This design comes from an exercise in tuning for a short achievable clock period and few clock cycles on the open sky130 flow, not from production work.
In this exercise RTL edits were held to simulation tests only and were not proved equivalent to the original.
Some runs may be left out. An edit can pass the tests and still lose a function that they never use.

$ cat design.v
module CHIP(clk,
            rst_n,
            mem_wen_D,
            mem_addr_D,
            mem_wdata_D,
            mem_rdata_D,
            mem_addr_I,
            mem_rdata_I
    );
    parameter width = 32;
    input         clk, rst_n ;
    output        mem_wen_D  ;   
    output [31:0] mem_addr_D ;   
    output [31:0] mem_wdata_D;   
    input  [31:0] mem_rdata_D;   
    output [31:0] mem_addr_I ;   
    input  [31:0] mem_rdata_I;   
    reg  [width-1:0] PC_r,PC_w ;
    wire [width-1:0] reg_rdata_1 , reg_rdata_2, alusrc_data , o_immgen ,alu_result ,write_data_reg,final_read;
    wire [width-1:0] i_r_instruction  ,o_addr_mem,i_data_mem ,PC_PLUS4;
    wire [6:0] i_opcode,i_func7;
    wire [4:0] i_rs1,i_rs2,i_rd_or_imm;
    wire [3:0] o_aluctrol;
    wire [2:0] i_func3;
    wire [1:0] aluop;
    wire zero , jalr,jal, jal_or_jalr, branch ,memread,memtoreg ,memwrite,alusrc,regwrite;
    wire PCINS_CTRL;
    assign mem_addr_I    = PC_r;
    assign mem_addr_D    = alu_result;  
    assign mem_wdata_D   = o_addr_mem;
    assign mem_wen_D     = memwrite ;
    assign i_opcode      = i_r_instruction[6:0];
    assign i_rd_or_imm   = i_r_instruction[11:7];
    assign i_func3       = i_r_instruction[14:12];
    assign i_rs1         = i_r_instruction[19:15];
    assign i_rs2         = i_r_instruction[24:20];
    assign i_func7       = i_r_instruction[31:25];
    assign PCINS_CTRL    = jal | (branch & zero);
    assign PC_PLUS4      = PC_r+32'd4;
    REG_FILE #(.BITS(5),.WIDTH(32)) registerfile_01(.read_reg_1(i_rs1),.read_reg_2(i_rs2),.write_reg(i_rd_or_imm),
                                                    .regWrite(regwrite),.clk(clk),.rst_n(rst_n),.write_data(write_data_reg),
                                                    .read_data_1(reg_rdata_1),.read_data_2(reg_rdata_2));
    ALU #(.BITS(32)) chipalu01(.i_a(reg_rdata_1),.i_b(alusrc_data),.i_ctrl(o_aluctrol),.o_zero(zero),.o_result(alu_result));
    ENDIAN_CONV endconv01(.i_endians(mem_rdata_I),.o_endians(i_r_instruction));  
    ENDIAN_CONV endconv02(.i_endians(reg_rdata_2),.o_endians(o_addr_mem));   
    ENDIAN_CONV endconv03(.i_endians(mem_rdata_D),.o_endians(i_data_mem));   
    MUX2to1 #(.BITS(32)) MUX_01(.i_a(PC_PLUS4),.i_b(final_read),.muxctrol(jal_or_jalr),.o_result(write_data_reg));
    MUX2to1 #(.BITS(32)) MUX_02(.i_a(o_immgen),.i_b(reg_rdata_2),.muxctrol(alusrc),.o_result(alusrc_data));  
    MUX2to1 #(.BITS(32)) MUX_03(.i_a(i_data_mem),.i_b(alu_result),.muxctrol(memtoreg),.o_result(final_read));   
    immGEN #(.WIDTH(32)) immedgene01(.i_instruction(i_r_instruction),.gen_instruction(o_immgen));
    ALU_CTRL alu_control(.OP(aluop),.funct3(i_func3),.funct7(i_func7[5]),.alu_control(o_aluctrol));
    INS_CONTROL insCtrol01(.opcode(i_opcode),.jalr(jalr),.jal(jal),.jal_or_jalr(jal_or_jalr),.branch(branch),
                           .memread(memread),.memtoreg(memtoreg),.aluop(aluop),
                           .memwrite(memwrite),.alusrc(alusrc),.regwrite(regwrite));
    always @(*) begin 
         PC_w       = (jalr) ? reg_rdata_1 + o_immgen : (PCINS_CTRL) ? PC_r + o_immgen : PC_r + 4 ;
    end
    always @(posedge clk) begin 
          if(!rst_n) begin  
            PC_r <= 32'd0; 
          end
          else  begin       
            PC_r <= PC_w;
          end
    end
endmodule
module INS_CONTROL(
        input [6:0]opcode,
        output jalr,
        output jal,
        output jal_or_jalr,
        output branch,
        output memread,
        output memtoreg,
        output memwrite,
        output alusrc,
        output regwrite,
        output [1:0] aluop
 );
 reg [10:0] control;
 assign {jalr,jal,jal_or_jalr,branch,memread,memtoreg,memwrite,alusrc,regwrite,aluop[1:0]} = control;
 parameter JAL        = 7'b1101111;    
 parameter JALR       = 7'b1100111;    
 parameter BRANCH     = 7'b1100011;    
 parameter LOAD       = 7'b0000011;    
 parameter STORE      = 7'b0100011;    
 parameter ARITH      = 7'b0110011;    
 always@(*)
 begin
  case (opcode)  
    JAL:     control = 11'b01100101100;   
    JALR:    control = 11'b10100101100;   
    BRANCH:  control = 11'b00010000000;    
    LOAD:    control = 11'b00001101100;  
    STORE:   control = 11'b00000011000;  
    ARITH:   control = 11'b00000000110;  
    default: control = 11'b00000000000; 
  endcase
 end
endmodule
module REG_FILE #( parameter BITS=5,parameter WIDTH =32)(  
    input  [BITS-1:0] read_reg_1,
    input  [BITS-1:0] read_reg_2,
    input  [BITS-1:0] write_reg,
    input  regWrite,
    input  clk,
    input  rst_n,
    input  [WIDTH-1:0] write_data,
    output [WIDTH-1:0] read_data_1,
    output [WIDTH-1:0] read_data_2
 );
  integer  idx;
  reg [WIDTH-1:0] reg_r [0:WIDTH-1];
  reg [WIDTH-1:0] reg_w [0:WIDTH-1];
  assign  read_data_1  =   reg_r[read_reg_1];
  assign  read_data_2  =   reg_r[read_reg_2];
  always @(*) begin
    for(idx=0; idx<WIDTH; idx=idx+1) begin 
         reg_w[idx]  = reg_r[idx]; 
      end
  end
 always @(posedge clk   ) begin
  if(!rst_n) begin
    for(idx=0; idx<WIDTH; idx=idx+1) begin 
         reg_r[idx] <= 32'd0; 
    end
  end
  else begin 
      if(regWrite == 1'b1 & write_reg != 5'd0) begin
        reg_r[ write_reg ] <= write_data;
      end
      else begin 
          for(idx=0; idx<WIDTH; idx=idx+1) begin 
              reg_r[idx] <= reg_w[idx]; 
           end
      end
  end
 end
endmodule
module ALU #( parameter BITS =32
 )(
    input [BITS-1:0] i_a,
    input [BITS-1:0] i_b,
    input [3:0] i_ctrl,
    output  o_zero,  
    output  [BITS-1:0] o_result
 );
   parameter AND      = 4'b0000;
   parameter OR       = 4'b0001;
   parameter ADD      = 4'b0010;  
   parameter SUBTRACT = 4'b0110;   
   parameter SLT      = 4'b1000;
  reg [31:0 ] in_result ;
  reg in_zero;
   assign   o_result = in_result ;
   assign   o_zero   = in_zero  ;
    always @(*) begin
      case(i_ctrl)
        AND:begin
            in_zero     = 1'b0;
            in_result   = i_a & i_b;
        end
        OR: begin
            in_zero     = 1'b0;
            in_result   = i_a | i_b;
        end
        ADD :begin 
             in_zero     = 1'b0;
             in_result = i_a + i_b;
        end
        SUBTRACT: begin 
            in_zero     =  (i_a == i_b) ? 1'b1 : 1'b0;
            in_result   =  i_a - i_b;
        end
        SLT : begin 
            in_zero     = 1'b0 ;
            in_result   = ($signed(i_a) < $signed(i_b)) ? 32'd1 : 32'd0;
        end
        default: begin 
            in_zero     = 1'b0;
            in_result   = 32'd0;
        end
      endcase
    end
endmodule
module immGEN #(parameter WIDTH =32)(    
    input [WIDTH-1:0] i_instruction,
    output [WIDTH-1:0] gen_instruction
 );
 reg [WIDTH-1:0] gened;
 assign gen_instruction = gened;
 always @(*) begin
    case(i_instruction[6:0]) 
    7'b1100011:  begin  
         gened  = {{{WIDTH-12}{i_instruction[31]}},i_instruction[7],i_instruction[30:25],i_instruction[11:8],1'b0};
    end
    7'b1101111: begin   
         gened  = {{{WIDTH-20}{i_instruction[31]}},i_instruction[19:12], i_instruction[20] ,i_instruction[30:25],i_instruction[24:21],1'b0};
    end
    7'b1100111: begin   
        gened  ={{{WIDTH-11}{i_instruction[31]}},i_instruction[30:25],i_instruction[24:21],i_instruction[20]};
    end
    7'b0000011: begin   
        gened  ={{{WIDTH-11}{i_instruction[31]}},i_instruction[30:25],i_instruction[24:21],i_instruction[20]};
    end
    7'b0100011: begin   
        gened  ={{{WIDTH-11}{i_instruction[31]}},i_instruction[30:25],i_instruction[11:8],i_instruction[7]};
    end
    default: begin
         gened  = {WIDTH{1'b0}};
    end
  endcase
 end
endmodule
module ALU_CTRL(  
   input [1:0] OP,  
   input [2:0] funct3,
   input   funct7,
   output [3:0]alu_control
 );  
  assign  alu_control[0] = OP[1] & funct3[2] & funct3[1] & (!funct3[0]);
  assign  alu_control[1] = !(OP[1] & (!OP[0]) & funct3[1]);
  assign  alu_control[2] = ((!OP[1])  & (!funct3[1])) | (funct7 & OP[1]);
  assign  alu_control[3] = OP[1] & (!funct3[2]) & funct3[1];
endmodule
module  ENDIAN_CONV(
    input [31:0] i_endians,
    output [31:0] o_endians
 );
 assign  o_endians ={{i_endians[7:0]} ,{i_endians[15:8]} ,{i_endians[23:16]} ,{i_endians[31:24]}};
endmodule
module MUX2to1#(parameter BITS=32) ( 
 input [BITS-1:0] i_a ,
 input [BITS-1:0] i_b ,
 input muxctrol,
 output [BITS-1:0] o_result
 );
 assign o_result =(muxctrol) ? i_a : i_b ;
endmodule
module adder #(parameter BITS=32) (
 input [BITS-1:0] i_a ,
 input [BITS-1:0] i_b,
 output o_result
 );
 assign o_result = i_a + i_b;
endmodule
$ cat run.sh
#!/bin/bash
# synth_recipe.tcl (not shown) runs the flow's synth.tcl, then flattens the netlist and writes it again
# the make line also repeats each setting of config.mk as NAME=value (left out here)
make -C /OpenROAD-flow-scripts/flow DESIGN_CONFIG=/design/flow/config.mk WORK_HOME=/design/flow/orfs CLKGATE_MAP_FILE= SYNTH_SCRIPT=/design/flow/synth_recipe.tcl finish
$ cat config.mk
export PLATFORM = sky130hd
export DESIGN_NAME = CHIP
export DESIGN_NICKNAME = CHIP
export VERILOG_FILES = /design/flow/design.v
export SDC_FILE = /design/flow/constraint.sdc
export NUM_CORES = 4
export LEC_CHECK = 0
export CAP_MARGIN = 20
export CORE_MARGIN = 2
export CORE_UTILIZATION = 40
export SLEW_MARGIN = 20
$ cat constraint.sdc
create_clock -name core_clock -period 10.5 [get_ports {clk}]
set_input_delay 2.1000 -clock core_clock [delete_from_list [all_inputs] [get_ports {clk}]]
set_output_delay 2.1000 -clock core_clock [all_outputs]
set_load 0.01 [all_outputs]
Fig. 1: run 1, routed metal per tile
The die is cut into 40 by 40 equal tiles; black is low, pale yellow is high, scaled to the fullest tile. Values are wire area over tile area, all layers added.
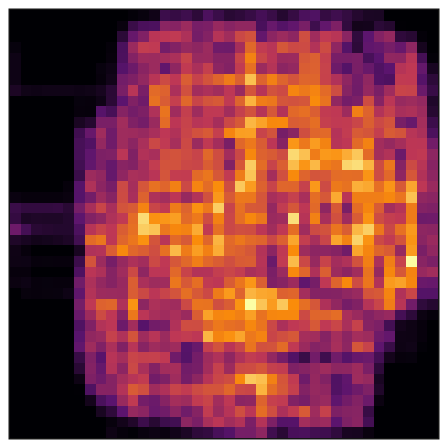
tiles over half the peak = 35%
fullest tile = 0.75
mean over tiles = 0.28
emptiest ninth of the die = north-west
nearly empty tiles = 19%

Fig. 2: run 1, port wiring
Scale bar: 100 µm.
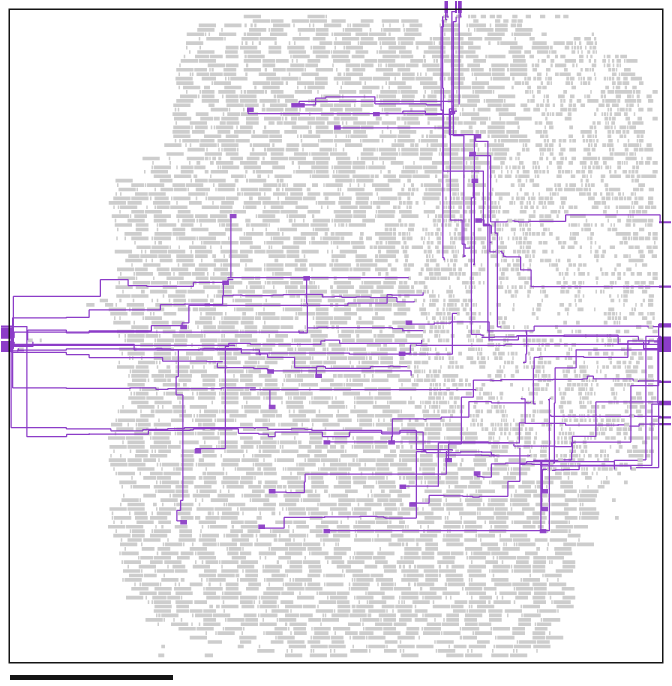
purple -> mem_wdata_D  # bits 32, direction output, end cells 32, buffers 32, wire 8560 µm
number of input and output port buffers inserted: 162
I/O pin count: 163

Fig. 3: run 1, signal wires by layer
Scale bar: 100 µm. Only two layers are drawn.
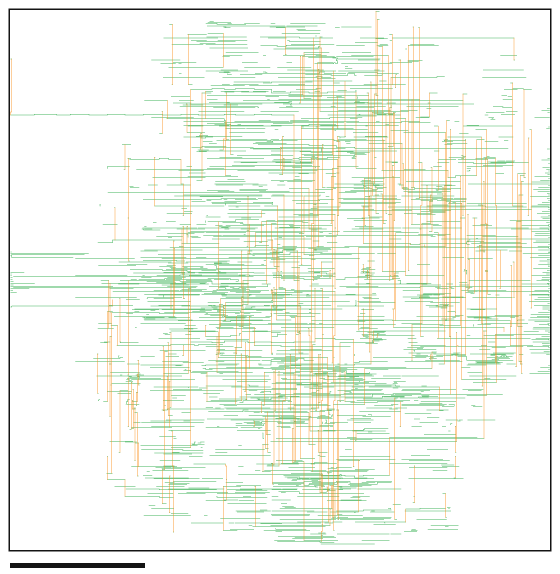
orange -> metal 4  # wire length 14800 µm
green -> metal 3  # wire length 33.2 mm

==> notes.md, run 1 <==
status finished clean; Sequential Area 31400 µm²; dominant cell type by count on the critical path or3_1; Synth top cells by count 1071 x nor2_1, 1024 x edfxtp_1, 640 x mux4_2; number of max-capacitance violations reported 0; setup slack on the worst flop-to-flop path 3.70 ns; most common cell in the netlist nor2_1; launching element of the worst setup path mem_rdata_I[27]; total inserted antenna cells 7; via count of the first global-routing pass 45100; layout buffering overhead excluding clock cells 5.12%; clock tree skew after final layout 0.0461 ns; async set or reset register ratio after synthesis 0%; clock input transition at the sequential cells of the worst setup and hold paths 0.06 ns; leading cell type in the layout, fill and taps excluded nor2_1; Hold Violations, Final 0; cell with the biggest individual delay on the critical path clkdlybuf4s50_1; arithmetic-cell share of the synthesized area counting full adders, half adders and majority gates 3.30%; htree depth 3; largest incremental delay on the critical path 0.59 ns; Reg-to-Reg End registerfile_01.reg_r[5][24]; well tap count 2058; post-CTS setup buffers 0; pin count of the biggest net entering global routing 65; commonest non-fill, non-tap cells in the layout 1066 x nor2_1, 1024 x edfxtp_1, 640 x mux4_2; clock buf count 135; routed length per placed instance 36.2 µm; FMAX 97.0 MHz; total global routing track utilization 31.6%; antenna violations before repair 9; Worst Setup EP mem_addr_D[29]; multi-input combinational cell area 29700 µm²; biggest cell category by area in the final layout sequential cells; drt initial violations 7361; RSZ-0062 raised after global routing no
Testbench counts for the RTL of run 1, summed over its fixed seeds: cycles 86,026.
run 1: per-stage QoR:
stage / setup WS [ns] / utilization (%) / cell area, µm² / instances
after detailed placement: 0.334 / 43.5 / 67700 / 6832
after global routing: 0.0268 / 45.7 / 71200 / 7035
after floorplan: 1.06 / - / 62800 / 4816
after CTS: 0.324 / 45.7 / 71200 / 7034
after global placement: 0.393 / 43.5 / 67700 / 6832
final: 0.194 / 45.7 / 71300 / 7041
run 1: state kept, by name, indices dropped and copies added (netlist names):
| signal | flops |
|---|---|
| PC_r | 32 |
| registerfile_01.reg_r | 1024 |
run 1: layer usage:
metal  up-vias  track usage (%)  wire (µm)
li1      18600                -          -
met1     23900             41.5      92400
met2      3624             48.3     114000
met3       647             8.52      33200
met4         6             15.8      14800
met5         -                0         34
run 1: worst max-delay path, delay by kind of cell:
kind / cells / cell delay [ns]
simple gates: 6 / 2.14
compound gates: 8 / 2.05
buf+inv: 5 / 1.55
fa+ha+maj: 1 / 0.20
xor+xnor: 1 / 0.18
Fig. 4: run 1, close-up of the layout
Window x 285 to 315, y 85 to 115 µm. Cells in grey, sequential cells in the stronger grey; small squares are vias.
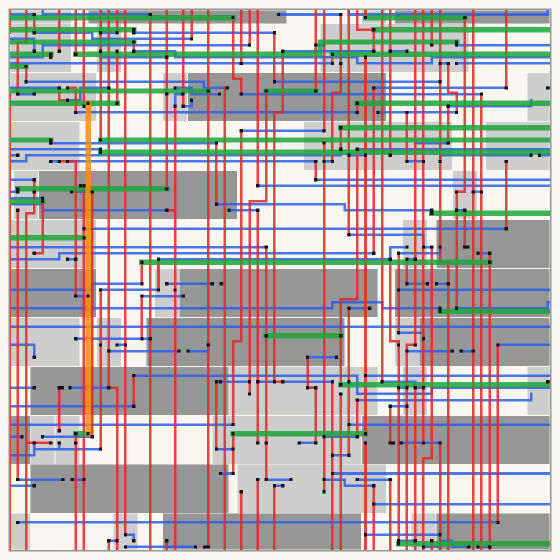

--- run 2 (changed files replaced; the others as in run 1) ---
==> design.v <==
module CHIP(clk,
            rst_n,
            mem_wen_D,
            mem_addr_D,
            mem_wdata_D,
            mem_rdata_D,
            mem_addr_I,
            mem_rdata_I
    );
    input         clk, rst_n ;
    output        mem_wen_D  ;
    output [31:0] mem_addr_D ;
    output [31:0] mem_wdata_D;
    input  [31:0] mem_rdata_D;
    output [31:0] mem_addr_I ;
    input  [31:0] mem_rdata_I;
    localparam [31:0] NOP = 32'h00000033;    
    function [31:0] bswap(input [31:0] v);
        bswap = {v[7:0], v[15:8], v[23:16], v[31:24]};
    endfunction
    reg  [31:0] pc_f;
    reg  [31:0] ir_d;
    reg  [31:0] pc_d;
    reg  [31:0] a_e, b_e, imm_e, link_e, alt_e;
    reg         fwda_e, fwdb_e;
    reg         use_imm_e, is_sub_e, is_and_e, is_or_e, is_slt_e, is_link_e;
    reg         is_lw_e, is_sw_e, is_beq_e, is_jalr_e, pred_e;
    reg         wen_e;
    reg  [4:0]  rd_e;
    reg  [31:0] res_m, addr_m, wdata_m;
    reg         st_m, lw_m, wen_m;
    reg  [4:0]  rd_m;
    reg  [31:0] rf [1:31];
    wire [31:0] ld_m = bswap(mem_rdata_D);
    wire [31:0] wb_m = lw_m ? ld_m : res_m;
    assign mem_addr_I  = pc_f;
    assign mem_addr_D  = addr_m;
    assign mem_wdata_D = wdata_m;
    assign mem_wen_D   = st_m;
    wire [6:0] op_d  = ir_d[6:0];
    wire [4:0] rd_d  = ir_d[11:7];
    wire [4:0] rs1_d = ir_d[19:15];
    wire [4:0] rs2_d = ir_d[24:20];
    wire d_alu  = op_d == 7'b0110011;
    wire d_lw   = op_d == 7'b0000011;
    wire d_sw   = op_d == 7'b0100011;
    wire d_beq  = op_d == 7'b1100011;
    wire d_jal  = op_d == 7'b1101111;
    wire d_jalr = op_d == 7'b1100111;
    wire use1_d = d_alu | d_lw | d_sw | d_beq | d_jalr;
    wire use2_d = d_alu | d_sw | d_beq;
    wire wr_d   = (d_alu | d_lw | d_jal | d_jalr) & (rd_d != 5'd0);
    wire [31:0] imm_i = {{21{ir_d[31]}}, ir_d[30:20]};
    wire [31:0] imm_s = {{21{ir_d[31]}}, ir_d[30:25], ir_d[11:7]};
    wire [31:0] imm_b = {{20{ir_d[31]}}, ir_d[7], ir_d[30:25], ir_d[11:8], 1'b0};
    wire [31:0] imm_j = {{12{ir_d[31]}}, ir_d[19:12], ir_d[20], ir_d[30:21], 1'b0};
    wire [31:0] tgt_b  = pc_d + imm_b;
    wire [31:0] tgt_j  = pc_d + imm_j;
    wire [31:0] link_d = pc_d + 32'd4;
    wire back_d = d_beq & ir_d[31];       
    wire [31:0] rf1 = (rs1_d == 5'd0) ? 32'd0 : rf[rs1_d];
    wire [31:0] rf2 = (rs2_d == 5'd0) ? 32'd0 : rf[rs2_d];
    wire hit1_m = wen_m & (rd_m == rs1_d);
    wire hit2_m = wen_m & (rd_m == rs2_d);
    wire hit1_e = wen_e & (rd_e == rs1_d);
    wire hit2_e = wen_e & (rd_e == rs2_d);
    wire stall = is_lw_e & ((hit1_e & use1_d) | (hit2_e & use2_d));
    wire [31:0] a_x  = fwda_e ? res_m : a_e;
    wire [31:0] b_x  = fwdb_e ? res_m : b_e;
    wire [31:0] op2  = use_imm_e ? imm_e : b_x;
    wire [31:0] sum  = a_x + op2;
    wire [31:0] diff = a_x - b_x;
    wire        lt   = $signed(a_x) < $signed(b_x);
    wire        eq   = a_x == b_x;
    reg  [31:0] alu;
    always @(*) begin
        if (is_link_e)     alu = link_e;
        else if (is_sub_e) alu = diff;
        else if (is_and_e) alu = a_x & b_x;
        else if (is_or_e)  alu = a_x | b_x;
        else if (is_slt_e) alu = {31'd0, lt};
        else               alu = sum;
    end
    wire br_miss = is_beq_e & (eq != pred_e);
    wire redir_e = br_miss | is_jalr_e;
    wire [31:0] tgt_e = is_jalr_e ? sum : alt_e;
    wire redir_d = !redir_e & !stall & (d_jal | back_d);
    wire [31:0] tgt_d = d_jal ? tgt_j : tgt_b;
    integer i;
    always @(posedge clk) begin
        if (!rst_n) begin
            pc_f <= 32'd0;
            ir_d <= NOP;
            pc_d <= 32'd0;
            a_e <= 32'd0; b_e <= 32'd0; imm_e <= 32'd0; link_e <= 32'd0; alt_e <= 32'd0;
            fwda_e <= 1'b0; fwdb_e <= 1'b0;
            use_imm_e <= 1'b0; is_sub_e <= 1'b0; is_and_e <= 1'b0; is_or_e <= 1'b0;
            is_slt_e <= 1'b0; is_link_e <= 1'b0; is_lw_e <= 1'b0; is_sw_e <= 1'b0;
            is_beq_e <= 1'b0; is_jalr_e <= 1'b0; pred_e <= 1'b0; wen_e <= 1'b0; rd_e <= 5'd0;
            res_m <= 32'd0; addr_m <= 32'd0; wdata_m <= 32'd0;
            st_m <= 1'b0; lw_m <= 1'b0; wen_m <= 1'b0; rd_m <= 5'd0;
            for (i = 1; i < 32; i = i + 1) rf[i] <= 32'd0;
        end else begin
            if (redir_e)      pc_f <= tgt_e;
            else if (redir_d) pc_f <= tgt_d;
            else if (!stall)  pc_f <= pc_f + 32'd4;
            if (redir_e | redir_d) ir_d <= NOP;
            else if (!stall)       ir_d <= bswap(mem_rdata_I);
            if (!stall) pc_d <= pc_f;
            a_e    <= hit1_m ? wb_m : rf1;
            b_e    <= hit2_m ? wb_m : rf2;
            fwda_e <= hit1_e;
            fwdb_e <= hit2_e;
            imm_e  <= d_sw ? imm_s : imm_i;
            link_e <= link_d;
            alt_e  <= back_d ? link_d : tgt_b;
            rd_e   <= rd_d;
            pred_e <= back_d;
            if (redir_e | stall) begin
                use_imm_e <= 1'b0; is_sub_e <= 1'b0; is_and_e <= 1'b0; is_or_e <= 1'b0;
                is_slt_e <= 1'b0; is_link_e <= 1'b0; is_lw_e <= 1'b0; is_sw_e <= 1'b0;
                is_beq_e <= 1'b0; is_jalr_e <= 1'b0; wen_e <= 1'b0;
            end else begin
                use_imm_e <= d_lw | d_sw | d_jalr;
                is_sub_e  <= d_alu & (ir_d[14:12] == 3'b000) & ir_d[30];
                is_and_e  <= d_alu & (ir_d[14:12] == 3'b111);
                is_or_e   <= d_alu & (ir_d[14:12] == 3'b110);
                is_slt_e  <= d_alu & (ir_d[14:12] == 3'b010);
                is_link_e <= d_jal | d_jalr;
                is_lw_e   <= d_lw;
                is_sw_e   <= d_sw;
                is_beq_e  <= d_beq;
                is_jalr_e <= d_jalr;
                wen_e     <= wr_d;
            end
            res_m   <= alu;
            addr_m  <= sum;
            wdata_m <= bswap(b_x);
            st_m    <= is_sw_e;
            lw_m    <= is_lw_e;
            wen_m   <= wen_e;
            rd_m    <= rd_e;
            if (wen_m) rf[rd_m] <= wb_m;
        end
    end
endmodule
Fig. 5: run 2, close-up of the layout
Window x 310 to 340, y 93 to 123 µm. Cells in grey, sequential cells in the stronger grey; small squares are vias.
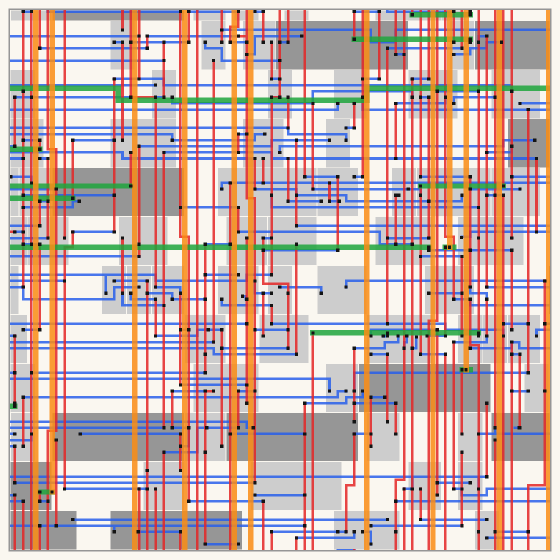
orange -> metal 4
green -> metal 3
blue -> metal 1
red -> metal 2
sequential cells in the window = 8
cells with their middle in the window = 61
most frequent = nand2_1 (10), dfxtp_1 (8), buf_4 (7)
netlist names of flops here include = alt_e (3), ir_d (2), pc_f (2)

Fig. 6: run 2, routed metal per tile
The die is cut into 22 by 22 equal tiles; black is low, pale yellow is high, scaled to the fullest tile. Values are wire area over tile area, all layers added.
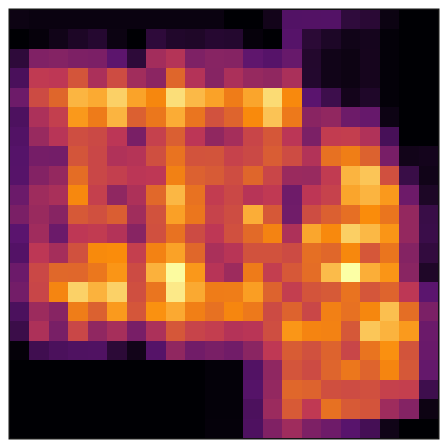
fullest tile = 0.59
mean over tiles = 0.24
nearly empty tiles = 16%
emptiest ninth of the die = north-east

==> notes.md, run 2 <==
average cell area after synthesis 12.4 µm²; via count of the first global-routing pass 51600 (+15%); cell chosen for the clock root clkbuf_16; largest incremental delay on the critical path 0.92 ns (+0.33 ns); fillers 16500; number of flops mapped to enable cells by yosys 1024; global-route met1 utilization 35.8% (-5.6 points); antenna violations before repair 9 (unchanged); Hold Path Stages 2; clk sinks 1392; headroom to the max-slew limit 16.2%; final instance area 83500 µm² (+17%); placement-stage cell area 78300 µm² (+16%); main flop type after synthesis edfxtp_1; Synth top cells by count 1320 x nor2_1, 1024 x edfxtp_1, 640 x mux4_2; WL final 263 mm; count of hold buffers inserted by post-cts repair 0; number of max-capacitance violations reported 0 (unchanged); number of cells on the critical path 13 (-38%); std cell rows 157; Worst Setup EP pc_f[28]; library cell occupying the most area in the post-synthesis netlist edfxtp_1; I/O pin count 163 (unchanged); detailed-route vias per instance 6.15; clock input transition at the sequential cells of the worst setup and hold paths 0.06 ns (about the same); Initial DRT Pass Iterations 8; crit path time final 5.78 ns; list of cells traversed by the critical path buf_4 -> mux2i_1 -> ha_1 -> or3_1 -> or4_4 -> o41a_1 -> a2111oi_4 -> o21a_4 -> and2_1 -> nand2_1 -> o41ai_2 -> a221oi_1 -> a21oi_1; Detailed Place HPWL 175 mm; Core Region 183000 µm²; number of input and output port buffers inserted 162 (unchanged); count of placed standard cells in the final layout, fillers left out 8468 (+20%); top register by number of flip-flops rf; number of flip-flops under the largest register name 1024 (unchanged); Vert. Die Dim 434 µm; number of buffer and inverter stages on the critical path 1 (-4); drt initial violations 6355 (-14%); Sequential Area 38200 µm² (+22%); transition at the pin with the smallest max-transition slack 1.25 ns; number of nets in the finished design 6119; RSZ-0062 raised after global routing no; post-synthesis instance area 73800 µm²; htree depth 4 (+1); pin count of the biggest net entering global routing 138 (+110%); post-route clock period utilization 55.0%; async set or reset register ratio after synthesis 0% (unchanged); status finished clean; met1 layer wirelength in the final routing 98.1 mm (+6.2%); Worst Hold Slack 0.461 ns; cell with the biggest individual delay on the critical path a2111oi_4; crit-path leading delay family compound AO/OA/AOI/OAI gates; number of standard cells after synthesis 5937; WHS Endpoint res_m[29]; initial core utilization 40.3%; launching element of the worst setup path fwdb_e; Die X-Extent 434 µm; kind of critical path reg -> reg; endpoint type of the worst setup path flip-flop; min-delay worst type reg -> reg; via total after detailed routing 52100; total global routing track utilization 27.8% (-3.7 points); count of final setup violators 0; number of warning messages in the yosys log 1; FMAX 173 MHz (+78%); routed wire length on met2 121 mm (+5.9%); layout cells sized above 1 19.0%; TritonCTS Buffers 156; Hold Violations, Final 0 (unchanged); portion of synthesized cell area occupied by the leading cell type 41.7%; share of the yosys chip area belonging to registers 51.6%; leading cell type in the layout, fill and taps excluded nor2_1; commonest non-fill, non-tap cells in the layout 1317 x nor2_1, 1024 x edfxtp_1, 640 x mux4_2; highest signal layer in the routed design met5; clock tree skew after final layout 0.0535 ns (+0.00743 ns); setup slack at placement 4.73 ns (+4.40 ns); post-CTS setup buffers 0 (unchanged); met3 WL 26.7 mm (-19%); required time reported for the critical path endpoint 11.24 ns; r2r worst-path depth 13; post-detailed-route count of antenna-violating nets 0; source-to-sink clock delay at the later pin of the worst-skew pair 0.83 ns; CTS tree built; layout overhead on the synthesized area 13.1%; Setup TNS Final 0 ns; Bufs on Longest Clock Path 3; most common cell in the netlist nor2_1; total instance count after detailed placement 8181 (+20%); Reg-to-Reg End pc_f[28]; weighted congestion at the end of routability-driven global placement 0.959; setup slack on the worst flop-to-flop path 4.72 ns (+1.02 ns); number of library cell types mapped by synthesis 83; multi-input combinational cell area 33800 µm² (+14%); PnR worst setup slack 4.72 ns (+4.53 ns)
Testbench counts for the RTL of run 2, summed over its fixed seeds: cycles 106,108.
Fig. 7: run 2, routing congestion
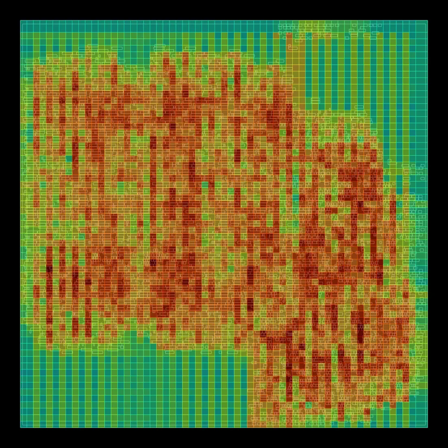
routed length per placed instance: 31.1 µm
global routing usage on met3: 6.35%
met2 capacity usage during global routing: 43.7%
GRT Max-Usage Layer: met2
final core utilization: 45.6%

## run 2: cell type report
type                            instances  share of cell area (%)
Antenna cell                            4                  0.0120
Clock buffer                          196                    5.03
Clock inverter                         85                    1.09
Inverter                              165                   0.751
Multi-Input combinational cell       3879                    40.5
Sequential cell                      1392                    45.7
Tap cell                             2464                    3.69
Timing Repair Buffer                  283                    3.22
## run 2: cells by family (layout without fill, tap and decap cells)
kind of cell / after synthesis / count (layout) / share of synthesized area [%]
simple gates: 1956 / 1956 / 10.9
flops: 1392 / 1392 / 51.6
mux: 821 / 821 / 22.0
compound gates: 758 / 758 / 7.02
buf+inv: 666 / 729 / 3.42
fa+ha+maj: 176 / 176 / 3.02
xor+xnor: 168 / 168 / 1.99
other cells: 0 / 4 / 0
Fig. 8: run 2, signal wires by layer
Scale bar: 100 µm. Only two layers are drawn.
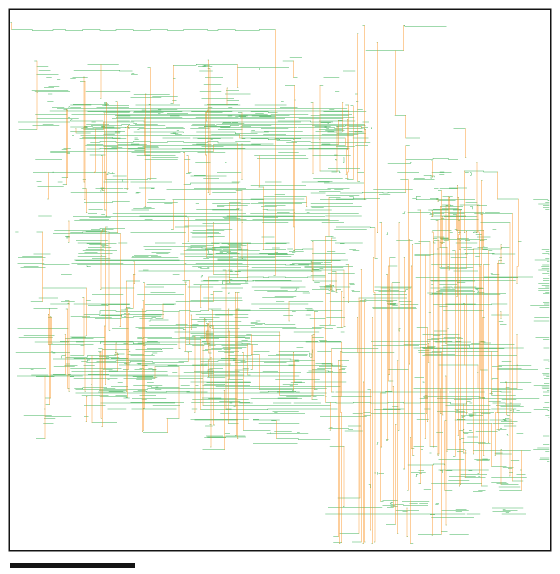

## Run 3: what changed since run 2
--- a/config.mk
+++ b/config.mk
@@ -7,2 +7,3 @@
 export LEC_CHECK = 0
+export ABC_CLOCK_PERIOD_IN_PS = 3000
 export CAP_MARGIN = 20
@@ -10,2 +11,3 @@
 export CORE_UTILIZATION = 40
+export SETUP_SLACK_MARGIN = 5
 export SLEW_MARGIN = 20
Fig. 9: run 3, signal wires by layer
Scale bar: 100 µm. Only two layers are drawn.
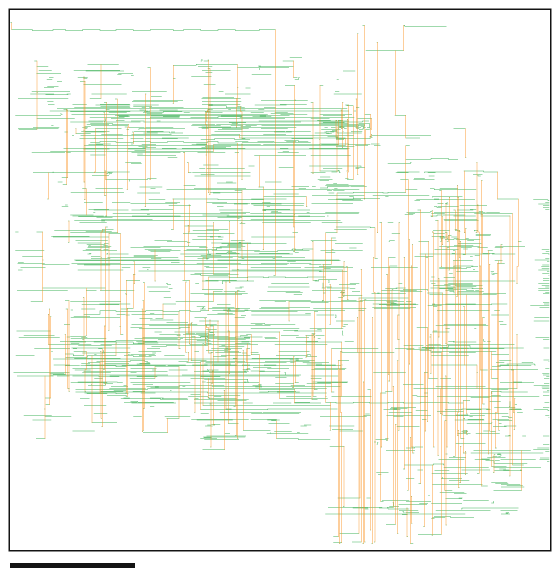
via total after detailed routing: 52200
WL final: 263 mm
routed length per placed instance: 31.0 µm
total global routing track utilization: 27.8%

Fig. 10: run 3, close-up of the layout
Window x 310 to 340, y 93 to 123 µm. Cells in grey, sequential cells in the stronger grey; small squares are vias.
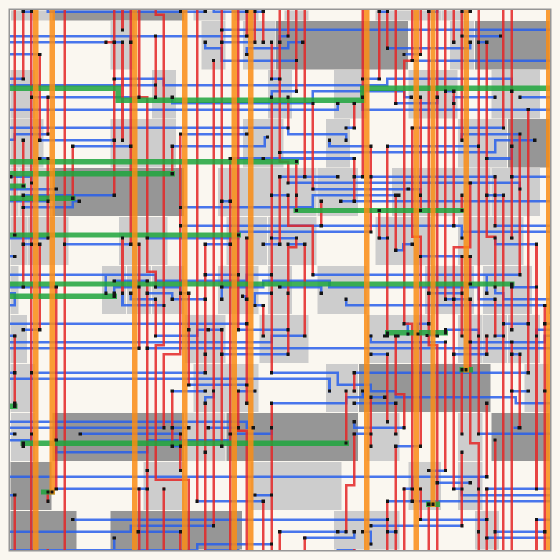
green -> metal 3
orange -> metal 4
red -> metal 2
blue -> metal 1
sequential cells in the window = 8
most frequent = nand2_1 (10), buf_4 (9), dfxtp_1 (8)
cells with their middle in the window = 63
netlist names of flops here include = alt_e (3), ir_d (2), pc_f (2)

==> notes.md, run 3 <==
drt initial violations 6384 (+0.46%); headroom to the max-slew limit 18.9% (+2.7 points); clock input transition at the sequential cells of the worst setup and hold paths 0.06 ns (about the same); number of max-capacitance violations reported 0 (unchanged); Bufs on Longest Clock Path 3 (unchanged); transition at the pin with the smallest max-transition slack 1.21 ns (-0.0403 ns); launching element of the worst setup path fwda_e; Worst Setup EP pc_f[28]; largest family of logic cells by synthesized area multiplexers; Synth top cells by count 1320 x nor2_1, 1024 x edfxtp_1, 640 x mux4_2; placement-stage cell area 78300 µm² (unchanged); kind of critical path reg -> reg; Reg-to-Reg End pc_f[28]; xor/xnor cell area share of the yosys netlist 1.99% (unchanged); number of standard cells after synthesis 5937 (unchanged); post-detailed-route count of antenna-violating nets 0 (unchanged); min-delay worst type reg -> reg; I/O pin count 163 (unchanged); area fraction in compound gates after synthesis 7.02% (unchanged); TritonCTS Buffers 156 (unchanged); fillers 16500 (-0.0061%); number of flops mapped to enable cells by yosys 1024 (unchanged); CTS tree built; total inserted antenna cells 2 (-2); post-route clock period utilization 48.6% (-6.5 points); antenna violations before repair 10 (+1); r2r worst-path depth 14 (+1); share of the yosys chip area belonging to registers 51.6% (unchanged); layout overhead on the synthesized area 13.1% (about the same); Vert. Die Dim 434 µm (unchanged); layout cells sized above 1 19.0% (+0.054 points); weighted congestion at the end of routability-driven global placement 0.959 (unchanged); biggest cell category by area in the final layout sequential cells; Initial DRT Pass Iterations 10 (+2); Hold Violations, Final 0 (unchanged); detailed-route vias per instance 6.17 (+0.23%); setup slack on the worst flop-to-flop path 5.40 ns (+0.68 ns); number of library cell types mapped by synthesis 83 (unchanged); multi-input combinational cell area 33800 µm² (unchanged); arithmetic-cell share of the synthesized area counting full adders, half adders and majority gates 3.02% (unchanged); Core Region 183000 µm² (unchanged); via count of the first global-routing pass 51600 (-0.0039%); std cell rows 157 (unchanged); leading cell type in the layout, fill and taps excluded nor2_1; initial core utilization 40.3% (unchanged); number of warning messages in the yosys log 1 (unchanged); WHS Endpoint res_m[29]; status finished clean; htree depth 4 (unchanged); Setup TNS Final 0 ns (unchanged); Sequential Area 38200 µm² (unchanged); top register by number of flip-flops rf; source-to-sink clock delay at the later pin of the worst-skew pair 0.83 ns (about the same); library cell occupying the most area in the post-synthesis netlist edfxtp_1; layout buffering overhead excluding clock cells 3.26% (+0.039 points); post-synthesis instance area 73800 µm² (unchanged); number of non-clock buffers 287 (+1.4%); well tap count 2464 (unchanged); cell chosen for the clock root clkbuf_16; commonest non-fill, non-tap cells in the layout 1317 x nor2_1, 1024 x edfxtp_1, 640 x mux4_2; Detailed Place HPWL 175 mm (unchanged); FMAX 196 MHz (+13%); multi-input gates 3879 (unchanged); final instance area 83500 µm² (about the same); endpoint type of the worst setup path flip-flop; clock tree skew after final layout 0.0572 ns (+0.00368 ns); mux contribution to synthesized area 22.0% (unchanged); clock buf count 196 (unchanged)
Fig. 11: run 3, routed metal per tile
The die is cut into 22 by 22 equal tiles; black is low, pale yellow is high, scaled to the fullest tile. Values are wire area over tile area, all layers added.
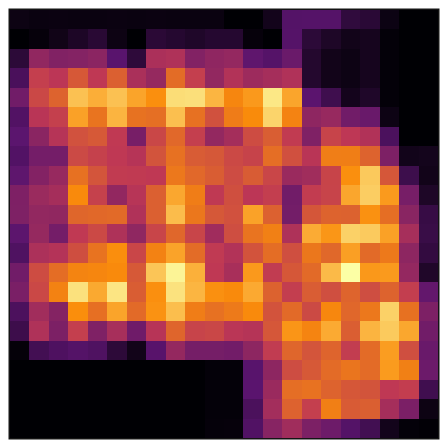
mean over tiles = 0.24
nearly empty tiles = 16%
emptiest ninth of the die = north-east
fullest tile = 0.58

## run 3: timing repair
item / CTS / global route
pin swaps: 1 / 0
buffers inserted: 4 / 0
setup endpoints to repair: 3 / 1
resized for setup: 0 / 1
cloned: 0 / 0
hold buffers: 0 / 0
## run 3: metrics by stage
| stage | cells | worst slack (ns) |
|---|---|---|
| 3_3_place_gp | 8178 | 4.82 |
| 3_5_place_dp | 8181 | 4.73 |
| 6_report | 8470 | 5.40 |
| 5_1_grt | 8468 | 5.15 |
| 4_1_cts | 8466 | 5.32 |
| 2_1_floorplan | 5937 | 6.03 |
## run 3: layer usage
layer / global-route usage (%) / up-vias / wire length [µm]
li1: - / 22000 / -
met1: 35.9 / 26600 / 97400
met2: 43.6 / 2970 / 122000
met3: 6.31 / 575 / 27300
met4: 15.3 / 4 / 16600
met5: 0 / - / 22
## run 3: critical path, cell delays in order, from the launching register on
cell,delay (ns)
dfxtp_2,0.31
buf_4,0.55
mux2i_1,0.34
ha_1,0.36
or3_1,0.40
or4_4,0.50
o41a_1,0.48
a2111oi_4,0.27
buf_4,0.21
o21a_4,0.25
and2_1,0.53
nand2_1,0.19
o41ai_2,0.33
a221oi_1,0.09
a21oi_1,0.16
Fig. 12: run 3, port wiring
Scale bar: 100 µm.
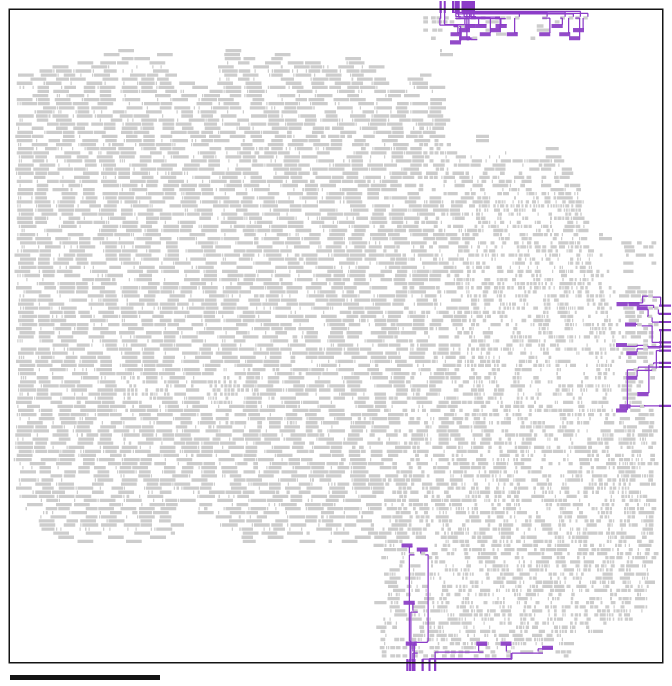

## Run 4: files that changed since run 3, shown whole
removed: run.sh
==> design.v <==
module CHIP(clk,
            rst_n,
            mem_wen_D,
            mem_addr_D,
            mem_wdata_D,
            mem_rdata_D,
            mem_addr_I,
            mem_rdata_I
    );
    input         clk, rst_n ;
    output        mem_wen_D  ;
    output [31:0] mem_addr_D ;
    output [31:0] mem_wdata_D;
    input  [31:0] mem_rdata_D;
    output [31:0] mem_addr_I ;
    input  [31:0] mem_rdata_I;
    function [31:0] bswap(input [31:0] v);
        bswap = {v[7:0], v[15:8], v[23:16], v[31:24]};
    endfunction
    reg  [31:0] pc_f;
    reg  [31:0] ll_f;             
    reg  [31:0] ir_d;
    reg  [31:0] pc_d;
    reg         v_d, pt_d;
    reg  [31:0] a_e, b_e, imm_e, link_e, tgt_e, chk_e;
    reg         fwda_e, fwdb_e;
    reg         use_imm_e, is_sub_e, is_and_e, is_or_e, is_slt_e, is_link_e;
    reg         is_lw_e, is_sw_e, is_beq_e, is_jalr_e, pt_e;
    reg         wen_e;
    reg  [4:0]  rd_e;
    reg  [31:0] res_m, addr_m, wdata_m;
    reg         st_m, lw_m, wen_m;
    reg  [4:0]  rd_m;
    reg  [31:0] rf [1:31];
    wire [31:0] ld_m = bswap(mem_rdata_D);
    wire [31:0] wb_m = lw_m ? ld_m : res_m;
    assign mem_addr_I  = pc_f;
    assign mem_addr_D  = addr_m;
    assign mem_wdata_D = wdata_m;
    assign mem_wen_D   = st_m;
    wire [31:0] in_f   = bswap(mem_rdata_I);
    wire        f_jal  = in_f[6:0] == 7'b1101111;
    wire        f_beq  = in_f[6:0] == 7'b1100011;
    wire        f_jalr = in_f[6:0] == 7'b1100111;
    wire        f_btk  = f_beq & (in_f[31] | (in_f[19:15] == in_f[24:20]));
    wire [31:0] fimm_j = {{12{in_f[31]}}, in_f[19:12], in_f[20], in_f[30:21], 1'b0};
    wire [31:0] fimm_b = {{20{in_f[31]}}, in_f[7], in_f[30:25], in_f[11:8], 1'b0};
    wire [31:0] fimm_i = {{21{in_f[31]}}, in_f[30:20]};
    wire [31:0] seq_f  = pc_f + 32'd4;
    wire [31:0] pred_f = f_jal  ? pc_f + fimm_j :
                         f_btk  ? pc_f + fimm_b :
                         f_jalr ? ll_f + fimm_i : seq_f;
    wire        ptk_f  = f_btk;
    wire [6:0] op_d  = ir_d[6:0];
    wire [4:0] rd_d  = ir_d[11:7];
    wire [4:0] rs1_d = ir_d[19:15];
    wire [4:0] rs2_d = ir_d[24:20];
    wire d_alu  = v_d & (op_d == 7'b0110011);
    wire d_lw   = v_d & (op_d == 7'b0000011);
    wire d_sw   = v_d & (op_d == 7'b0100011);
    wire d_beq  = v_d & (op_d == 7'b1100011);
    wire d_jal  = v_d & (op_d == 7'b1101111);
    wire d_jalr = v_d & (op_d == 7'b1100111);
    wire use1_d = d_alu | d_lw | d_sw | d_beq | d_jalr;
    wire use2_d = d_alu | d_sw | d_beq;
    wire wr_d   = (d_alu | d_lw | d_jal | d_jalr) & (rd_d != 5'd0);
    wire [31:0] imm_i = {{21{ir_d[31]}}, ir_d[30:20]};
    wire [31:0] imm_s = {{21{ir_d[31]}}, ir_d[30:25], ir_d[11:7]};
    wire [31:0] imm_b = {{20{ir_d[31]}}, ir_d[7], ir_d[30:25], ir_d[11:8], 1'b0};
    wire [31:0] rf1 = (rs1_d == 5'd0) ? 32'd0 : rf[rs1_d];
    wire [31:0] rf2 = (rs2_d == 5'd0) ? 32'd0 : rf[rs2_d];
    wire hit1_m = wen_m & (rd_m == rs1_d);
    wire hit2_m = wen_m & (rd_m == rs2_d);
    wire hit1_e = wen_e & (rd_e == rs1_d);
    wire hit2_e = wen_e & (rd_e == rs2_d);
    wire stall = is_lw_e & ((hit1_e & use1_d) | (hit2_e & use2_d));
    wire [31:0] a_x  = fwda_e ? res_m : a_e;
    wire [31:0] b_x  = fwdb_e ? res_m : b_e;
    wire [31:0] op2  = use_imm_e ? imm_e : b_x;
    wire [31:0] sum  = a_x + op2;
    wire [31:0] diff = a_x - b_x;
    wire        lt   = $signed(a_x) < $signed(b_x);
    wire        eq   = a_x == b_x;
    reg  [31:0] alu;
    always @(*) begin
        if (is_link_e)     alu = link_e;
        else if (is_sub_e) alu = diff;
        else if (is_and_e) alu = a_x & b_x;
        else if (is_or_e)  alu = a_x | b_x;
        else if (is_slt_e) alu = {31'd0, lt};
        else               alu = sum;
    end
    wire br_miss   = is_beq_e & (eq != pt_e);
    wire jalr_miss = is_jalr_e & (a_x != chk_e);
    wire redir_e   = br_miss | jalr_miss;
    wire [31:0] tgx_e = is_jalr_e ? sum : eq ? tgt_e : link_e;
    integer i;
    always @(posedge clk) begin
        if (!rst_n) begin
            pc_f <= 32'd0;
            ll_f <= 32'd0;
            ir_d <= 32'd0;
            pc_d <= 32'd0;
            v_d  <= 1'b0;
            pt_d <= 1'b0;
            a_e <= 32'd0; b_e <= 32'd0; imm_e <= 32'd0; link_e <= 32'd0; tgt_e <= 32'd0;
            chk_e <= 32'd0;
            fwda_e <= 1'b0; fwdb_e <= 1'b0;
            use_imm_e <= 1'b0; is_sub_e <= 1'b0; is_and_e <= 1'b0; is_or_e <= 1'b0;
            is_slt_e <= 1'b0; is_link_e <= 1'b0; is_lw_e <= 1'b0; is_sw_e <= 1'b0;
            is_beq_e <= 1'b0; is_jalr_e <= 1'b0; pt_e <= 1'b0;
            wen_e <= 1'b0; rd_e <= 5'd0;
            res_m <= 32'd0; addr_m <= 32'd0; wdata_m <= 32'd0;
            st_m <= 1'b0; lw_m <= 1'b0; wen_m <= 1'b0; rd_m <= 5'd0;
            for (i = 1; i < 32; i = i + 1) rf[i] <= 32'd0;
        end else begin
            if (redir_e)     pc_f <= tgx_e;
            else if (!stall) pc_f <= pred_f;
            if (!redir_e && !stall && f_jal && in_f[11:7] != 5'd0) ll_f <= seq_f;
            if (!stall) begin
                ir_d <= in_f;
                pc_d <= pc_f;
                pt_d <= ptk_f;
            end
            if (redir_e)     v_d <= 1'b0;
            else if (!stall) v_d <= 1'b1;
            a_e    <= hit1_m ? wb_m : rf1;
            b_e    <= hit2_m ? wb_m : rf2;
            fwda_e <= hit1_e;
            fwdb_e <= hit2_e;
            imm_e  <= d_sw ? imm_s : imm_i;
            link_e <= pc_d + 32'd4;
            tgt_e  <= pc_d + imm_b;
            chk_e  <= pc_f - imm_i;
            pt_e   <= pt_d;
            rd_e   <= rd_d;
            if (redir_e | stall) begin
                use_imm_e <= 1'b0; is_sub_e <= 1'b0; is_and_e <= 1'b0; is_or_e <= 1'b0;
                is_slt_e <= 1'b0; is_link_e <= 1'b0; is_lw_e <= 1'b0; is_sw_e <= 1'b0;
                is_beq_e <= 1'b0; is_jalr_e <= 1'b0; wen_e <= 1'b0;
            end else begin
                use_imm_e <= d_lw | d_sw | d_jalr;
                is_sub_e  <= d_alu & (ir_d[14:12] == 3'b000) & ir_d[30];
                is_and_e  <= d_alu & (ir_d[14:12] == 3'b111);
                is_or_e   <= d_alu & (ir_d[14:12] == 3'b110);
                is_slt_e  <= d_alu & (ir_d[14:12] == 3'b010);
                is_link_e <= d_jal | d_jalr;
                is_lw_e   <= d_lw;
                is_sw_e   <= d_sw;
                is_beq_e  <= d_beq;
                is_jalr_e <= d_jalr;
                wen_e     <= wr_d;
            end
            res_m   <= alu;
            addr_m  <= sum;
            wdata_m <= bswap(b_x);
            st_m    <= is_sw_e;
            lw_m    <= is_lw_e;
            wen_m   <= wen_e;
            rd_m    <= rd_e;
            if (wen_m) rf[rd_m] <= wb_m;
        end
    end
endmodule
==> flow/run.sh <==
#!/bin/bash
# Standard ORFS layout, with timing repair aimed below the clock period:
# repair_timing keeps working until the setup slack reaches the margin.
set -euo pipefail
MARGIN=${MARGIN:-7.0}
bash standard.sh SETUP_SLACK_MARGIN=$MARGIN finish > flow_standard.log 2>&1
==> standard.sh <==
#!/bin/bash
# synth_recipe.tcl (not shown) runs the flow's synth.tcl, then flattens the netlist and writes it again
# the make line also repeats each setting of config.mk as NAME=value (left out here)
make -C /OpenROAD-flow-scripts/flow DESIGN_CONFIG=/design/flow/config.mk WORK_HOME=/design/flow/orfs CLKGATE_MAP_FILE= SYNTH_SCRIPT=/design/flow/synth_recipe.tcl "${@:-finish}"
==> config.mk <==
export PLATFORM = sky130hd
export DESIGN_NAME = CHIP
export DESIGN_NICKNAME = CHIP
export VERILOG_FILES = /design/flow/design.v
export SDC_FILE = /design/flow/constraint.sdc
export NUM_CORES = 4
export LEC_CHECK = 0
export CAP_MARGIN = 20
export CORE_MARGIN = 2
export CORE_UTILIZATION = 40
export SLEW_MARGIN = 20
Fig. 13: run 4, port wiring
Scale bar: 100 µm.
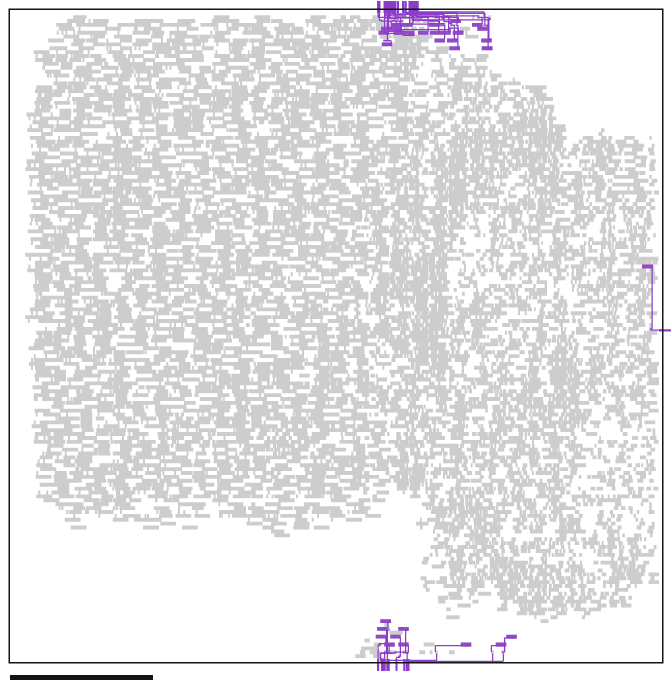
purple -> mem_wdata_D  # bits 32, direction output, end cells 32, buffers 32, wire 1430 µm

Fig. 14: run 4, routing congestion
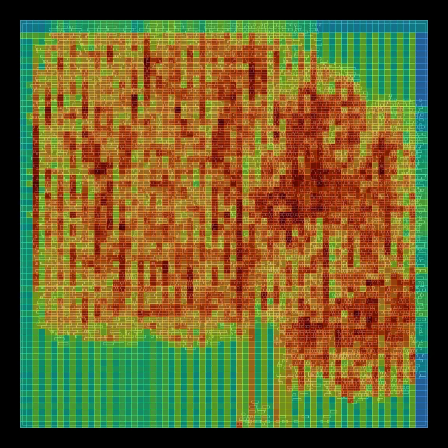
global-route met1 utilization: 38.0%
routed length per placed instance: 32.1 µm
global routing usage on met3: 6.29%

==> notes.md, run 4 <==
largest incremental delay on the critical path 0.41 ns (-0.14 ns); fraction of standard cell area in multi-input logic 44.2%; number of buffer and inverter stages on the critical path 12 (+10); fillers 17500 (+6.5%); weighted congestion at the end of routability-driven global placement 0.956 (-0.30%); layout buffering overhead excluding clock cells 7.14% (+3.9 points); number of non-clock buffers 670 (+130%); Max Slew Vio Count 0; sequential cell count 1458; total inserted antenna cells 11 (+9); top register by number of flip-flops rf; status finished clean; relative area of clock buffers and inverters in the final design 5.26%; leading cell type in the layout, fill and taps excluded nor2_1; number of max-capacitance violations reported 0 (unchanged); post-detailed-route count of antenna-violating nets 0 (unchanged); library cell occupying the most area in the post-synthesis netlist edfxtp_1; htree depth 4 (unchanged); Resized cells post-CTS 1105 (+1105); drt initial violations 7692 (+20%); transition at the pin with the smallest max-transition slack 1.13 ns (-0.0766 ns); placement-stage cell area 86800 µm² (+11%); I/O pin count 163 (unchanged); TritonCTS Buffers 165 (+5.8%); main flop type after synthesis edfxtp_1; most common cell in the netlist nor2_1; post-synthesis instance area 81400 µm² (+10%); register bit count reported by yosys 1458; Hold Violations, Final 0 (unchanged); setup slack at placement 4.47 ns (-0.261 ns); Vert. Die Dim 455 µm (+5.0%); endpoint type of the worst setup path flip-flop; total instance count after detailed placement 9324 (+14%); multi-input combinational cell area 44500 µm² (+32%); initial core utilization 40.2% (-0.043 points); async set or reset register ratio after synthesis 0%; biggest cell category by area in the final layout multi-input gates; FMAX 234 MHz (+19%); crit-path leading delay family buffers and inverters; Initial DRT Pass Iterations 5 (-5); clock input transition at the sequential cells of the worst setup and hold paths 0.06 ns (about the same); highest signal layer in the routed design met5; cell with the biggest individual delay on the critical path or3_4; Detailed Place HPWL 195 mm (+12%); number of non-clock inverters in the layout 201; post-route clock period utilization 40.7% (-7.8 points); via count of the first global-routing pass 62500 (+21%); Bufs on Longest Clock Path 3 (unchanged); met3 WL 30.5 mm (+12%); min-delay worst type reg -> reg; headroom to the max-slew limit 23.0% (+4.1 points); Setup TNS Final 0 ns (unchanged); PnR worst setup slack 6.22 ns (+0.824 ns); RSZ-0062 raised after global routing yes; Sequential Area 39600 µm² (+3.8%); multi-input gates 4737 (+22%); post-CTS setup buffers 272 (+268); layout overhead on the synthesized area 23.8%; antenna violations before repair 18 (+8); routed wire length on met2 151 mm (+24%); count of hold buffers inserted by post-cts repair 0 (unchanged); share of the yosys chip area belonging to registers 48.4% (-3.2 points); source-to-sink clock delay at the later pin of the worst-skew pair 0.84 ns (about the same); met2 capacity usage during global routing 49.1% (+5.5 points); well tap count 2672 (+8.4%); final instance area 101000 µm² (+21%); kind of critical path reg -> reg; clock buf count 219 (+12%); first-pass GRT wire length 453 mm; number of standard cells after synthesis 6911 (+16%); count of placed standard cells in the final layout, fillers left out 10100 (+19%); portion of synthesized cell area occupied by the leading cell type 37.8%; std cell rows 165 (+5.1%); Core Region 202000 µm² (+10%); number of warning messages in the yosys log 1 (unchanged); dominant cell type by count on the critical path buf_12; commonest non-fill, non-tap cells in the layout 1420 x nor2_1, 1024 x edfxtp_1, 640 x mux4_2; Synth top cells by count 1459 x nor2_1, 1024 x edfxtp_1, 640 x mux4_2; clock tree skew after final layout 0.0525 ns (-0.00468 ns); cell chosen for the clock root clkbuf_16; detailed-route vias per instance 6.30 (+2.1%); GRT Max-Usage Layer met2; number of flops mapped to enable cells by yosys 1024 (unchanged); met1 layer wirelength in the final routing 118 mm (+21%); list of cells traversed by the critical path buf_12 -> buf_12 -> buf_16 -> buf_12 -> buf_12 -> buf_6 -> mux2i_1 -> buf_4 -> buf_6 -> ha_4 -> or3_4 -> nor3_4 -> nand4_1 -> buf_12 -> xnor2_4 -> nand2_4 -> buf_4 -> buf_6 -> buf_4 -> a21oi_4 -> o211ai_1 -> o211ai_1; CTS tree built; number of library cell types mapped by synthesis 95 (+14%); crit path time final 4.28 ns; layout cells sized above 1 30.2% (+11 points)
Testbench counts for the RTL of run 4, summed over its fixed seeds: cycles 89,464.
Fig. 15: run 4, routed metal per tile
The die is cut into 23 by 23 equal tiles; black is low, pale yellow is high, scaled to the fullest tile. Values are wire area over tile area, all layers added.
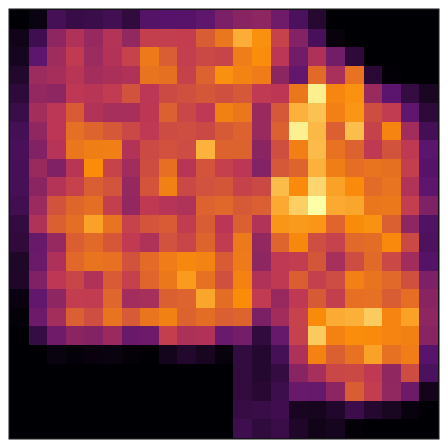
via total after detailed routing: 63300
total global routing track utilization: 30.5%
WL final: 323 mm

run 4: changes by cell type after synthesis, sizes merged, moves of 47 or more:
| cell | change |
|---|---|
| o21ai | +54 |
| a211oi | +47 |
| a21oi | +69 |
| a21o | +57 |
| mux2i | +56 |
| dfxtp | +66 |
| ha | +92 |
| xor2 | +47 |
| xnor2 | +58 |
| nor2 | +143 |
| nand2 | +56 |
run 4: worst paths after layout:
kind                                 end  cells past startpoint  slack (ns)  startpoint
worst max-delay path            pc_f[24]                     22        6.22      fwdb_e
worst min-delay path                st_m                      1        0.45     is_sw_e
worst max register to register  pc_f[24]                     22        6.22      fwdb_e
worst min register to register      st_m                      1        0.45     is_sw_e
run 4: kinds of logic (layout without fill, tap and decap cells):
family | after synthesis | after routing | synth area share [%]
simple gates | 2276 | 2288 | 11.8
flops | 1458 | 1458 | 48.4
compound gates | 1021 | 1025 | 8.40
mux | 880 | 880 | 20.8
buf+inv | 732 | 1177 | 3.48
xor+xnor | 273 | 273 | 2.94
fa+ha+maj | 271 | 271 | 4.23
other cells | 0 | 11 | 0
Fig. 16: run 4, signal wires by layer
Scale bar: 100 µm. Only two layers are drawn.
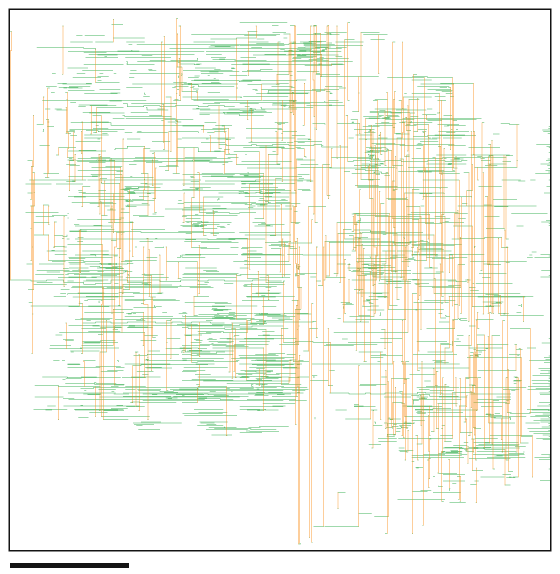

## Run 5: what changed since run 4
--- a/config.mk
+++ b/config.mk
@@ -9,3 +9,3 @@
 export CORE_MARGIN = 2
-export CORE_UTILIZATION = 40
+export CORE_UTILIZATION = 60
 export SLEW_MARGIN = 20
Fig. 17: run 5, signal wires by layer
Scale bar: 100 µm. Only two layers are drawn.
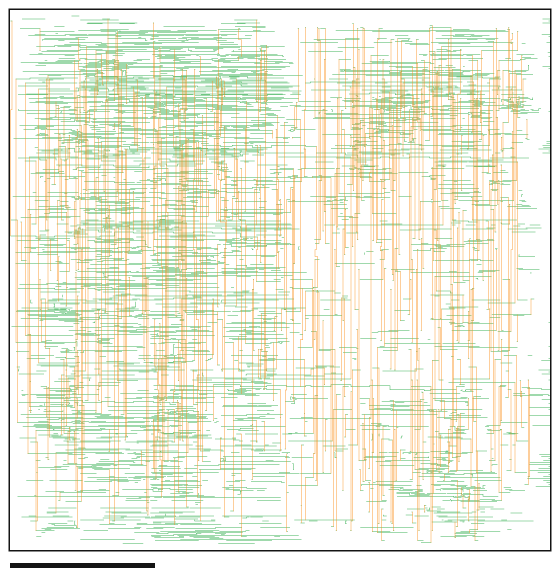
routed length per placed instance: 35.2 µm
via total after detailed routing: 65400
WL final: 323 mm

Fig. 18: run 5, routed metal per tile
The die is cut into 37 by 37 equal tiles; black is low, pale yellow is high, scaled to the fullest tile. Values are wire area over tile area, all layers added.
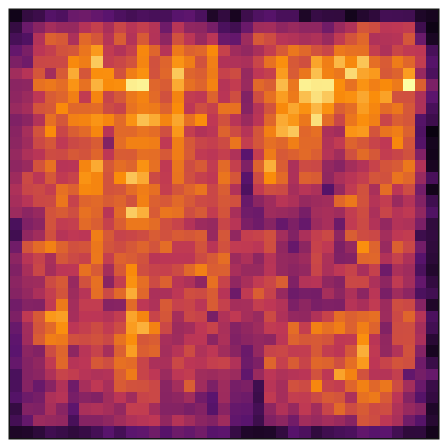
mean over tiles = 0.42
tiles over half the peak = 53%
fullest tile = 0.85

Fig. 19: run 5, port wiring
Scale bar: 100 µm.
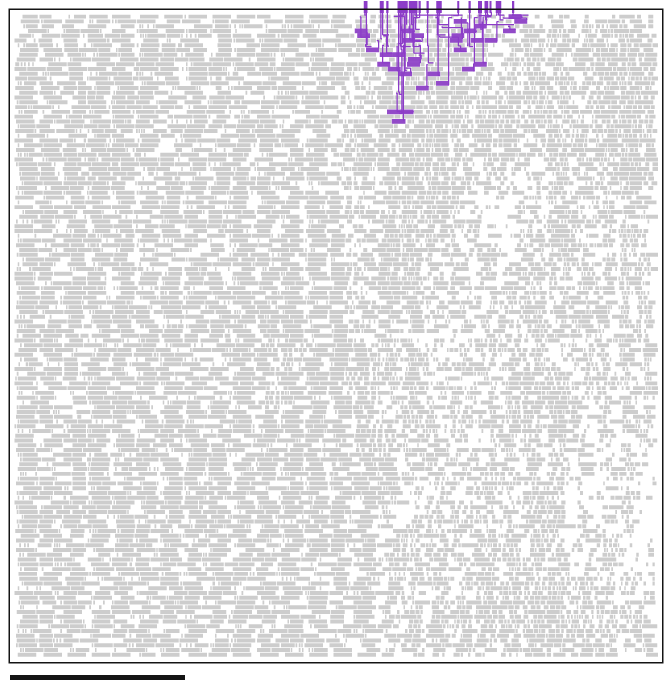

==> notes.md, run 5 <==
total inserted antenna cells 0 (-11); highest signal layer in the routed design met5; xor/xnor cell area share of the yosys netlist 2.94% (unchanged); Initial DRT Pass Iterations 6 (+1); met2 capacity usage during global routing 69.9% (+21 points); std cell rows 135 (-18%); clk sinks 1458; largest family of logic cells by synthesized area multiplexers; clock input transition at the sequential cells of the worst setup and hold paths 0.06 ns (about the same); final instance area 99700 µm² (-1.0%); drt initial violations 10200 (+32%); mux contribution to synthesized area 20.8% (unchanged); Sequential Area 39600 µm² (about the same); count of placed standard cells in the final layout, fillers left out 9185 (-8.7%); library cell occupying the most area in the post-synthesis netlist edfxtp_1; PnR worst setup slack 6.14 ns (-0.0806 ns); share of the yosys chip area belonging to registers 48.4% (unchanged); global routing usage on met3 10.7% (+4.4 points); Max Slew Vio Count 0 (unchanged); area fraction in compound gates after synthesis 8.40% (unchanged); post-CTS setup buffers 228 (-16%); htree depth 4 (unchanged); CTS tree built; number of max-capacitance violations reported 0 (unchanged); layout cells sized above 1 30.6% (+0.42 points); antenna violations before repair 6 (-12); met1 layer wirelength in the final routing 105 mm (-11%); Setup TNS Final 0 ns (unchanged); count of hold buffers inserted by post-cts repair 0 (unchanged); kind of critical path reg -> reg; post-route clock period utilization 41.5% (+0.77 points); commonest non-fill, non-tap cells in the layout 1410 x nor2_1, 1024 x edfxtp_1, 640 x mux4_2; multi-input combinational cell area 45000 µm² (+1.2%); most common cell in the netlist nor2_1; first-pass GRT wire length 442 mm (-2.4%); total global routing track utilization 45.3% (+15 points); Bufs on Longest Clock Path 3 (unchanged); number of standard cells after synthesis 6911 (unchanged); transition at the pin with the smallest max-transition slack 1.11 ns (-0.0234 ns); FMAX 229 MHz (-1.8%); fillers 8776 (-50%); main flop type after synthesis edfxtp_1; clock tree skew after final layout 0.0391 ns (-0.0134 ns); cell chosen for the clock root clkbuf_16; TritonCTS Buffers 156 (-5.5%); weighted congestion at the end of routability-driven global placement 1.03 (+8.0%); Core Region 135000 µm² (-33%); min-delay worst type reg -> reg; routed wire length on met2 146 mm (-2.8%); number of flops mapped to enable cells by yosys 1024 (unchanged); total instance count after detailed placement 8458 (-9.3%); via count of the first global-routing pass 62700 (+0.26%); Synth top cells by count 1459 x nor2_1, 1024 x edfxtp_1, 640 x mux4_2; met3 WL 38.2 mm (+25%); Resized cells post-CTS 984 (-11%); arithmetic-cell share of the synthesized area counting full adders, half adders and majority gates 4.23% (unchanged); initial core utilization 60.2% (+20 points); setup slack at placement 4.70 ns (+0.231 ns); headroom to the max-slew limit 26.1% (+3.1 points); layout overhead on the synthesized area 22.5%; leading cell type in the layout, fill and taps excluded nor2_1; portion of synthesized cell area occupied by the leading cell type 37.8% (unchanged); async set or reset register ratio after synthesis 0% (unchanged); endpoint type of the worst setup path flip-flop; status finished clean; post-synthesis instance area 81400 µm² (unchanged); detailed-route vias per instance 7.13 (+13%); source-to-sink clock delay at the later pin of the worst-skew pair 0.83 ns (about the same); fraction of the mapped netlist area in simple logic gates 11.8% (unchanged); crit path time final 4.36 ns (+0.0806 ns); number of library cell types mapped by synthesis 95 (unchanged); number of warning messages in the yosys log 1 (unchanged); placement-stage cell area 85800 µm² (-1.1%); Hold Violations, Final 0 (unchanged); number of nets in the finished design 7612; RSZ-0062 raised after global routing yes; post-detailed-route count of antenna-violating nets 0 (unchanged); top register by number of flip-flops rf; I/O pin count 163 (unchanged)
run 5: cell counts after synthesis:
No cell type changed its count.
run 5: area by class of cell:
cell class	instances	area share, %
clock buffers	201	4.26
clock inverters	86	0.861
inverters	200	0.773
multi-input cells	4756	45.1
flip-flops and latches	1458	39.7
well taps	1781	2.23
repair buffers	702	7.02
repair inverters	1	0.00753
run 5: critical path, stage by stage (launching register included):
cell and delay (ns):
dfxtp_4 0.36, buf_12 0.13, buf_6 0.11, buf_8 0.13, buf_16 0.15, buf_12 0.12, mux2i_4 0.27, inv_2 0.10
nor2_2 0.10, nor2_2 0.06, ha_4 0.23, and3_4 0.20, a31o_4 0.25, a2111oi_4 0.32, o21ai_4 0.14, buf_4 0.16
a31oi_4 0.25, buf_6 0.14, buf_6 0.09, nand2_4 0.06, xor2_4 0.32, a221oi_4 0.12, o31ai_4 0.42
run 5: final timing paths:
kind / from / end / slack (ns) / depth (start not counted)
setup / recovery: fwdb_e / res_m[23] / 6.14 / 22
hold / removal: pt_d / pt_e / 0.46 / 1
setup reg to reg: fwdb_e / res_m[23] / 6.14 / 22
hold reg to reg: pt_d / pt_e / 0.46 / 1
Fig. 20: run 5, close-up of the layout
Window x 264 to 294, y 78 to 108 µm. Cells in grey, sequential cells in the stronger grey; small squares are vias.
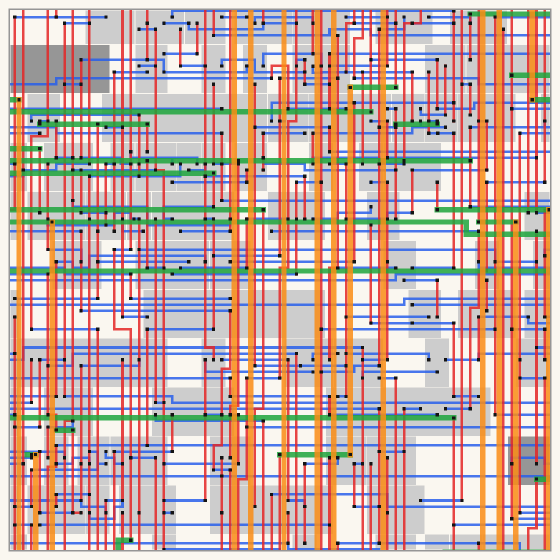

--- run 6 (changed files replaced; the others as in run 5) ---
==> design.v <==
module CHIP(clk,
            rst_n,
            mem_wen_D,
            mem_addr_D,
            mem_wdata_D,
            mem_rdata_D,
            mem_addr_I,
            mem_rdata_I
    );
    input         clk, rst_n ;
    output        mem_wen_D  ;
    output [31:0] mem_addr_D ;
    output [31:0] mem_wdata_D;
    input  [31:0] mem_rdata_D;
    output [31:0] mem_addr_I ;
    input  [31:0] mem_rdata_I;
    function [31:0] bswap(input [31:0] v);
        bswap = {v[7:0], v[15:8], v[23:16], v[31:24]};
    endfunction
    reg  [31:0] pc_f;
    reg  [31:0] ll_f;             
    reg  [31:0] ir_d;
    reg  [31:0] pc_d;
    reg         v_d, pt_d;
    reg  [31:0] a_e, b_e, imm_e, link_e, tgt_e, chk_e;
    reg         v_e;
    reg         s_add_e, s_sub_e, s_and_e, s_or_e, s_slt_e, s_link_e;
    reg         is_lw_e, is_sw_e, is_beq_e, is_jalr_e, pt_e;
    reg         wen_e;
    reg  [4:0]  rd_e;
    reg  [31:0] res_m, addr_m, wdata_m;
    reg         st_m, lw_m, wen_m;
    reg  [4:0]  rd_m;
    reg  [31:0] rf [1:31];
    wire [31:0] ld_m = bswap(mem_rdata_D);
    wire [31:0] wb_m = lw_m ? ld_m : res_m;
    assign mem_addr_I  = pc_f;
    assign mem_addr_D  = addr_m;
    assign mem_wdata_D = wdata_m;
    assign mem_wen_D   = st_m;
    wire [31:0] in_f   = bswap(mem_rdata_I);
    wire        f_jal  = in_f[6:0] == 7'b1101111;
    wire        f_beq  = in_f[6:0] == 7'b1100011;
    wire        f_jalr = in_f[6:0] == 7'b1100111;
    wire        f_btk  = f_beq & (in_f[31] | (in_f[19:15] == in_f[24:20]));
    wire [20:0] lo_j  = {1'b0, pc_f[19:0]} + {1'b0, in_f[19:12], in_f[20], in_f[30:21], 1'b0};
    wire [12:0] lo_b  = {1'b0, pc_f[11:0]} + {1'b0, in_f[7], in_f[30:25], in_f[11:8], 1'b0};
    wire [12:0] lo_i  = {1'b0, ll_f[11:0]} + {1'b0, in_f[31:20]};
    wire [11:0] pj_hi = pc_f[31:20];
    wire [11:0] pj_p1 = pc_f[31:20] + 12'd1;
    wire [11:0] pj_m1 = pc_f[31:20] - 12'd1;
    wire [19:0] pb_hi = pc_f[31:12];
    wire [19:0] pb_p1 = pc_f[31:12] + 20'd1;
    wire [19:0] pb_m1 = pc_f[31:12] - 20'd1;
    wire [19:0] li_hi = ll_f[31:12];
    wire [19:0] li_p1 = ll_f[31:12] + 20'd1;
    wire [19:0] li_m1 = ll_f[31:12] - 20'd1;
    wire        s_f   = in_f[31];
    wire [31:0] tj_f = {(s_f == lo_j[20]) ? pj_hi : lo_j[20] ? pj_p1 : pj_m1, lo_j[19:0]};
    wire [31:0] tb_f = {(s_f == lo_b[12]) ? pb_hi : lo_b[12] ? pb_p1 : pb_m1, lo_b[11:0]};
    wire [31:0] tr_f = {(s_f == lo_i[12]) ? li_hi : lo_i[12] ? li_p1 : li_m1, lo_i[11:0]};
    wire [31:0] seq_f  = pc_f + 32'd4;
    wire [31:0] pred_f = f_jal  ? tj_f :
                         f_btk  ? tb_f :
                         f_jalr ? tr_f : seq_f;
    wire [6:0] op_d  = ir_d[6:0];
    wire [4:0] rd_d  = ir_d[11:7];
    wire [4:0] rs1_d = ir_d[19:15];
    wire [4:0] rs2_d = ir_d[24:20];
    wire d_alu  = v_d & (op_d == 7'b0110011);
    wire d_lw   = v_d & (op_d == 7'b0000011);
    wire d_sw   = v_d & (op_d == 7'b0100011);
    wire d_beq  = v_d & (op_d == 7'b1100011);
    wire d_jal  = v_d & (op_d == 7'b1101111);
    wire d_jalr = v_d & (op_d == 7'b1100111);
    wire use1_d = d_alu | d_lw | d_sw | d_beq | d_jalr;
    wire use2_d = d_alu | d_sw | d_beq;
    wire wr_d   = (d_alu | d_lw | d_jal | d_jalr) & (rd_d != 5'd0);
    wire [31:0] imm_i = {{21{ir_d[31]}}, ir_d[30:20]};
    wire [31:0] imm_s = {{21{ir_d[31]}}, ir_d[30:25], ir_d[11:7]};
    wire [31:0] imm_b = {{20{ir_d[31]}}, ir_d[7], ir_d[30:25], ir_d[11:8], 1'b0};
    wire [31:0] rf1 = (rs1_d == 5'd0) ? 32'd0 : rf[rs1_d];
    wire [31:0] rf2 = (rs2_d == 5'd0) ? 32'd0 : rf[rs2_d];
    wire ex_wr  = v_e & wen_e;
    wire hit1_m = wen_m & (rd_m == rs1_d);
    wire hit2_m = wen_m & (rd_m == rs2_d);
    wire hit1_e = ex_wr & (rd_e == rs1_d);
    wire hit2_e = ex_wr & (rd_e == rs2_d);
    wire stall = v_e & is_lw_e & ((hit1_e & use1_d) | (hit2_e & use2_d));
    wire [31:0] sum  = a_e + b_e;
    wire [31:0] diff = a_e - b_e;
    wire [31:0] addr = a_e + imm_e;
    wire        lt   = $signed(a_e) < $signed(b_e);
    wire        eq   = a_e == b_e;
    wire [31:0] alu = ({32{s_add_e}}  & sum)
                    | ({32{s_sub_e}}  & diff)
                    | ({32{s_and_e}}  & (a_e & b_e))
                    | ({32{s_or_e}}   & (a_e | b_e))
                    | ({32{s_slt_e}}  & {31'd0, lt})
                    | ({32{s_link_e}} & link_e);
    wire br_miss   = is_beq_e & (eq != pt_e);
    wire jalr_miss = is_jalr_e & (a_e != chk_e);
    wire redir_e   = v_e & (br_miss | jalr_miss);
    wire [31:0] tgx_e = is_jalr_e ? addr : eq ? tgt_e : link_e;
    integer i;
    always @(posedge clk) begin
        if (!rst_n) begin
            pc_f <= 32'd0;
            ll_f <= 32'd0;
            ir_d <= 32'd0;
            pc_d <= 32'd0;
            v_d  <= 1'b0;
            pt_d <= 1'b0;
            a_e <= 32'd0; b_e <= 32'd0; imm_e <= 32'd0; link_e <= 32'd0; tgt_e <= 32'd0;
            chk_e <= 32'd0;
            v_e <= 1'b0;
            s_add_e <= 1'b0; s_sub_e <= 1'b0; s_and_e <= 1'b0; s_or_e <= 1'b0;
            s_slt_e <= 1'b0; s_link_e <= 1'b0; is_lw_e <= 1'b0; is_sw_e <= 1'b0;
            is_beq_e <= 1'b0; is_jalr_e <= 1'b0; pt_e <= 1'b0;
            wen_e <= 1'b0; rd_e <= 5'd0;
            res_m <= 32'd0; addr_m <= 32'd0; wdata_m <= 32'd0;
            st_m <= 1'b0; lw_m <= 1'b0; wen_m <= 1'b0; rd_m <= 5'd0;
            for (i = 1; i < 32; i = i + 1) rf[i] <= 32'd0;
        end else begin
            if (redir_e)     pc_f <= tgx_e;
            else if (!stall) pc_f <= pred_f;
            if (f_jal && in_f[11:7] != 5'd0) ll_f <= seq_f;
            if (!stall) begin
                ir_d <= in_f;
                pc_d <= pc_f;
                pt_d <= f_btk;
            end
            if (redir_e)     v_d <= 1'b0;
            else if (!stall) v_d <= 1'b1;
            a_e    <= hit1_e ? alu : hit1_m ? wb_m : rf1;
            b_e    <= hit2_e ? alu : hit2_m ? wb_m : rf2;
            imm_e  <= d_sw ? imm_s : imm_i;
            link_e <= pc_d + 32'd4;
            tgt_e  <= pc_d + imm_b;
            chk_e  <= pc_f - imm_i;
            pt_e   <= pt_d;
            rd_e   <= rd_d;
            v_e    <= !(redir_e | stall);
            s_add_e   <= d_alu & (ir_d[14:12] == 3'b000) & !ir_d[30];
            s_sub_e   <= d_alu & (ir_d[14:12] == 3'b000) & ir_d[30];
            s_and_e   <= d_alu & (ir_d[14:12] == 3'b111);
            s_or_e    <= d_alu & (ir_d[14:12] == 3'b110);
            s_slt_e   <= d_alu & (ir_d[14:12] == 3'b010);
            s_link_e  <= d_jal | d_jalr;
            is_lw_e   <= d_lw;
            is_sw_e   <= d_sw;
            is_beq_e  <= d_beq;
            is_jalr_e <= d_jalr;
            wen_e     <= wr_d;
            res_m   <= alu;
            addr_m  <= addr;
            wdata_m <= bswap(b_e);
            st_m    <= v_e & is_sw_e;
            lw_m    <= v_e & is_lw_e;
            wen_m   <= v_e & wen_e;
            rd_m    <= rd_e;
            if (wen_m) rf[rd_m] <= wb_m;
        end
    end
endmodule
==> config.mk <==
export PLATFORM = sky130hd
export DESIGN_NAME = CHIP
export DESIGN_NICKNAME = CHIP
export VERILOG_FILES = /design/flow/design.v
export SDC_FILE = /design/flow/constraint.sdc
export NUM_CORES = 4
export LEC_CHECK = 0
export CAP_MARGIN = 20
export CORE_MARGIN = 2
export CORE_UTILIZATION = 40
export SLEW_MARGIN = 20
Fig. 21: run 6, close-up of the layout
Window x 327 to 357, y 99 to 129 µm. Cells in grey, sequential cells in the stronger grey; small squares are vias.
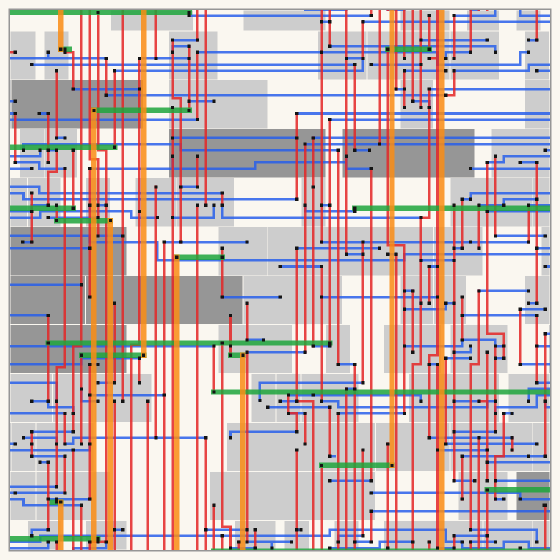
blue -> metal 1
green -> metal 3
orange -> metal 4
red -> metal 2
cells with their middle in the window = 60
most frequent = a21oi_1 (6), nand2_1 (5)
sequential cells in the window = 7
netlist names of flops here include = ir_d (3), pc_f (3)

Fig. 22: run 6, port wiring
Scale bar: 100 µm.
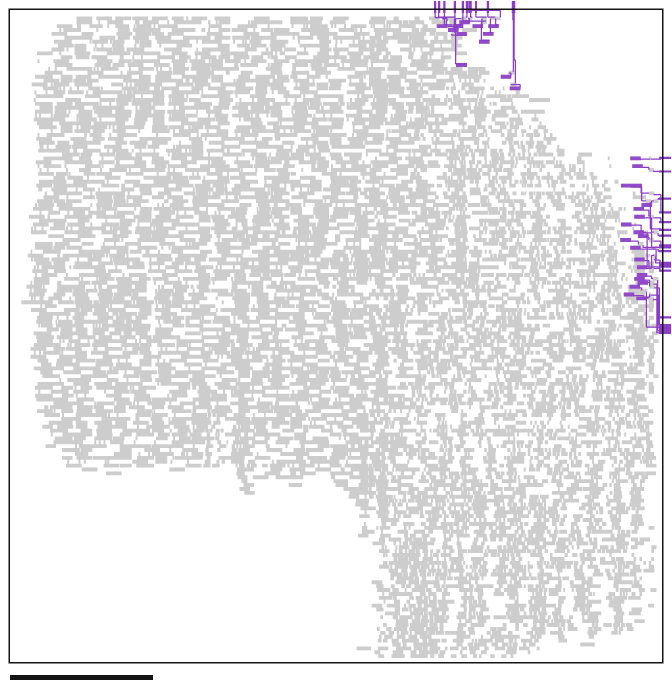
purple -> mem_wdata_D  # bits 32, direction output, end cells 32, buffers 32, wire 919 µm

Fig. 23: run 6, routed metal per tile
The die is cut into 23 by 23 equal tiles; black is low, pale yellow is high, scaled to the fullest tile. Values are wire area over tile area, all layers added.
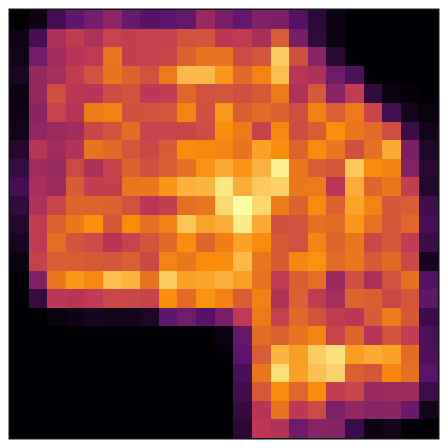
emptiest ninth of the die = south-west
mean over tiles = 0.26
fullest tile = 0.60
nearly empty tiles = 19%
densest ninth of the die = centre
via total after detailed routing: 63200
WL final: 312 mm
routed length per placed instance: 31.3 µm

==> notes.md, run 6 <==
multi-input gates 4813 (+1.2%); cells taking the most area after synthesis edfxtp_1 38%, mux4_2 18%, dfxtp_1 11%; library cell occupying the most area in the post-synthesis netlist edfxtp_1; # DRC 0; Sequential Area 39700 µm² (+0.16%); Bufs on Longest Clock Path 3 (unchanged); Max Slew Vio Count 0 (unchanged); origin of the worst min-delay path pc_d[0]; Setup TNS Final 0 ns (unchanged); number of flops mapped to enable cells by yosys 1024 (unchanged); RSZ-0062 raised after global routing yes; number of cells on the critical path 21 (-4.5%); I/O pin count 163 (unchanged); highest signal layer in the routed design met5; routed wire length on met2 146 mm (-0.15%); min-delay worst type reg -> reg; portion of synthesized cell area occupied by the leading cell type 37.6% (-0.15 points); layout overhead on the synthesized area 19.3%; clock buf count 205 (+2.0%); met2 capacity usage during global routing 46.9% (-23 points); placement-stage cell area 87000 µm² (+1.4%); main flop type after synthesis edfxtp_1; post-synthesis instance area 81700 µm² (+0.39%); status finished clean; htree depth 4 (unchanged); largest incremental delay on the critical path 0.39 ns (-0.03 ns); initial core utilization 40.4% (-20 points); std cell rows 165 (+22%); number of warning messages in the yosys log 1 (unchanged); met3 WL 33.5 mm (-12%); setup slack at placement 3.31 ns (-1.39 ns); first-pass GRT wire length 439 mm (-0.79%); count of placed standard cells in the final layout, fillers left out 9974 (+8.6%); FMAX 187 MHz (-19%); PnR worst setup slack 5.15 ns (-0.992 ns); Detailed Place HPWL 186 mm; commonest non-fill, non-tap cells in the layout 1387 x nor2_1, 1024 x edfxtp_1, 640 x mux4_2; Hold Violations, Final 0 (unchanged); crit-path leading delay family compound AO/OA/AOI/OAI gates; total global routing track utilization 29.1% (-16 points); Reg-to-Reg End pc_f[30]; startpoint of the most critical register-to-register path ll_f[0]; headroom to the max-slew limit 24.8% (-1.3 points); number of buffer and inverter stages on the critical path 5 (-4); number of non-clock inverters in the layout 224 (+11%); post-detailed-route count of antenna-violating nets 0 (unchanged); layout buffering overhead excluding clock cells 5.50% (-1.5 points); TritonCTS Buffers 159 (+1.9%); share of the yosys chip area belonging to registers 48.2% (-0.21 points); list of cells traversed by the critical path buf_12 -> ha_4 -> inv_2 -> fa_2 -> nand2b_4 -> a21oi_4 -> o211ai_1 -> o31a_1 -> buf_6 -> buf_16 -> buf_4 -> ha_4 -> or3_4 -> o32ai_4 -> o32ai_4 -> a311oi_2 -> xor2_1 -> a311o_1 -> o221ai_2 -> a22oi_1 -> a31oi_1; kind of critical path in -> reg; Hold Path Stages 2 (+1); final instance area 97500 µm² (-2.3%); fraction of standard cell area in multi-input logic 44.1% (-1.1 points); cell with the biggest individual delay on the critical path o31a_1; number of non-clock buffers 514 (-27%); cell chosen for the clock root clkbuf_16; most common cell in the netlist nor2_1; antenna violations before repair 7 (+1); CTS tree built; multi-input combinational cell area 43000 µm² (-4.6%); relative area of clock buffers and inverters in the final design 5.40% (+0.28 points); biggest cell category by area in the final layout multi-input gates; number of library cell types mapped by synthesis 103 (+8.4%); fillers 17900 (+100%); Synth top cells by count 1399 x nor2_1, 1024 x edfxtp_1, 640 x mux4_2; total inserted antenna cells 1 (+1); leading cell type in the layout, fill and taps excluded nor2_1; launching element of the worst setup path mem_rdata_I[12]; top register by number of flip-flops rf; layout cells sized above 1 25.8% (-4.8 points); share of cell area taken by flip-flops and latches 40.7% (+1.0 points); sequential cell count 1457 (-0.069%); transition at the pin with the smallest max-transition slack 1.13 ns (+0.0214 ns); well tap count 2672 (+50%); source-to-sink clock delay at the later pin of the worst-skew pair 0.84 ns (about the same); WHS Endpoint pc_d[0]; Initial DRT Pass Iterations 6 (unchanged); detailed-route vias per instance 6.33 (-11%); crit path time final 5.35 ns (+0.992 ns); count of hold buffers inserted by post-cts repair 0 (unchanged); r2r worst-path depth 20 (-9.1%); weighted congestion at the end of routability-driven global placement 0.930 (-9.9%); post-route clock period utilization 51.0% (+9.4 points); async set or reset register ratio after synthesis 0% (unchanged); number of nets in the finished design 7518 (-1.2%); total instance count after detailed placement 9412 (+11%); setup slack on the worst flop-to-flop path 6.09 ns (-0.05 ns); met1 layer wirelength in the final routing 112 mm (+7.4%); clock tree skew after final layout 0.0483 ns (+0.00914 ns); clock input transition at the sequential cells of the worst setup and hold paths 0.06 ns (about the same); Worst Setup EP pc_f[30]; global routing usage on met3 6.74% (-3.9 points); number of max-capacitance violations reported 0 (unchanged); drt initial violations 8011 (-21%); Core Region 203000 µm² (+50%)
Testbench counts for the RTL of run 6, summed over its fixed seeds: cycles 89,464.
-- run 6: cell types whose count changed after synthesis, sizes merged, moves of 25 or more --
| cell | change |
|---|---|
| mux2i | -84 |
| a21oi | +46 |
| buf | +25 |
| a211oi | +47 |
| o22ai | +71 |
| o22a | -62 |
| o21ai | +45 |
| nor2 | -63 |
-- run 6: repair_timing --
item | CTS | global route
setup endpoints to repair | 1409 | 546
pin swaps | 112 | 126
gates resized for setup | 720 | 277
cloned | 24 | 10
buffers inserted | 140 | 85
-- run 6: kinds of logic after synthesis --
family	Yosys count	synth area share, %
buffers and inverters	766	3.68
xor gates and xnor gates	253	2.72
AOI/OAI and AO/OA	1209	9.80
DFF	1457	48.2
adders and majority gates	283	4.43
and+or+nand+nor	2258	11.7
muxes	787	19.4
-- run 6: tightest hold or removal path: stages (launching register included) --
cell	delay, ns
dfxtp_1	0.31
nand2_1	0.05
a21oi_1	0.05
Fig. 24: run 6, signal wires by layer
Scale bar: 100 µm. Only two layers are drawn.
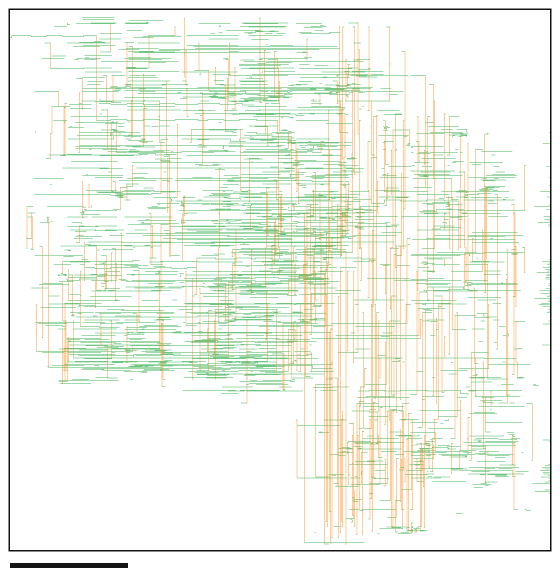

## Run 7: what changed since run 6
--- a/design.v
+++ b/design.v
@@ -18,2 +18,24 @@
         bswap = {v[7:0], v[15:8], v[23:16], v[31:24]};
+    endfunction
+    function [32:0] ks_add(input [31:0] a, input [31:0] b, input cin);
+        reg [31:0] g, p, gg, pp, gn, pn;
+        integer k, d;
+        begin
+            g = a & b;
+            p = a ^ b;
+            gg = g;
+            gg[0] = g[0] | (p[0] & cin);
+            pp = p;
+            for (d = 1; d < 32; d = d * 2) begin
+                gn = gg;
+                pn = pp;
+                for (k = d; k < 32; k = k + 1) begin
+                    gn[k] = gg[k] | (pp[k] & gg[k-d]);
+                    pn[k] = pp[k] & pp[k-d];
+                end
+                gg = gn;
+                pp = pn;
+            end
+            ks_add = {gg[31], p ^ {gg[30:0], cin}};
+        end
     endfunction
@@ -45,14 +67,23 @@
     wire        f_btk  = f_beq & (in_f[31] | (in_f[19:15] == in_f[24:20]));
-    wire [20:0] lo_j  = {1'b0, pc_f[19:0]} + {1'b0, in_f[19:12], in_f[20], in_f[30:21], 1'b0};
-    wire [12:0] lo_b  = {1'b0, pc_f[11:0]} + {1'b0, in_f[7], in_f[30:25], in_f[11:8], 1'b0};
-    wire [12:0] lo_i  = {1'b0, ll_f[11:0]} + {1'b0, in_f[31:20]};
+    wire [32:0] lo_jx = ks_add({12'd0, pc_f[19:0]}, {12'd0, in_f[19:12], in_f[20], in_f[30:21], 1'b0}, 1'b0);
+    wire [32:0] lo_bx = ks_add({20'd0, pc_f[11:0]}, {20'd0, in_f[7], in_f[30:25], in_f[11:8], 1'b0}, 1'b0);
+    wire [32:0] lo_ix = ks_add({20'd0, ll_f[11:0]}, {20'd0, in_f[31:20]}, 1'b0);
+    wire [20:0] lo_j  = lo_jx[20:0];
+    wire [12:0] lo_b  = lo_bx[12:0];
+    wire [12:0] lo_i  = lo_ix[12:0];
+    wire [32:0] pb_p1x = ks_add({12'd0, pc_f[31:12]}, 32'd1, 1'b0);
+    wire [32:0] pb_m1x = ks_add({12'd0, pc_f[31:12]}, 32'h000fffff, 1'b0);
+    wire [32:0] li_p1x = ks_add({12'd0, ll_f[31:12]}, 32'd1, 1'b0);
+    wire [32:0] li_m1x = ks_add({12'd0, ll_f[31:12]}, 32'h000fffff, 1'b0);
+    wire [32:0] pj_p1x = ks_add({20'd0, pc_f[31:20]}, 32'd1, 1'b0);
+    wire [32:0] pj_m1x = ks_add({20'd0, pc_f[31:20]}, 32'h00000fff, 1'b0);
     wire [11:0] pj_hi = pc_f[31:20];
-    wire [11:0] pj_p1 = pc_f[31:20] + 12'd1;
-    wire [11:0] pj_m1 = pc_f[31:20] - 12'd1;
+    wire [11:0] pj_p1 = pj_p1x[11:0];
+    wire [11:0] pj_m1 = pj_m1x[11:0];
     wire [19:0] pb_hi = pc_f[31:12];
-    wire [19:0] pb_p1 = pc_f[31:12] + 20'd1;
-    wire [19:0] pb_m1 = pc_f[31:12] - 20'd1;
+    wire [19:0] pb_p1 = pb_p1x[19:0];
+    wire [19:0] pb_m1 = pb_m1x[19:0];
     wire [19:0] li_hi = ll_f[31:12];
-    wire [19:0] li_p1 = ll_f[31:12] + 20'd1;
-    wire [19:0] li_m1 = ll_f[31:12] - 20'd1;
+    wire [19:0] li_p1 = li_p1x[19:0];
+    wire [19:0] li_m1 = li_m1x[19:0];
     wire        s_f   = in_f[31];
@@ -61,3 +92,4 @@
     wire [31:0] tr_f = {(s_f == lo_i[12]) ? li_hi : lo_i[12] ? li_p1 : li_m1, lo_i[11:0]};
-    wire [31:0] seq_f  = pc_f + 32'd4;
+    wire [32:0] seq_x  = ks_add(pc_f, 32'd4, 1'b0);
+    wire [31:0] seq_f  = seq_x[31:0];
     wire [31:0] pred_f = f_jal  ? tj_f :
@@ -83,2 +115,5 @@
     wire [31:0] rf2 = (rs2_d == 5'd0) ? 32'd0 : rf[rs2_d];
+    wire [32:0] link_x = ks_add(pc_d, 32'd4, 1'b0);
+    wire [32:0] tgt_x  = ks_add(pc_d, imm_b, 1'b0);
+    wire [32:0] chk_x  = ks_add(pc_f, ~imm_i, 1'b1);
     wire ex_wr  = v_e & wen_e;
@@ -89,6 +124,9 @@
     wire stall = v_e & is_lw_e & ((hit1_e & use1_d) | (hit2_e & use2_d));
-    wire [31:0] sum  = a_e + b_e;
-    wire [31:0] diff = a_e - b_e;
-    wire [31:0] addr = a_e + imm_e;
-    wire        lt   = $signed(a_e) < $signed(b_e);
+    wire [32:0] sum_x  = ks_add(a_e, b_e, 1'b0);
+    wire [32:0] diff_x = ks_add(a_e, ~b_e, 1'b1);
+    wire [32:0] addr_x = ks_add(a_e, imm_e, 1'b0);
+    wire [31:0] sum  = sum_x[31:0];
+    wire [31:0] diff = diff_x[31:0];
+    wire [31:0] addr = addr_x[31:0];
+    wire        lt   = (a_e[31] ^ b_e[31]) ? a_e[31] : diff[31];
     wire        eq   = a_e == b_e;
@@ -137,5 +175,5 @@
             imm_e  <= d_sw ? imm_s : imm_i;
-            link_e <= pc_d + 32'd4;
-            tgt_e  <= pc_d + imm_b;
-            chk_e  <= pc_f - imm_i;
+            link_e <= link_x[31:0];
+            tgt_e  <= tgt_x[31:0];
+            chk_e  <= chk_x[31:0];
             pt_e   <= pt_d;
Fig. 25: run 7, signal wires by layer
Scale bar: 100 µm. Only two layers are drawn.
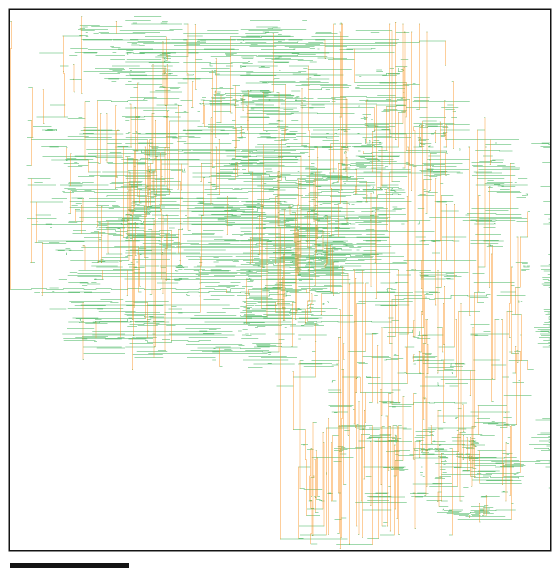
orange -> metal 4  # wire length 20.7 mm
green -> metal 3  # wire length 36.1 mm

Fig. 26: run 7, routing congestion
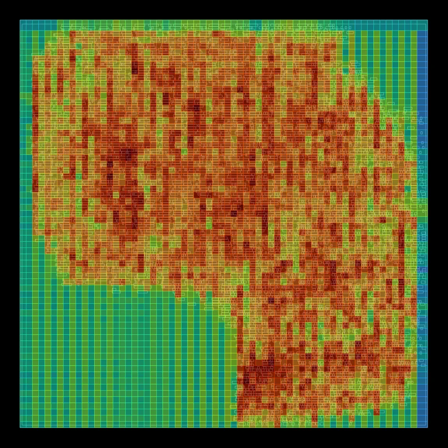
met2 capacity usage during global routing: 48.0%
routed length per placed instance: 31.8 µm
final core utilization: 48.1%
global-route met1 utilization: 37.1%
total global routing track utilization: 30.0%

==> notes.md, run 7 <==
FMAX 244 MHz (+30%); Worst Setup EP pc_f[29]; startpoint of the most critical register-to-register path a_e[1]; Hold Violations, Final 0 (unchanged); number of library cell types mapped by synthesis 87 (-16%); crit path time final 4.10 ns (-1.25 ns); # DRC 0 (unchanged); met1 layer wirelength in the final routing 112 mm (-0.57%); I/O pin count 163 (unchanged); global routing usage on met3 7.59% (+0.85 points); setup slack on the worst flop-to-flop path 6.78 ns (+0.69 ns); main flop type after synthesis edfxtp_1; area fraction in compound gates after synthesis 9.01% (-0.79 points); detailed-route vias per instance 6.39 (+0.97%); drt initial violations 8470 (+5.7%); cells taking the most area after synthesis edfxtp_1 38%, mux4_2 18%, dfxtp_1 11%; fillers 17700 (-1.0%); launching element of the worst setup path mem_rdata_I[14]; headroom to the max-slew limit 22.4% (-2.4 points); setup slack at placement 4.63 ns (+1.32 ns); CTS tree built; post-synthesis instance area 80800 µm² (-1.2%); total instance count after detailed placement 9338 (-0.79%); cell with the biggest individual delay on the critical path o31a_1; layout overhead on the synthesized area 19.4% (about the same); post-detailed-route count of antenna-violating nets 0 (unchanged); largest incremental delay on the critical path 0.34 ns (-0.05 ns); post-route clock period utilization 39.1% (-12 points); list of cells traversed by the critical path buf_2 -> ha_4 -> nor2b_2 -> o31a_1 -> buf_4 -> o211a_4 -> o21ai_4 -> nor2_1 -> a31oi_1 -> xor2_1 -> a222oi_1 -> o221ai_1 -> nor3_1; source-to-sink clock delay at the later pin of the worst-skew pair 0.85 ns (about the same); first-pass GRT wire length 445 mm (+1.3%); TritonCTS Buffers 162 (+1.9%); htree depth 4 (unchanged); antenna violations before repair 13 (+6); PnR worst setup slack 6.40 ns (+1.25 ns); number of nets in the finished design 7390 (-1.7%); weighted congestion at the end of routability-driven global placement 0.934 (+0.37%); Synth top cells by count 1423 x nor2_1, 1024 x edfxtp_1, 640 x mux4_2; arithmetic-cell share of the synthesized area counting full adders, half adders and majority gates 3.79% (-0.64 points); crit-path leading delay family compound AO/OA/AOI/OAI gates; status finished clean; placement-stage cell area 85700 µm² (-1.4%); async set or reset register ratio after synthesis 0% (unchanged); transition at the pin with the smallest max-transition slack 1.16 ns (+0.0288 ns); leading cell type in the layout, fill and taps excluded nor2_1; Hold Path Stages 2 (unchanged); origin of the worst min-delay path pc_d[0]; number of flops mapped to enable cells by yosys 1024 (unchanged); Bufs on Longest Clock Path 3 (unchanged); Core Region 200000 µm² (-1.1%); layout cells sized above 1 25.6% (-0.26 points); r2r worst-path depth 15 (-25%); initial core utilization 40.3% (about the same); clock tree skew after final layout 0.0762 ns (+0.0279 ns); Detailed Place HPWL 186 mm (+0.27%); RSZ-0062 raised after global routing yes; number of warning messages in the yosys log 1 (unchanged); kind of critical path in -> reg; routed wire length on met2 146 mm (-0.12%); commonest non-fill, non-tap cells in the layout 1407 x nor2_1, 1024 x edfxtp_1, 640 x mux4_2; share of the yosys chip area belonging to registers 48.8% (+0.58 points); portion of synthesized cell area occupied by the leading cell type 38.1% (+0.45 points); highest signal layer in the routed design met5
Testbench counts for the RTL of run 7, summed over its fixed seeds: cycles 89,464.
Fig. 27: run 7, routed metal per tile
The die is cut into 23 by 23 equal tiles; black is low, pale yellow is high, scaled to the fullest tile. Values are wire area over tile area, all layers added.
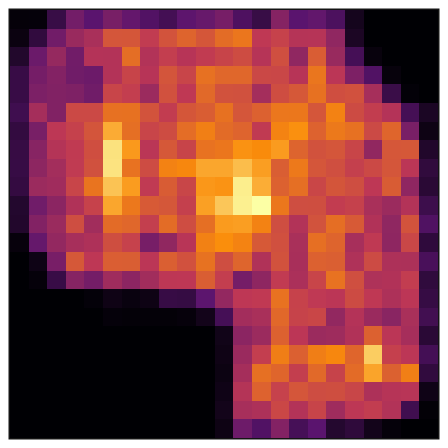
via total after detailed routing: 63200
WL final: 315 mm

-- run 7: cell types whose count changed after synthesis, sizes merged, moves of 16 or more --
cell    change
clkbuf     +54
o21bai     -17
nand3      +20
nor2       +23
ha         -40
xor2       +35
nor3       +17
a21oi      -17
nor2b      -16
buf        -30
xnor2      -52
-- run 7: final cells by class --
cell class	instances	area, µm²	area share, %
Timing Repair Buffer	484	5040	5.23
Clock inverter	101	1270	1.32
Multi-Input combinational cell	4771	42000	43.5
Timing Repair inverter	1	5.00	0.00519
Sequential cell	1457	39700	41.2
Antenna cell	7	17.5	0.0182
Clock buffer	197	4300	4.46
Inverter	207	798	0.828
Tap cell	2656	3320	3.45
-- run 7: repair_timing --
action / 4_1_cts / 5_1_grt
pin swaps: 117 / 97
setup buffers: 131 / 48
cloned: 42 / 2
setup endpoints to repair: 1311 / 959
gates resized for setup: 868 / 187
Fig. 28: run 7, port wiring
Scale bar: 100 µm.
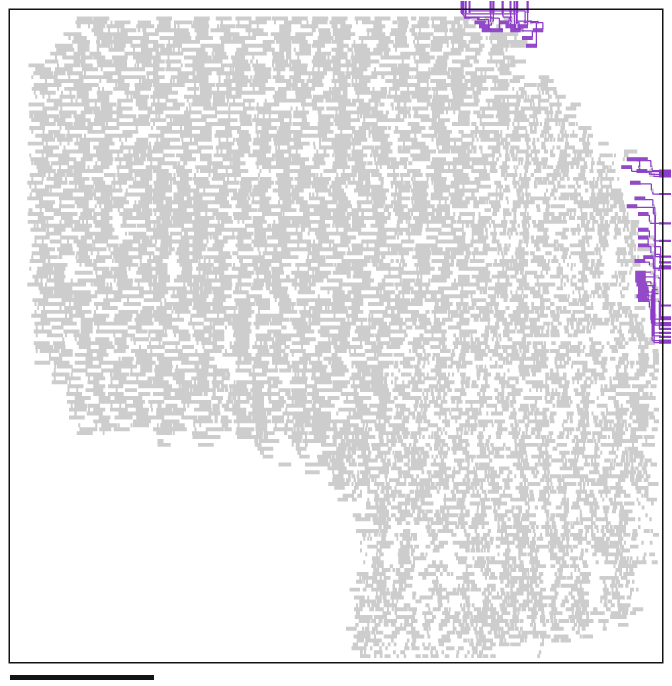

## Run 8: what changed since run 7
--- a/design.v
+++ b/design.v
@@ -45,3 +45,3 @@
     reg  [31:0] pc_d;
-    reg         v_d, pt_d;
+    reg         v_d, pt_d, pok_d;
     reg  [31:0] a_e, b_e, imm_e, link_e, tgt_e, chk_e;
@@ -67,27 +67,12 @@
     wire        f_btk  = f_beq & (in_f[31] | (in_f[19:15] == in_f[24:20]));
-    wire [32:0] lo_jx = ks_add({12'd0, pc_f[19:0]}, {12'd0, in_f[19:12], in_f[20], in_f[30:21], 1'b0}, 1'b0);
+    wire        s_f   = in_f[31];
+    wire [32:0] lo_jx = ks_add({20'd0, pc_f[11:0]}, {20'd0, in_f[20], in_f[30:21], 1'b0}, 1'b0);
     wire [32:0] lo_bx = ks_add({20'd0, pc_f[11:0]}, {20'd0, in_f[7], in_f[30:25], in_f[11:8], 1'b0}, 1'b0);
     wire [32:0] lo_ix = ks_add({20'd0, ll_f[11:0]}, {20'd0, in_f[31:20]}, 1'b0);
-    wire [20:0] lo_j  = lo_jx[20:0];
-    wire [12:0] lo_b  = lo_bx[12:0];
-    wire [12:0] lo_i  = lo_ix[12:0];
-    wire [32:0] pb_p1x = ks_add({12'd0, pc_f[31:12]}, 32'd1, 1'b0);
-    wire [32:0] pb_m1x = ks_add({12'd0, pc_f[31:12]}, 32'h000fffff, 1'b0);
-    wire [32:0] li_p1x = ks_add({12'd0, ll_f[31:12]}, 32'd1, 1'b0);
-    wire [32:0] li_m1x = ks_add({12'd0, ll_f[31:12]}, 32'h000fffff, 1'b0);
-    wire [32:0] pj_p1x = ks_add({20'd0, pc_f[31:20]}, 32'd1, 1'b0);
-    wire [32:0] pj_m1x = ks_add({20'd0, pc_f[31:20]}, 32'h00000fff, 1'b0);
-    wire [11:0] pj_hi = pc_f[31:20];
-    wire [11:0] pj_p1 = pj_p1x[11:0];
-    wire [11:0] pj_m1 = pj_m1x[11:0];
-    wire [19:0] pb_hi = pc_f[31:12];
-    wire [19:0] pb_p1 = pb_p1x[19:0];
-    wire [19:0] pb_m1 = pb_m1x[19:0];
-    wire [19:0] li_hi = ll_f[31:12];
-    wire [19:0] li_p1 = li_p1x[19:0];
-    wire [19:0] li_m1 = li_m1x[19:0];
-    wire        s_f   = in_f[31];
-    wire [31:0] tj_f = {(s_f == lo_j[20]) ? pj_hi : lo_j[20] ? pj_p1 : pj_m1, lo_j[19:0]};
-    wire [31:0] tb_f = {(s_f == lo_b[12]) ? pb_hi : lo_b[12] ? pb_p1 : pb_m1, lo_b[11:0]};
-    wire [31:0] tr_f = {(s_f == lo_i[12]) ? li_hi : lo_i[12] ? li_p1 : li_m1, lo_i[11:0]};
+    wire        ok_j  = (in_f[19:12] == {8{s_f}}) & (s_f == lo_jx[12]);
+    wire        ok_b  = s_f == lo_bx[12];
+    wire [31:0] tj_f = {pc_f[31:12], lo_jx[11:0]};
+    wire [31:0] tb_f = {pc_f[31:12], lo_bx[11:0]};
+    wire [31:0] tr_f = {ll_f[31:12], lo_ix[11:0]};
+    wire        pok_f = f_jal ? ok_j : f_btk ? ok_b : 1'b1;
     wire [32:0] seq_x  = ks_add(pc_f, 32'd4, 1'b0);
@@ -118,2 +103,4 @@
     wire [32:0] chk_x  = ks_add(pc_f, ~imm_i, 1'b1);
+    wire [31:0] imm_j  = {{12{ir_d[31]}}, ir_d[19:12], ir_d[20], ir_d[30:21], 1'b0};
+    wire [32:0] tgj_x  = ks_add(pc_d, imm_j, 1'b0);
     wire ex_wr  = v_e & wen_e;
@@ -124,2 +111,4 @@
     wire stall = v_e & is_lw_e & ((hit1_e & use1_d) | (hit2_e & use2_d));
+    wire        redir_d = v_d & !pok_d & !stall & !redir_e;
+    wire [31:0] tgt_d   = d_jal ? tgj_x[31:0] : tgt_x[31:0];
     wire [32:0] sum_x  = ks_add(a_e, b_e, 1'b0);
@@ -151,2 +140,3 @@
             pt_d <= 1'b0;
+            pok_d <= 1'b1;
             a_e <= 32'd0; b_e <= 32'd0; imm_e <= 32'd0; link_e <= 32'd0; tgt_e <= 32'd0;
@@ -162,4 +152,5 @@
         end else begin
-            if (redir_e)     pc_f <= tgx_e;
-            else if (!stall) pc_f <= pred_f;
+            if (redir_e)      pc_f <= tgx_e;
+            else if (redir_d) pc_f <= tgt_d;
+            else if (!stall)  pc_f <= pred_f;
             if (f_jal && in_f[11:7] != 5'd0) ll_f <= seq_f;
@@ -169,5 +160,6 @@
                 pt_d <= f_btk;
+                pok_d <= pok_f;
             end
-            if (redir_e)     v_d <= 1'b0;
-            else if (!stall) v_d <= 1'b1;
+            if (redir_e | redir_d) v_d <= 1'b0;
+            else if (!stall)       v_d <= 1'b1;
             a_e    <= hit1_e ? alu : hit1_m ? wb_m : rf1;
Fig. 29: run 8, port wiring
Scale bar: 100 µm.
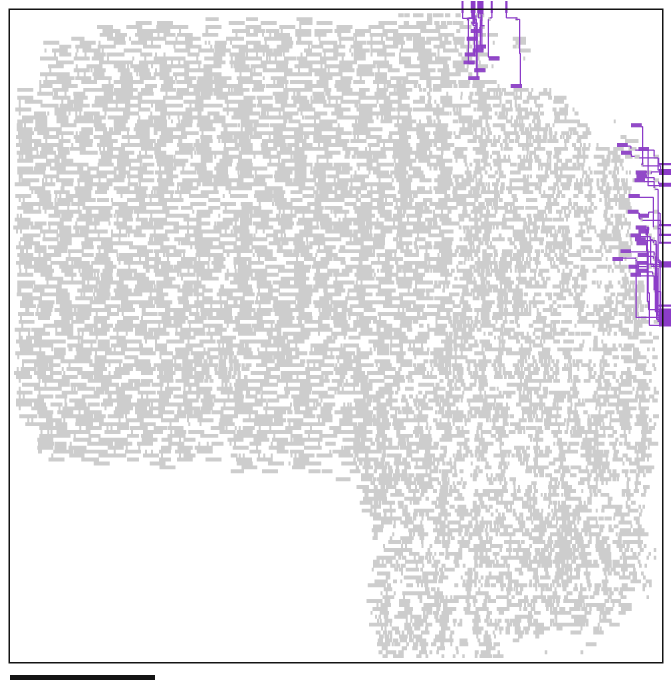
purple -> mem_wdata_D  # bits 32, direction output, end cells 32, buffers 32, wire 1280 µm

Fig. 30: run 8, routed metal per tile
The die is cut into 23 by 23 equal tiles; black is low, pale yellow is high, scaled to the fullest tile. Values are wire area over tile area, all layers added.
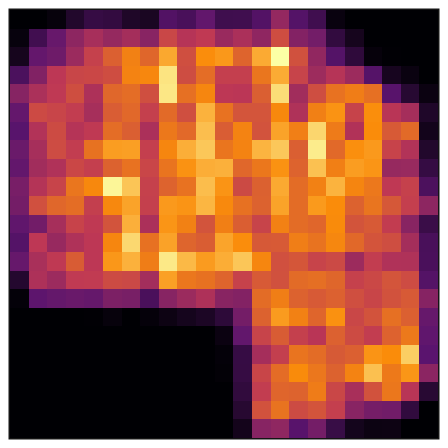
routed length per placed instance: 31.6 µm
total global routing track utilization: 29.3%
WL final: 307 mm
via total after detailed routing: 61300

==> notes.md, run 8 <==
Detailed Place HPWL 187 mm (+0.66%); PnR worst setup slack 6.81 ns (+0.415 ns); data arrival at the endpoint of the critical path 4.39 ns; antenna violations before repair 10 (-3); origin of the worst min-delay path pc_d[0]; number of max-capacitance violations reported 0; post-detailed-route count of antenna-violating nets 0 (unchanged); transition at the pin with the smallest max-transition slack 1.15 ns (-0.00647 ns); setup slack on the worst flop-to-flop path 6.81 ns (+0.03 ns); r2r worst-path depth 16 (+1); Hold Path Stages 2 (unchanged); first-pass GRT wire length 431 mm (-3.0%); Core Region 199000 µm² (-0.51%); Resized cells post-CTS 781 (-10%); layout cells sized above 1 25.4% (-0.14 points); placement-stage cell area 85100 µm² (-0.70%); number of buffer and inverter stages on the critical path 2; number of flops mapped to enable cells by yosys 1024 (unchanged); Hold Violations, Final 0 (unchanged); number of library cell types mapped by synthesis 99 (+14%); total instance count after detailed placement 9205 (-1.4%); layout overhead on the synthesized area 18.3%; number of nets in the finished design 7228 (-2.2%); most common cell in the netlist nor2_1; htree depth 4 (unchanged); detailed-route vias per instance 6.31 (-1.3%); drt initial violations 8103 (-4.3%); number of warning messages in the yosys log 1 (unchanged); commonest non-fill, non-tap cells in the layout 1387 x nor2_1, 1024 x edfxtp_1, 640 x mux4_2; TritonCTS Buffers 164 (+1.2%); RSZ-0062 raised after global routing yes; clk sinks 1458; area fraction in compound gates after synthesis 8.78% (-0.23 points); async set or reset register ratio after synthesis 0% (unchanged); Setup TNS Final 0 ns; main flop type after synthesis edfxtp_1; total die area 203000 µm²; startpoint of the most critical register-to-register path a_e[23]; kind of critical path reg -> reg; crit-path leading delay family simple AND/OR/NAND/NOR gates; arithmetic-cell share of the synthesized area counting full adders, half adders and majority gates 3.83% (+0.033 points); Synth top cells by count 1403 x nor2_1, 1024 x edfxtp_1, 640 x mux4_2; leading cell type in the layout, fill and taps excluded nor2_1; post-CTS setup buffers 118 (-9.9%); portion of synthesized cell area occupied by the leading cell type 38.5% (+0.39 points); source-to-sink clock delay at the later pin of the worst-skew pair 0.85 ns (about the same); largest incremental delay on the critical path 0.57 ns (+0.23 ns); headroom to the max-slew limit 23.1% (+0.73 points); CTS tree built; I/O pin count 163 (unchanged); # DRC 0 (unchanged); Bufs on Longest Clock Path 3 (unchanged); setup slack at placement 4.94 ns (+0.305 ns); clock tree skew after final layout 0.0662 ns (-0.0100 ns); crit path time final 3.69 ns (-0.415 ns); count of final setup violators 0; weighted congestion at the end of routability-driven global placement 0.941 (+0.75%); cells taking the most area after synthesis edfxtp_1 38%, mux4_2 18%, dfxtp_1 11%; launching element of the worst setup path a_e[23]; list of cells traversed by the critical path inv_4 -> ha_4 -> or4_4 -> nor3_2 -> nand3_1 -> a31o_4 -> nand4_1 -> o311a_1 -> a21oi_2 -> nor2_2 -> nor2_2 -> fa_2 -> o221ai_4 -> a21oi_4 -> buf_6 -> nor2_2; share of the yosys chip area belonging to registers 49.3% (+0.52 points); Worst Setup EP res_m[31]; register bit count reported by yosys 1458; post-synthesis instance area 79900 µm² (-1.0%); FMAX 271 MHz (+11%); post-route clock period utilization 35.1% (-4.0 points); final core utilization 47.5% (-0.67 points); status finished clean; number of flip-flops under the largest register name 1024; initial core utilization 40.1% (-0.20 points); final instance area 94600 µm²; cell with the biggest individual delay on the critical path or4_4
Testbench counts for the RTL of run 8, summed over its fixed seeds: cycles 89,464.
Fig. 31: run 8, close-up of the layout
Window x 323 to 353, y 98 to 128 µm. Cells in grey, sequential cells in the stronger grey; small squares are vias.
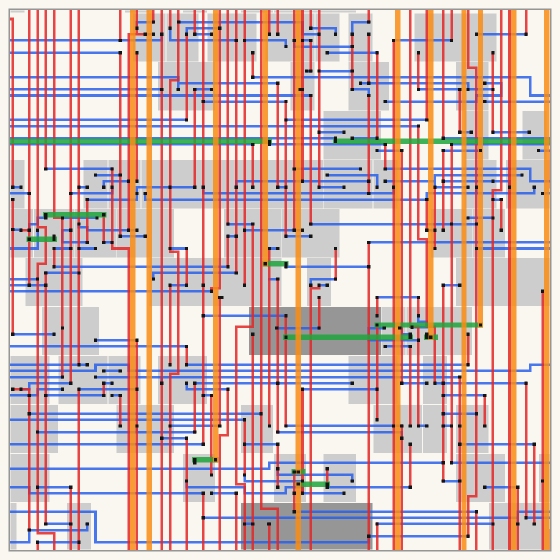
orange -> metal 4
red -> metal 2
green -> metal 3
blue -> metal 1
most frequent = a21oi_1 (7), nand2_1 (5), xor2_1 (5)
sequential cells in the window = 2
netlist names of flops here include = tgt_e (1), v_e (1)
cells with their middle in the window = 55

==> run 8: cell types whose count changed after synthesis, sizes merged, moves of 19 or more <==
cell / delta
clkbuf: -45
xor2: -49
xnor2: +46
nor3: -35
nor2: -19
buf: +23
==> run 8: final cells by class <==
| cell class | instances | area, µm² |
|---|---|---|
| Antenna cell | 1 | 2.50 |
| Clock buffer | 208 | 4430 |
| Clock inverter | 87 | 876 |
| Fill cell | 17700 | 105000 |
| Inverter | 198 | 779 |
| Multi-Input combinational cell | 4638 | 40800 |
| Sequential cell | 1458 | 39700 |
| Tap cell | 2656 | 3320 |
| Timing Repair Buffer | 462 | 4600 |
| Timing Repair inverter | 1 | 5.00 |
==> run 8: routing by layer <==
metal  global-route usage (%)  part of all wire (%)  vias up
met5                        0                 0.017        -
met4                     16.3                   6.4        8
li1                         -                     -    25600
met2                     46.4                    46     3862
met3                     6.53                    11      761
met1                     37.3                    37    31000
Fig. 32: run 8, signal wires by layer
Scale bar: 100 µm. Only two layers are drawn.
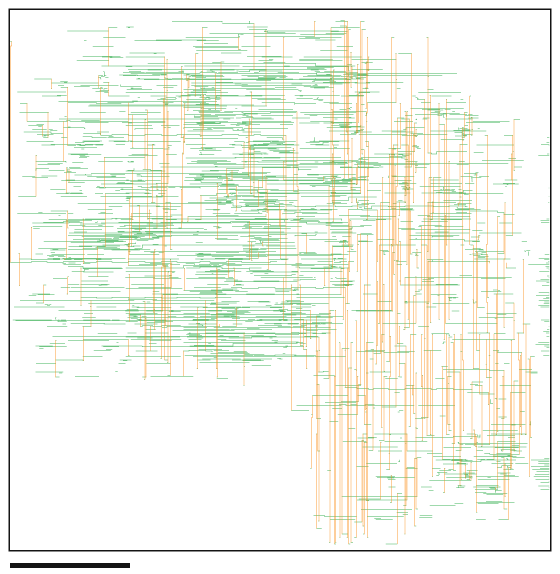

## Run 9: large edit since run 8, in outline
design.v: 195 -> 191 lines; modules unchanged: 0
  CHIP: edited, 195 -> 191 lines
Fig. 33: run 9, signal wires by layer
Scale bar: 100 µm. Only two layers are drawn.
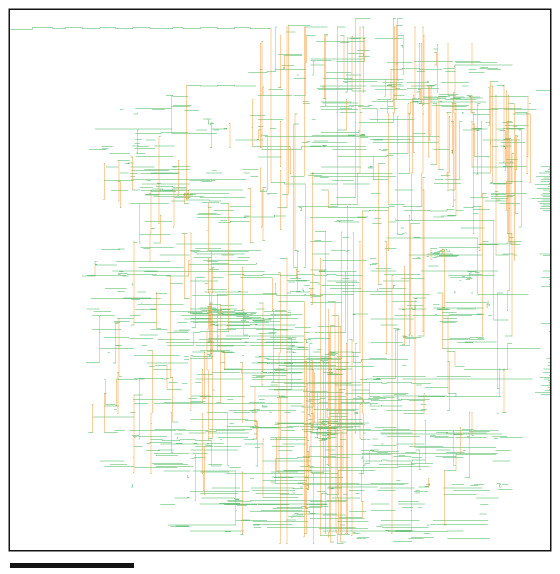
orange -> metal 4  # wire length 15900 µm
green -> metal 3  # wire length 20.6 mm
via total after detailed routing: 51900
total global routing track utilization: 27.3%
WL final: 264 mm

Fig. 34: run 9, routed metal per tile
The die is cut into 22 by 22 equal tiles; black is low, pale yellow is high, scaled to the fullest tile. Values are wire area over tile area, all layers added.
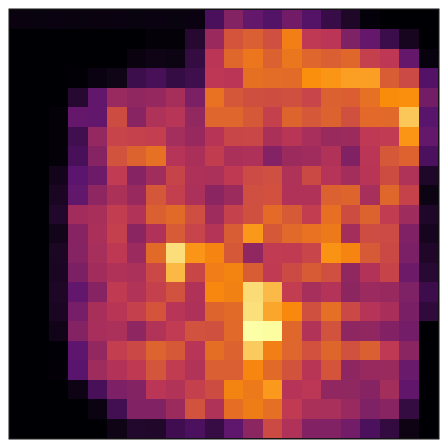
routed length per placed instance: 31.7 µm

Fig. 35: run 9, port wiring
Scale bar: 100 µm.
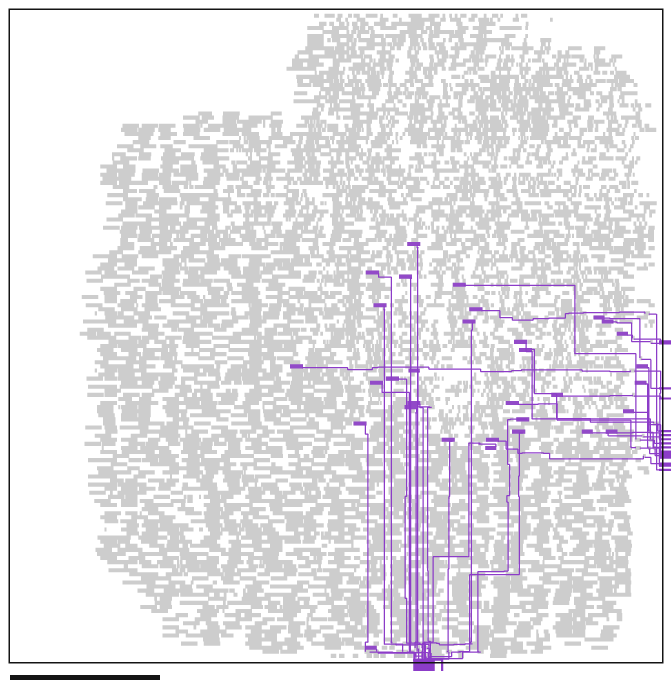

==> notes.md, run 9 <==
CTS tree built; setup slack at placement 5.04 ns (+0.105 ns); met2 capacity usage during global routing 44.0% (-2.4 points); commonest non-fill, non-tap cells in the layout 1058 x edfxtp_1, 594 x mux4_2, 394 x nor2_1; leading cell type in the layout, fill and taps excluded edfxtp_1; number of flops mapped to enable cells by yosys 1058 (+3.3%); global routing usage on met3 4.50% (-2.0 points); list of cells traversed by the critical path inv_2 -> ha_4 -> or4_4 -> o311a_4 -> o211ai_1 -> buf_4 -> nand3b_1 -> a31oi_2 -> a21oi_1 -> nor2_1 -> nor2_2 -> fa_2 -> o22ai_2 -> nand2b_4 -> a21oi_4 -> a21oi_2; Core Region 185000 µm² (-7.1%); initial core utilization 40.1% (about the same); status finished clean; Hold Violations, Final 0 (unchanged); post-route clock period utilization 35.8% (+0.68 points); arithmetic-cell share of the synthesized area counting full adders, half adders and majority gates 4.13% (+0.30 points); Worst Setup EP b_e[31]; met3 WL 20.6 mm (-37%); drt initial violations 6015 (-26%); cell with the biggest individual delay on the critical path or4_4; layout overhead on the synthesized area 19.0%; number of flip-flops under the largest register name 992 (-3.1%); first-pass GRT wire length 373 mm (-13%); transition at the pin with the smallest max-transition slack 1.02 ns (-0.128 ns); FMAX 266 MHz (-1.9%); portion of synthesized cell area occupied by the leading cell type 42.8% (+4.3 points); # DRC 0 (unchanged); layout cells sized above 1 29.9% (+4.5 points); number of max-capacitance violations reported 0 (unchanged); crit-path leading delay family compound AO/OA/AOI/OAI gates; startpoint of the most critical register-to-register path a_e[9]; async set or reset register ratio after synthesis 0% (unchanged); Bufs on Longest Clock Path 3 (unchanged); register bit count reported by yosys 1457 (-0.069%); TritonCTS Buffers 158 (-3.7%); area fraction in compound gates after synthesis 9.47% (+0.69 points); Hold Path Stages 0 (-2); crit path time final 3.76 ns (+0.0716 ns); Setup TNS Final 0 ns (unchanged)
Testbench counts for the RTL of run 9, summed over its fixed seeds: cycles 89,464.
run 9: per-stage QoR:
stage | util [%] | cells | hold WS, ns
after floorplan | - | 5390 | 0.323
after global placement | 42.7 | 7806 | 0.357
after detailed placement | 42.7 | 7806 | 0.363
after CTS | 47.2 | 8277 | 0.361
after global routing | 47.8 | 8335 | 0.364
final | 47.8 | 8337 | 0.360
run 9: final cells by class:
type,count,area [µm²],area share (%)
clock buffer,218,4390,4.97
timing repair buffer,499,4740,5.37
tap,2480,3100,3.51
inverter,213,825,0.933
multi-input combinational,3396,34400,39.0
sequential,1457,40100,45.3
timing repair inverter,1,5.00,0.00566
clock inverter,71,798,0.903
antenna,2,5.00,0.00566
run 9: logic make-up after synthesis:
family                   count (synthesis)
adder cells (fa/ha/maj)                239
XOR/XNOR                               251
AO/OA/AOI/OAI                         1094
buffers and inverters                  542
multiplexers                           804
flip-flops                            1457
AND/OR/NAND/NOR                       1003
run 9: what timing repair did:
action,in CTS,in global routing
endpoints found under the hold margin,0,0
setup buffers,167,57
gates cloned,15,1
setup endpoints to repair,289,119
resized for setup,902,159
pin swaps,74,64

==> notes/layouts.md <==
Pictures saved along the way, in no particular order.

Routing congestion.
panel A
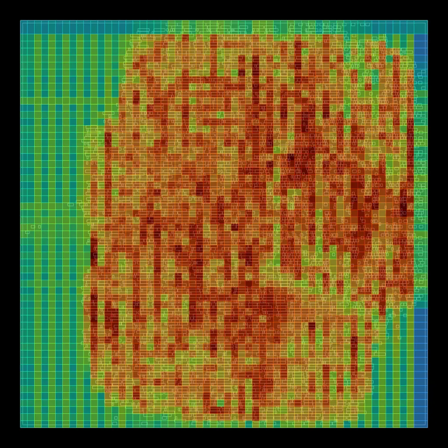
panel B
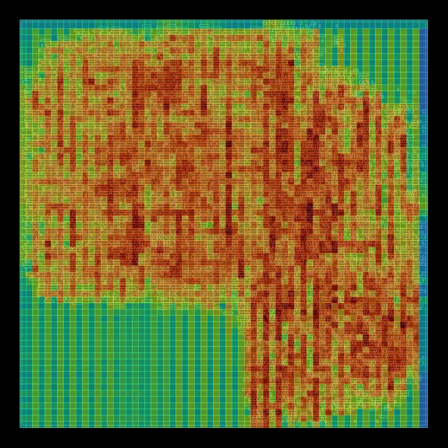
panel C
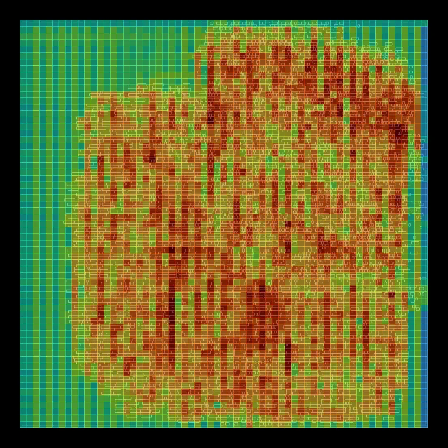
panel D
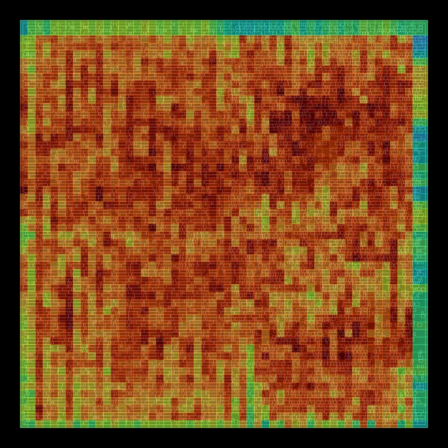
panel E
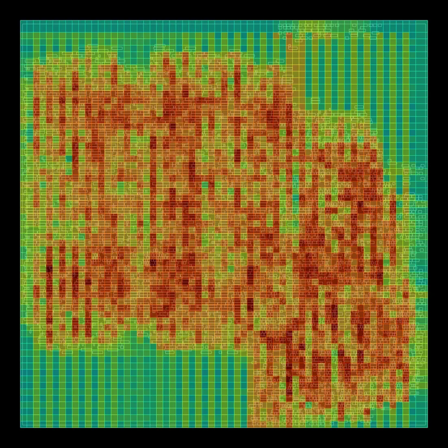
- run 5 = panel D
- run 1 = panel A
- run 9 = panel C
- run 3 = panel E
- run 8 = panel B

==> port drivers added, routing unchanged <==
In the flow no input, the clock included, has a driving cell. The finished layouts below were timed again as built, in two steps. Step 1 sets driving cells, clkbuf_16 on the clock port and buf_2 on the other inputs (assumed; they add their load-dependent delay and slew). Step 2 times the ports against the registers' clock, not the clock port: input delays grow and output delays shrink by t, the midpoint of the rising clock arrivals with the driver on. Slacks: ideal ports / drivers / drivers and shift; pairs: ideal ports / drivers.
| run | t, ns | setup WS [ns] | worst hold slack (ns) | worst register clock-pin slew, ns |
|---|---|---|---|---|
| run 1 | 0.821 | 0.194 / 0.164 / 0.164 | 0.693 / 0.693 / 0.693 | 0.07 / 0.07 |
| run 2 | 0.881 | 4.720 / 4.720 / 4.531 | 0.461 / 0.461 / 0.461 | 0.07 / 0.07 |
| run 3 | 0.882 | 5.397 / 5.397 / 4.533 | 0.465 / 0.465 / 0.465 | 0.08 / 0.08 |
| run 4 | 0.901 | 6.222 / 6.222 / 5.377 | 0.452 / 0.452 / 0.452 | 0.08 / 0.08 |
| run 5 | 0.897 | 6.141 / 6.141 / 5.347 | 0.459 / 0.459 / 0.459 | 0.07 / 0.07 |
| run 6 | 0.913 | 5.149 / 5.179 / 4.266 | 0.453 / 0.453 / 0.453 | 0.07 / 0.07 |
| run 7 | 0.908 | 6.395 / 6.428 / 5.520 | 0.456 / 0.456 / 0.456 | 0.08 / 0.08 |
| run 8 | 0.907 | 6.810 / 6.804 / 5.897 | 0.477 / 0.477 / 0.477 | 0.07 / 0.07 |
| run 9 | 0.907 | 6.738 / 6.738 / 6.017 | 0.360 / 0.360 / 0.360 | 0.07 / 0.07 |
After both steps every run listed still meets setup and hold. The setup slack of run 8, which loses most, moves by -0.006 ns with the drivers and by -0.913 ns with both steps.
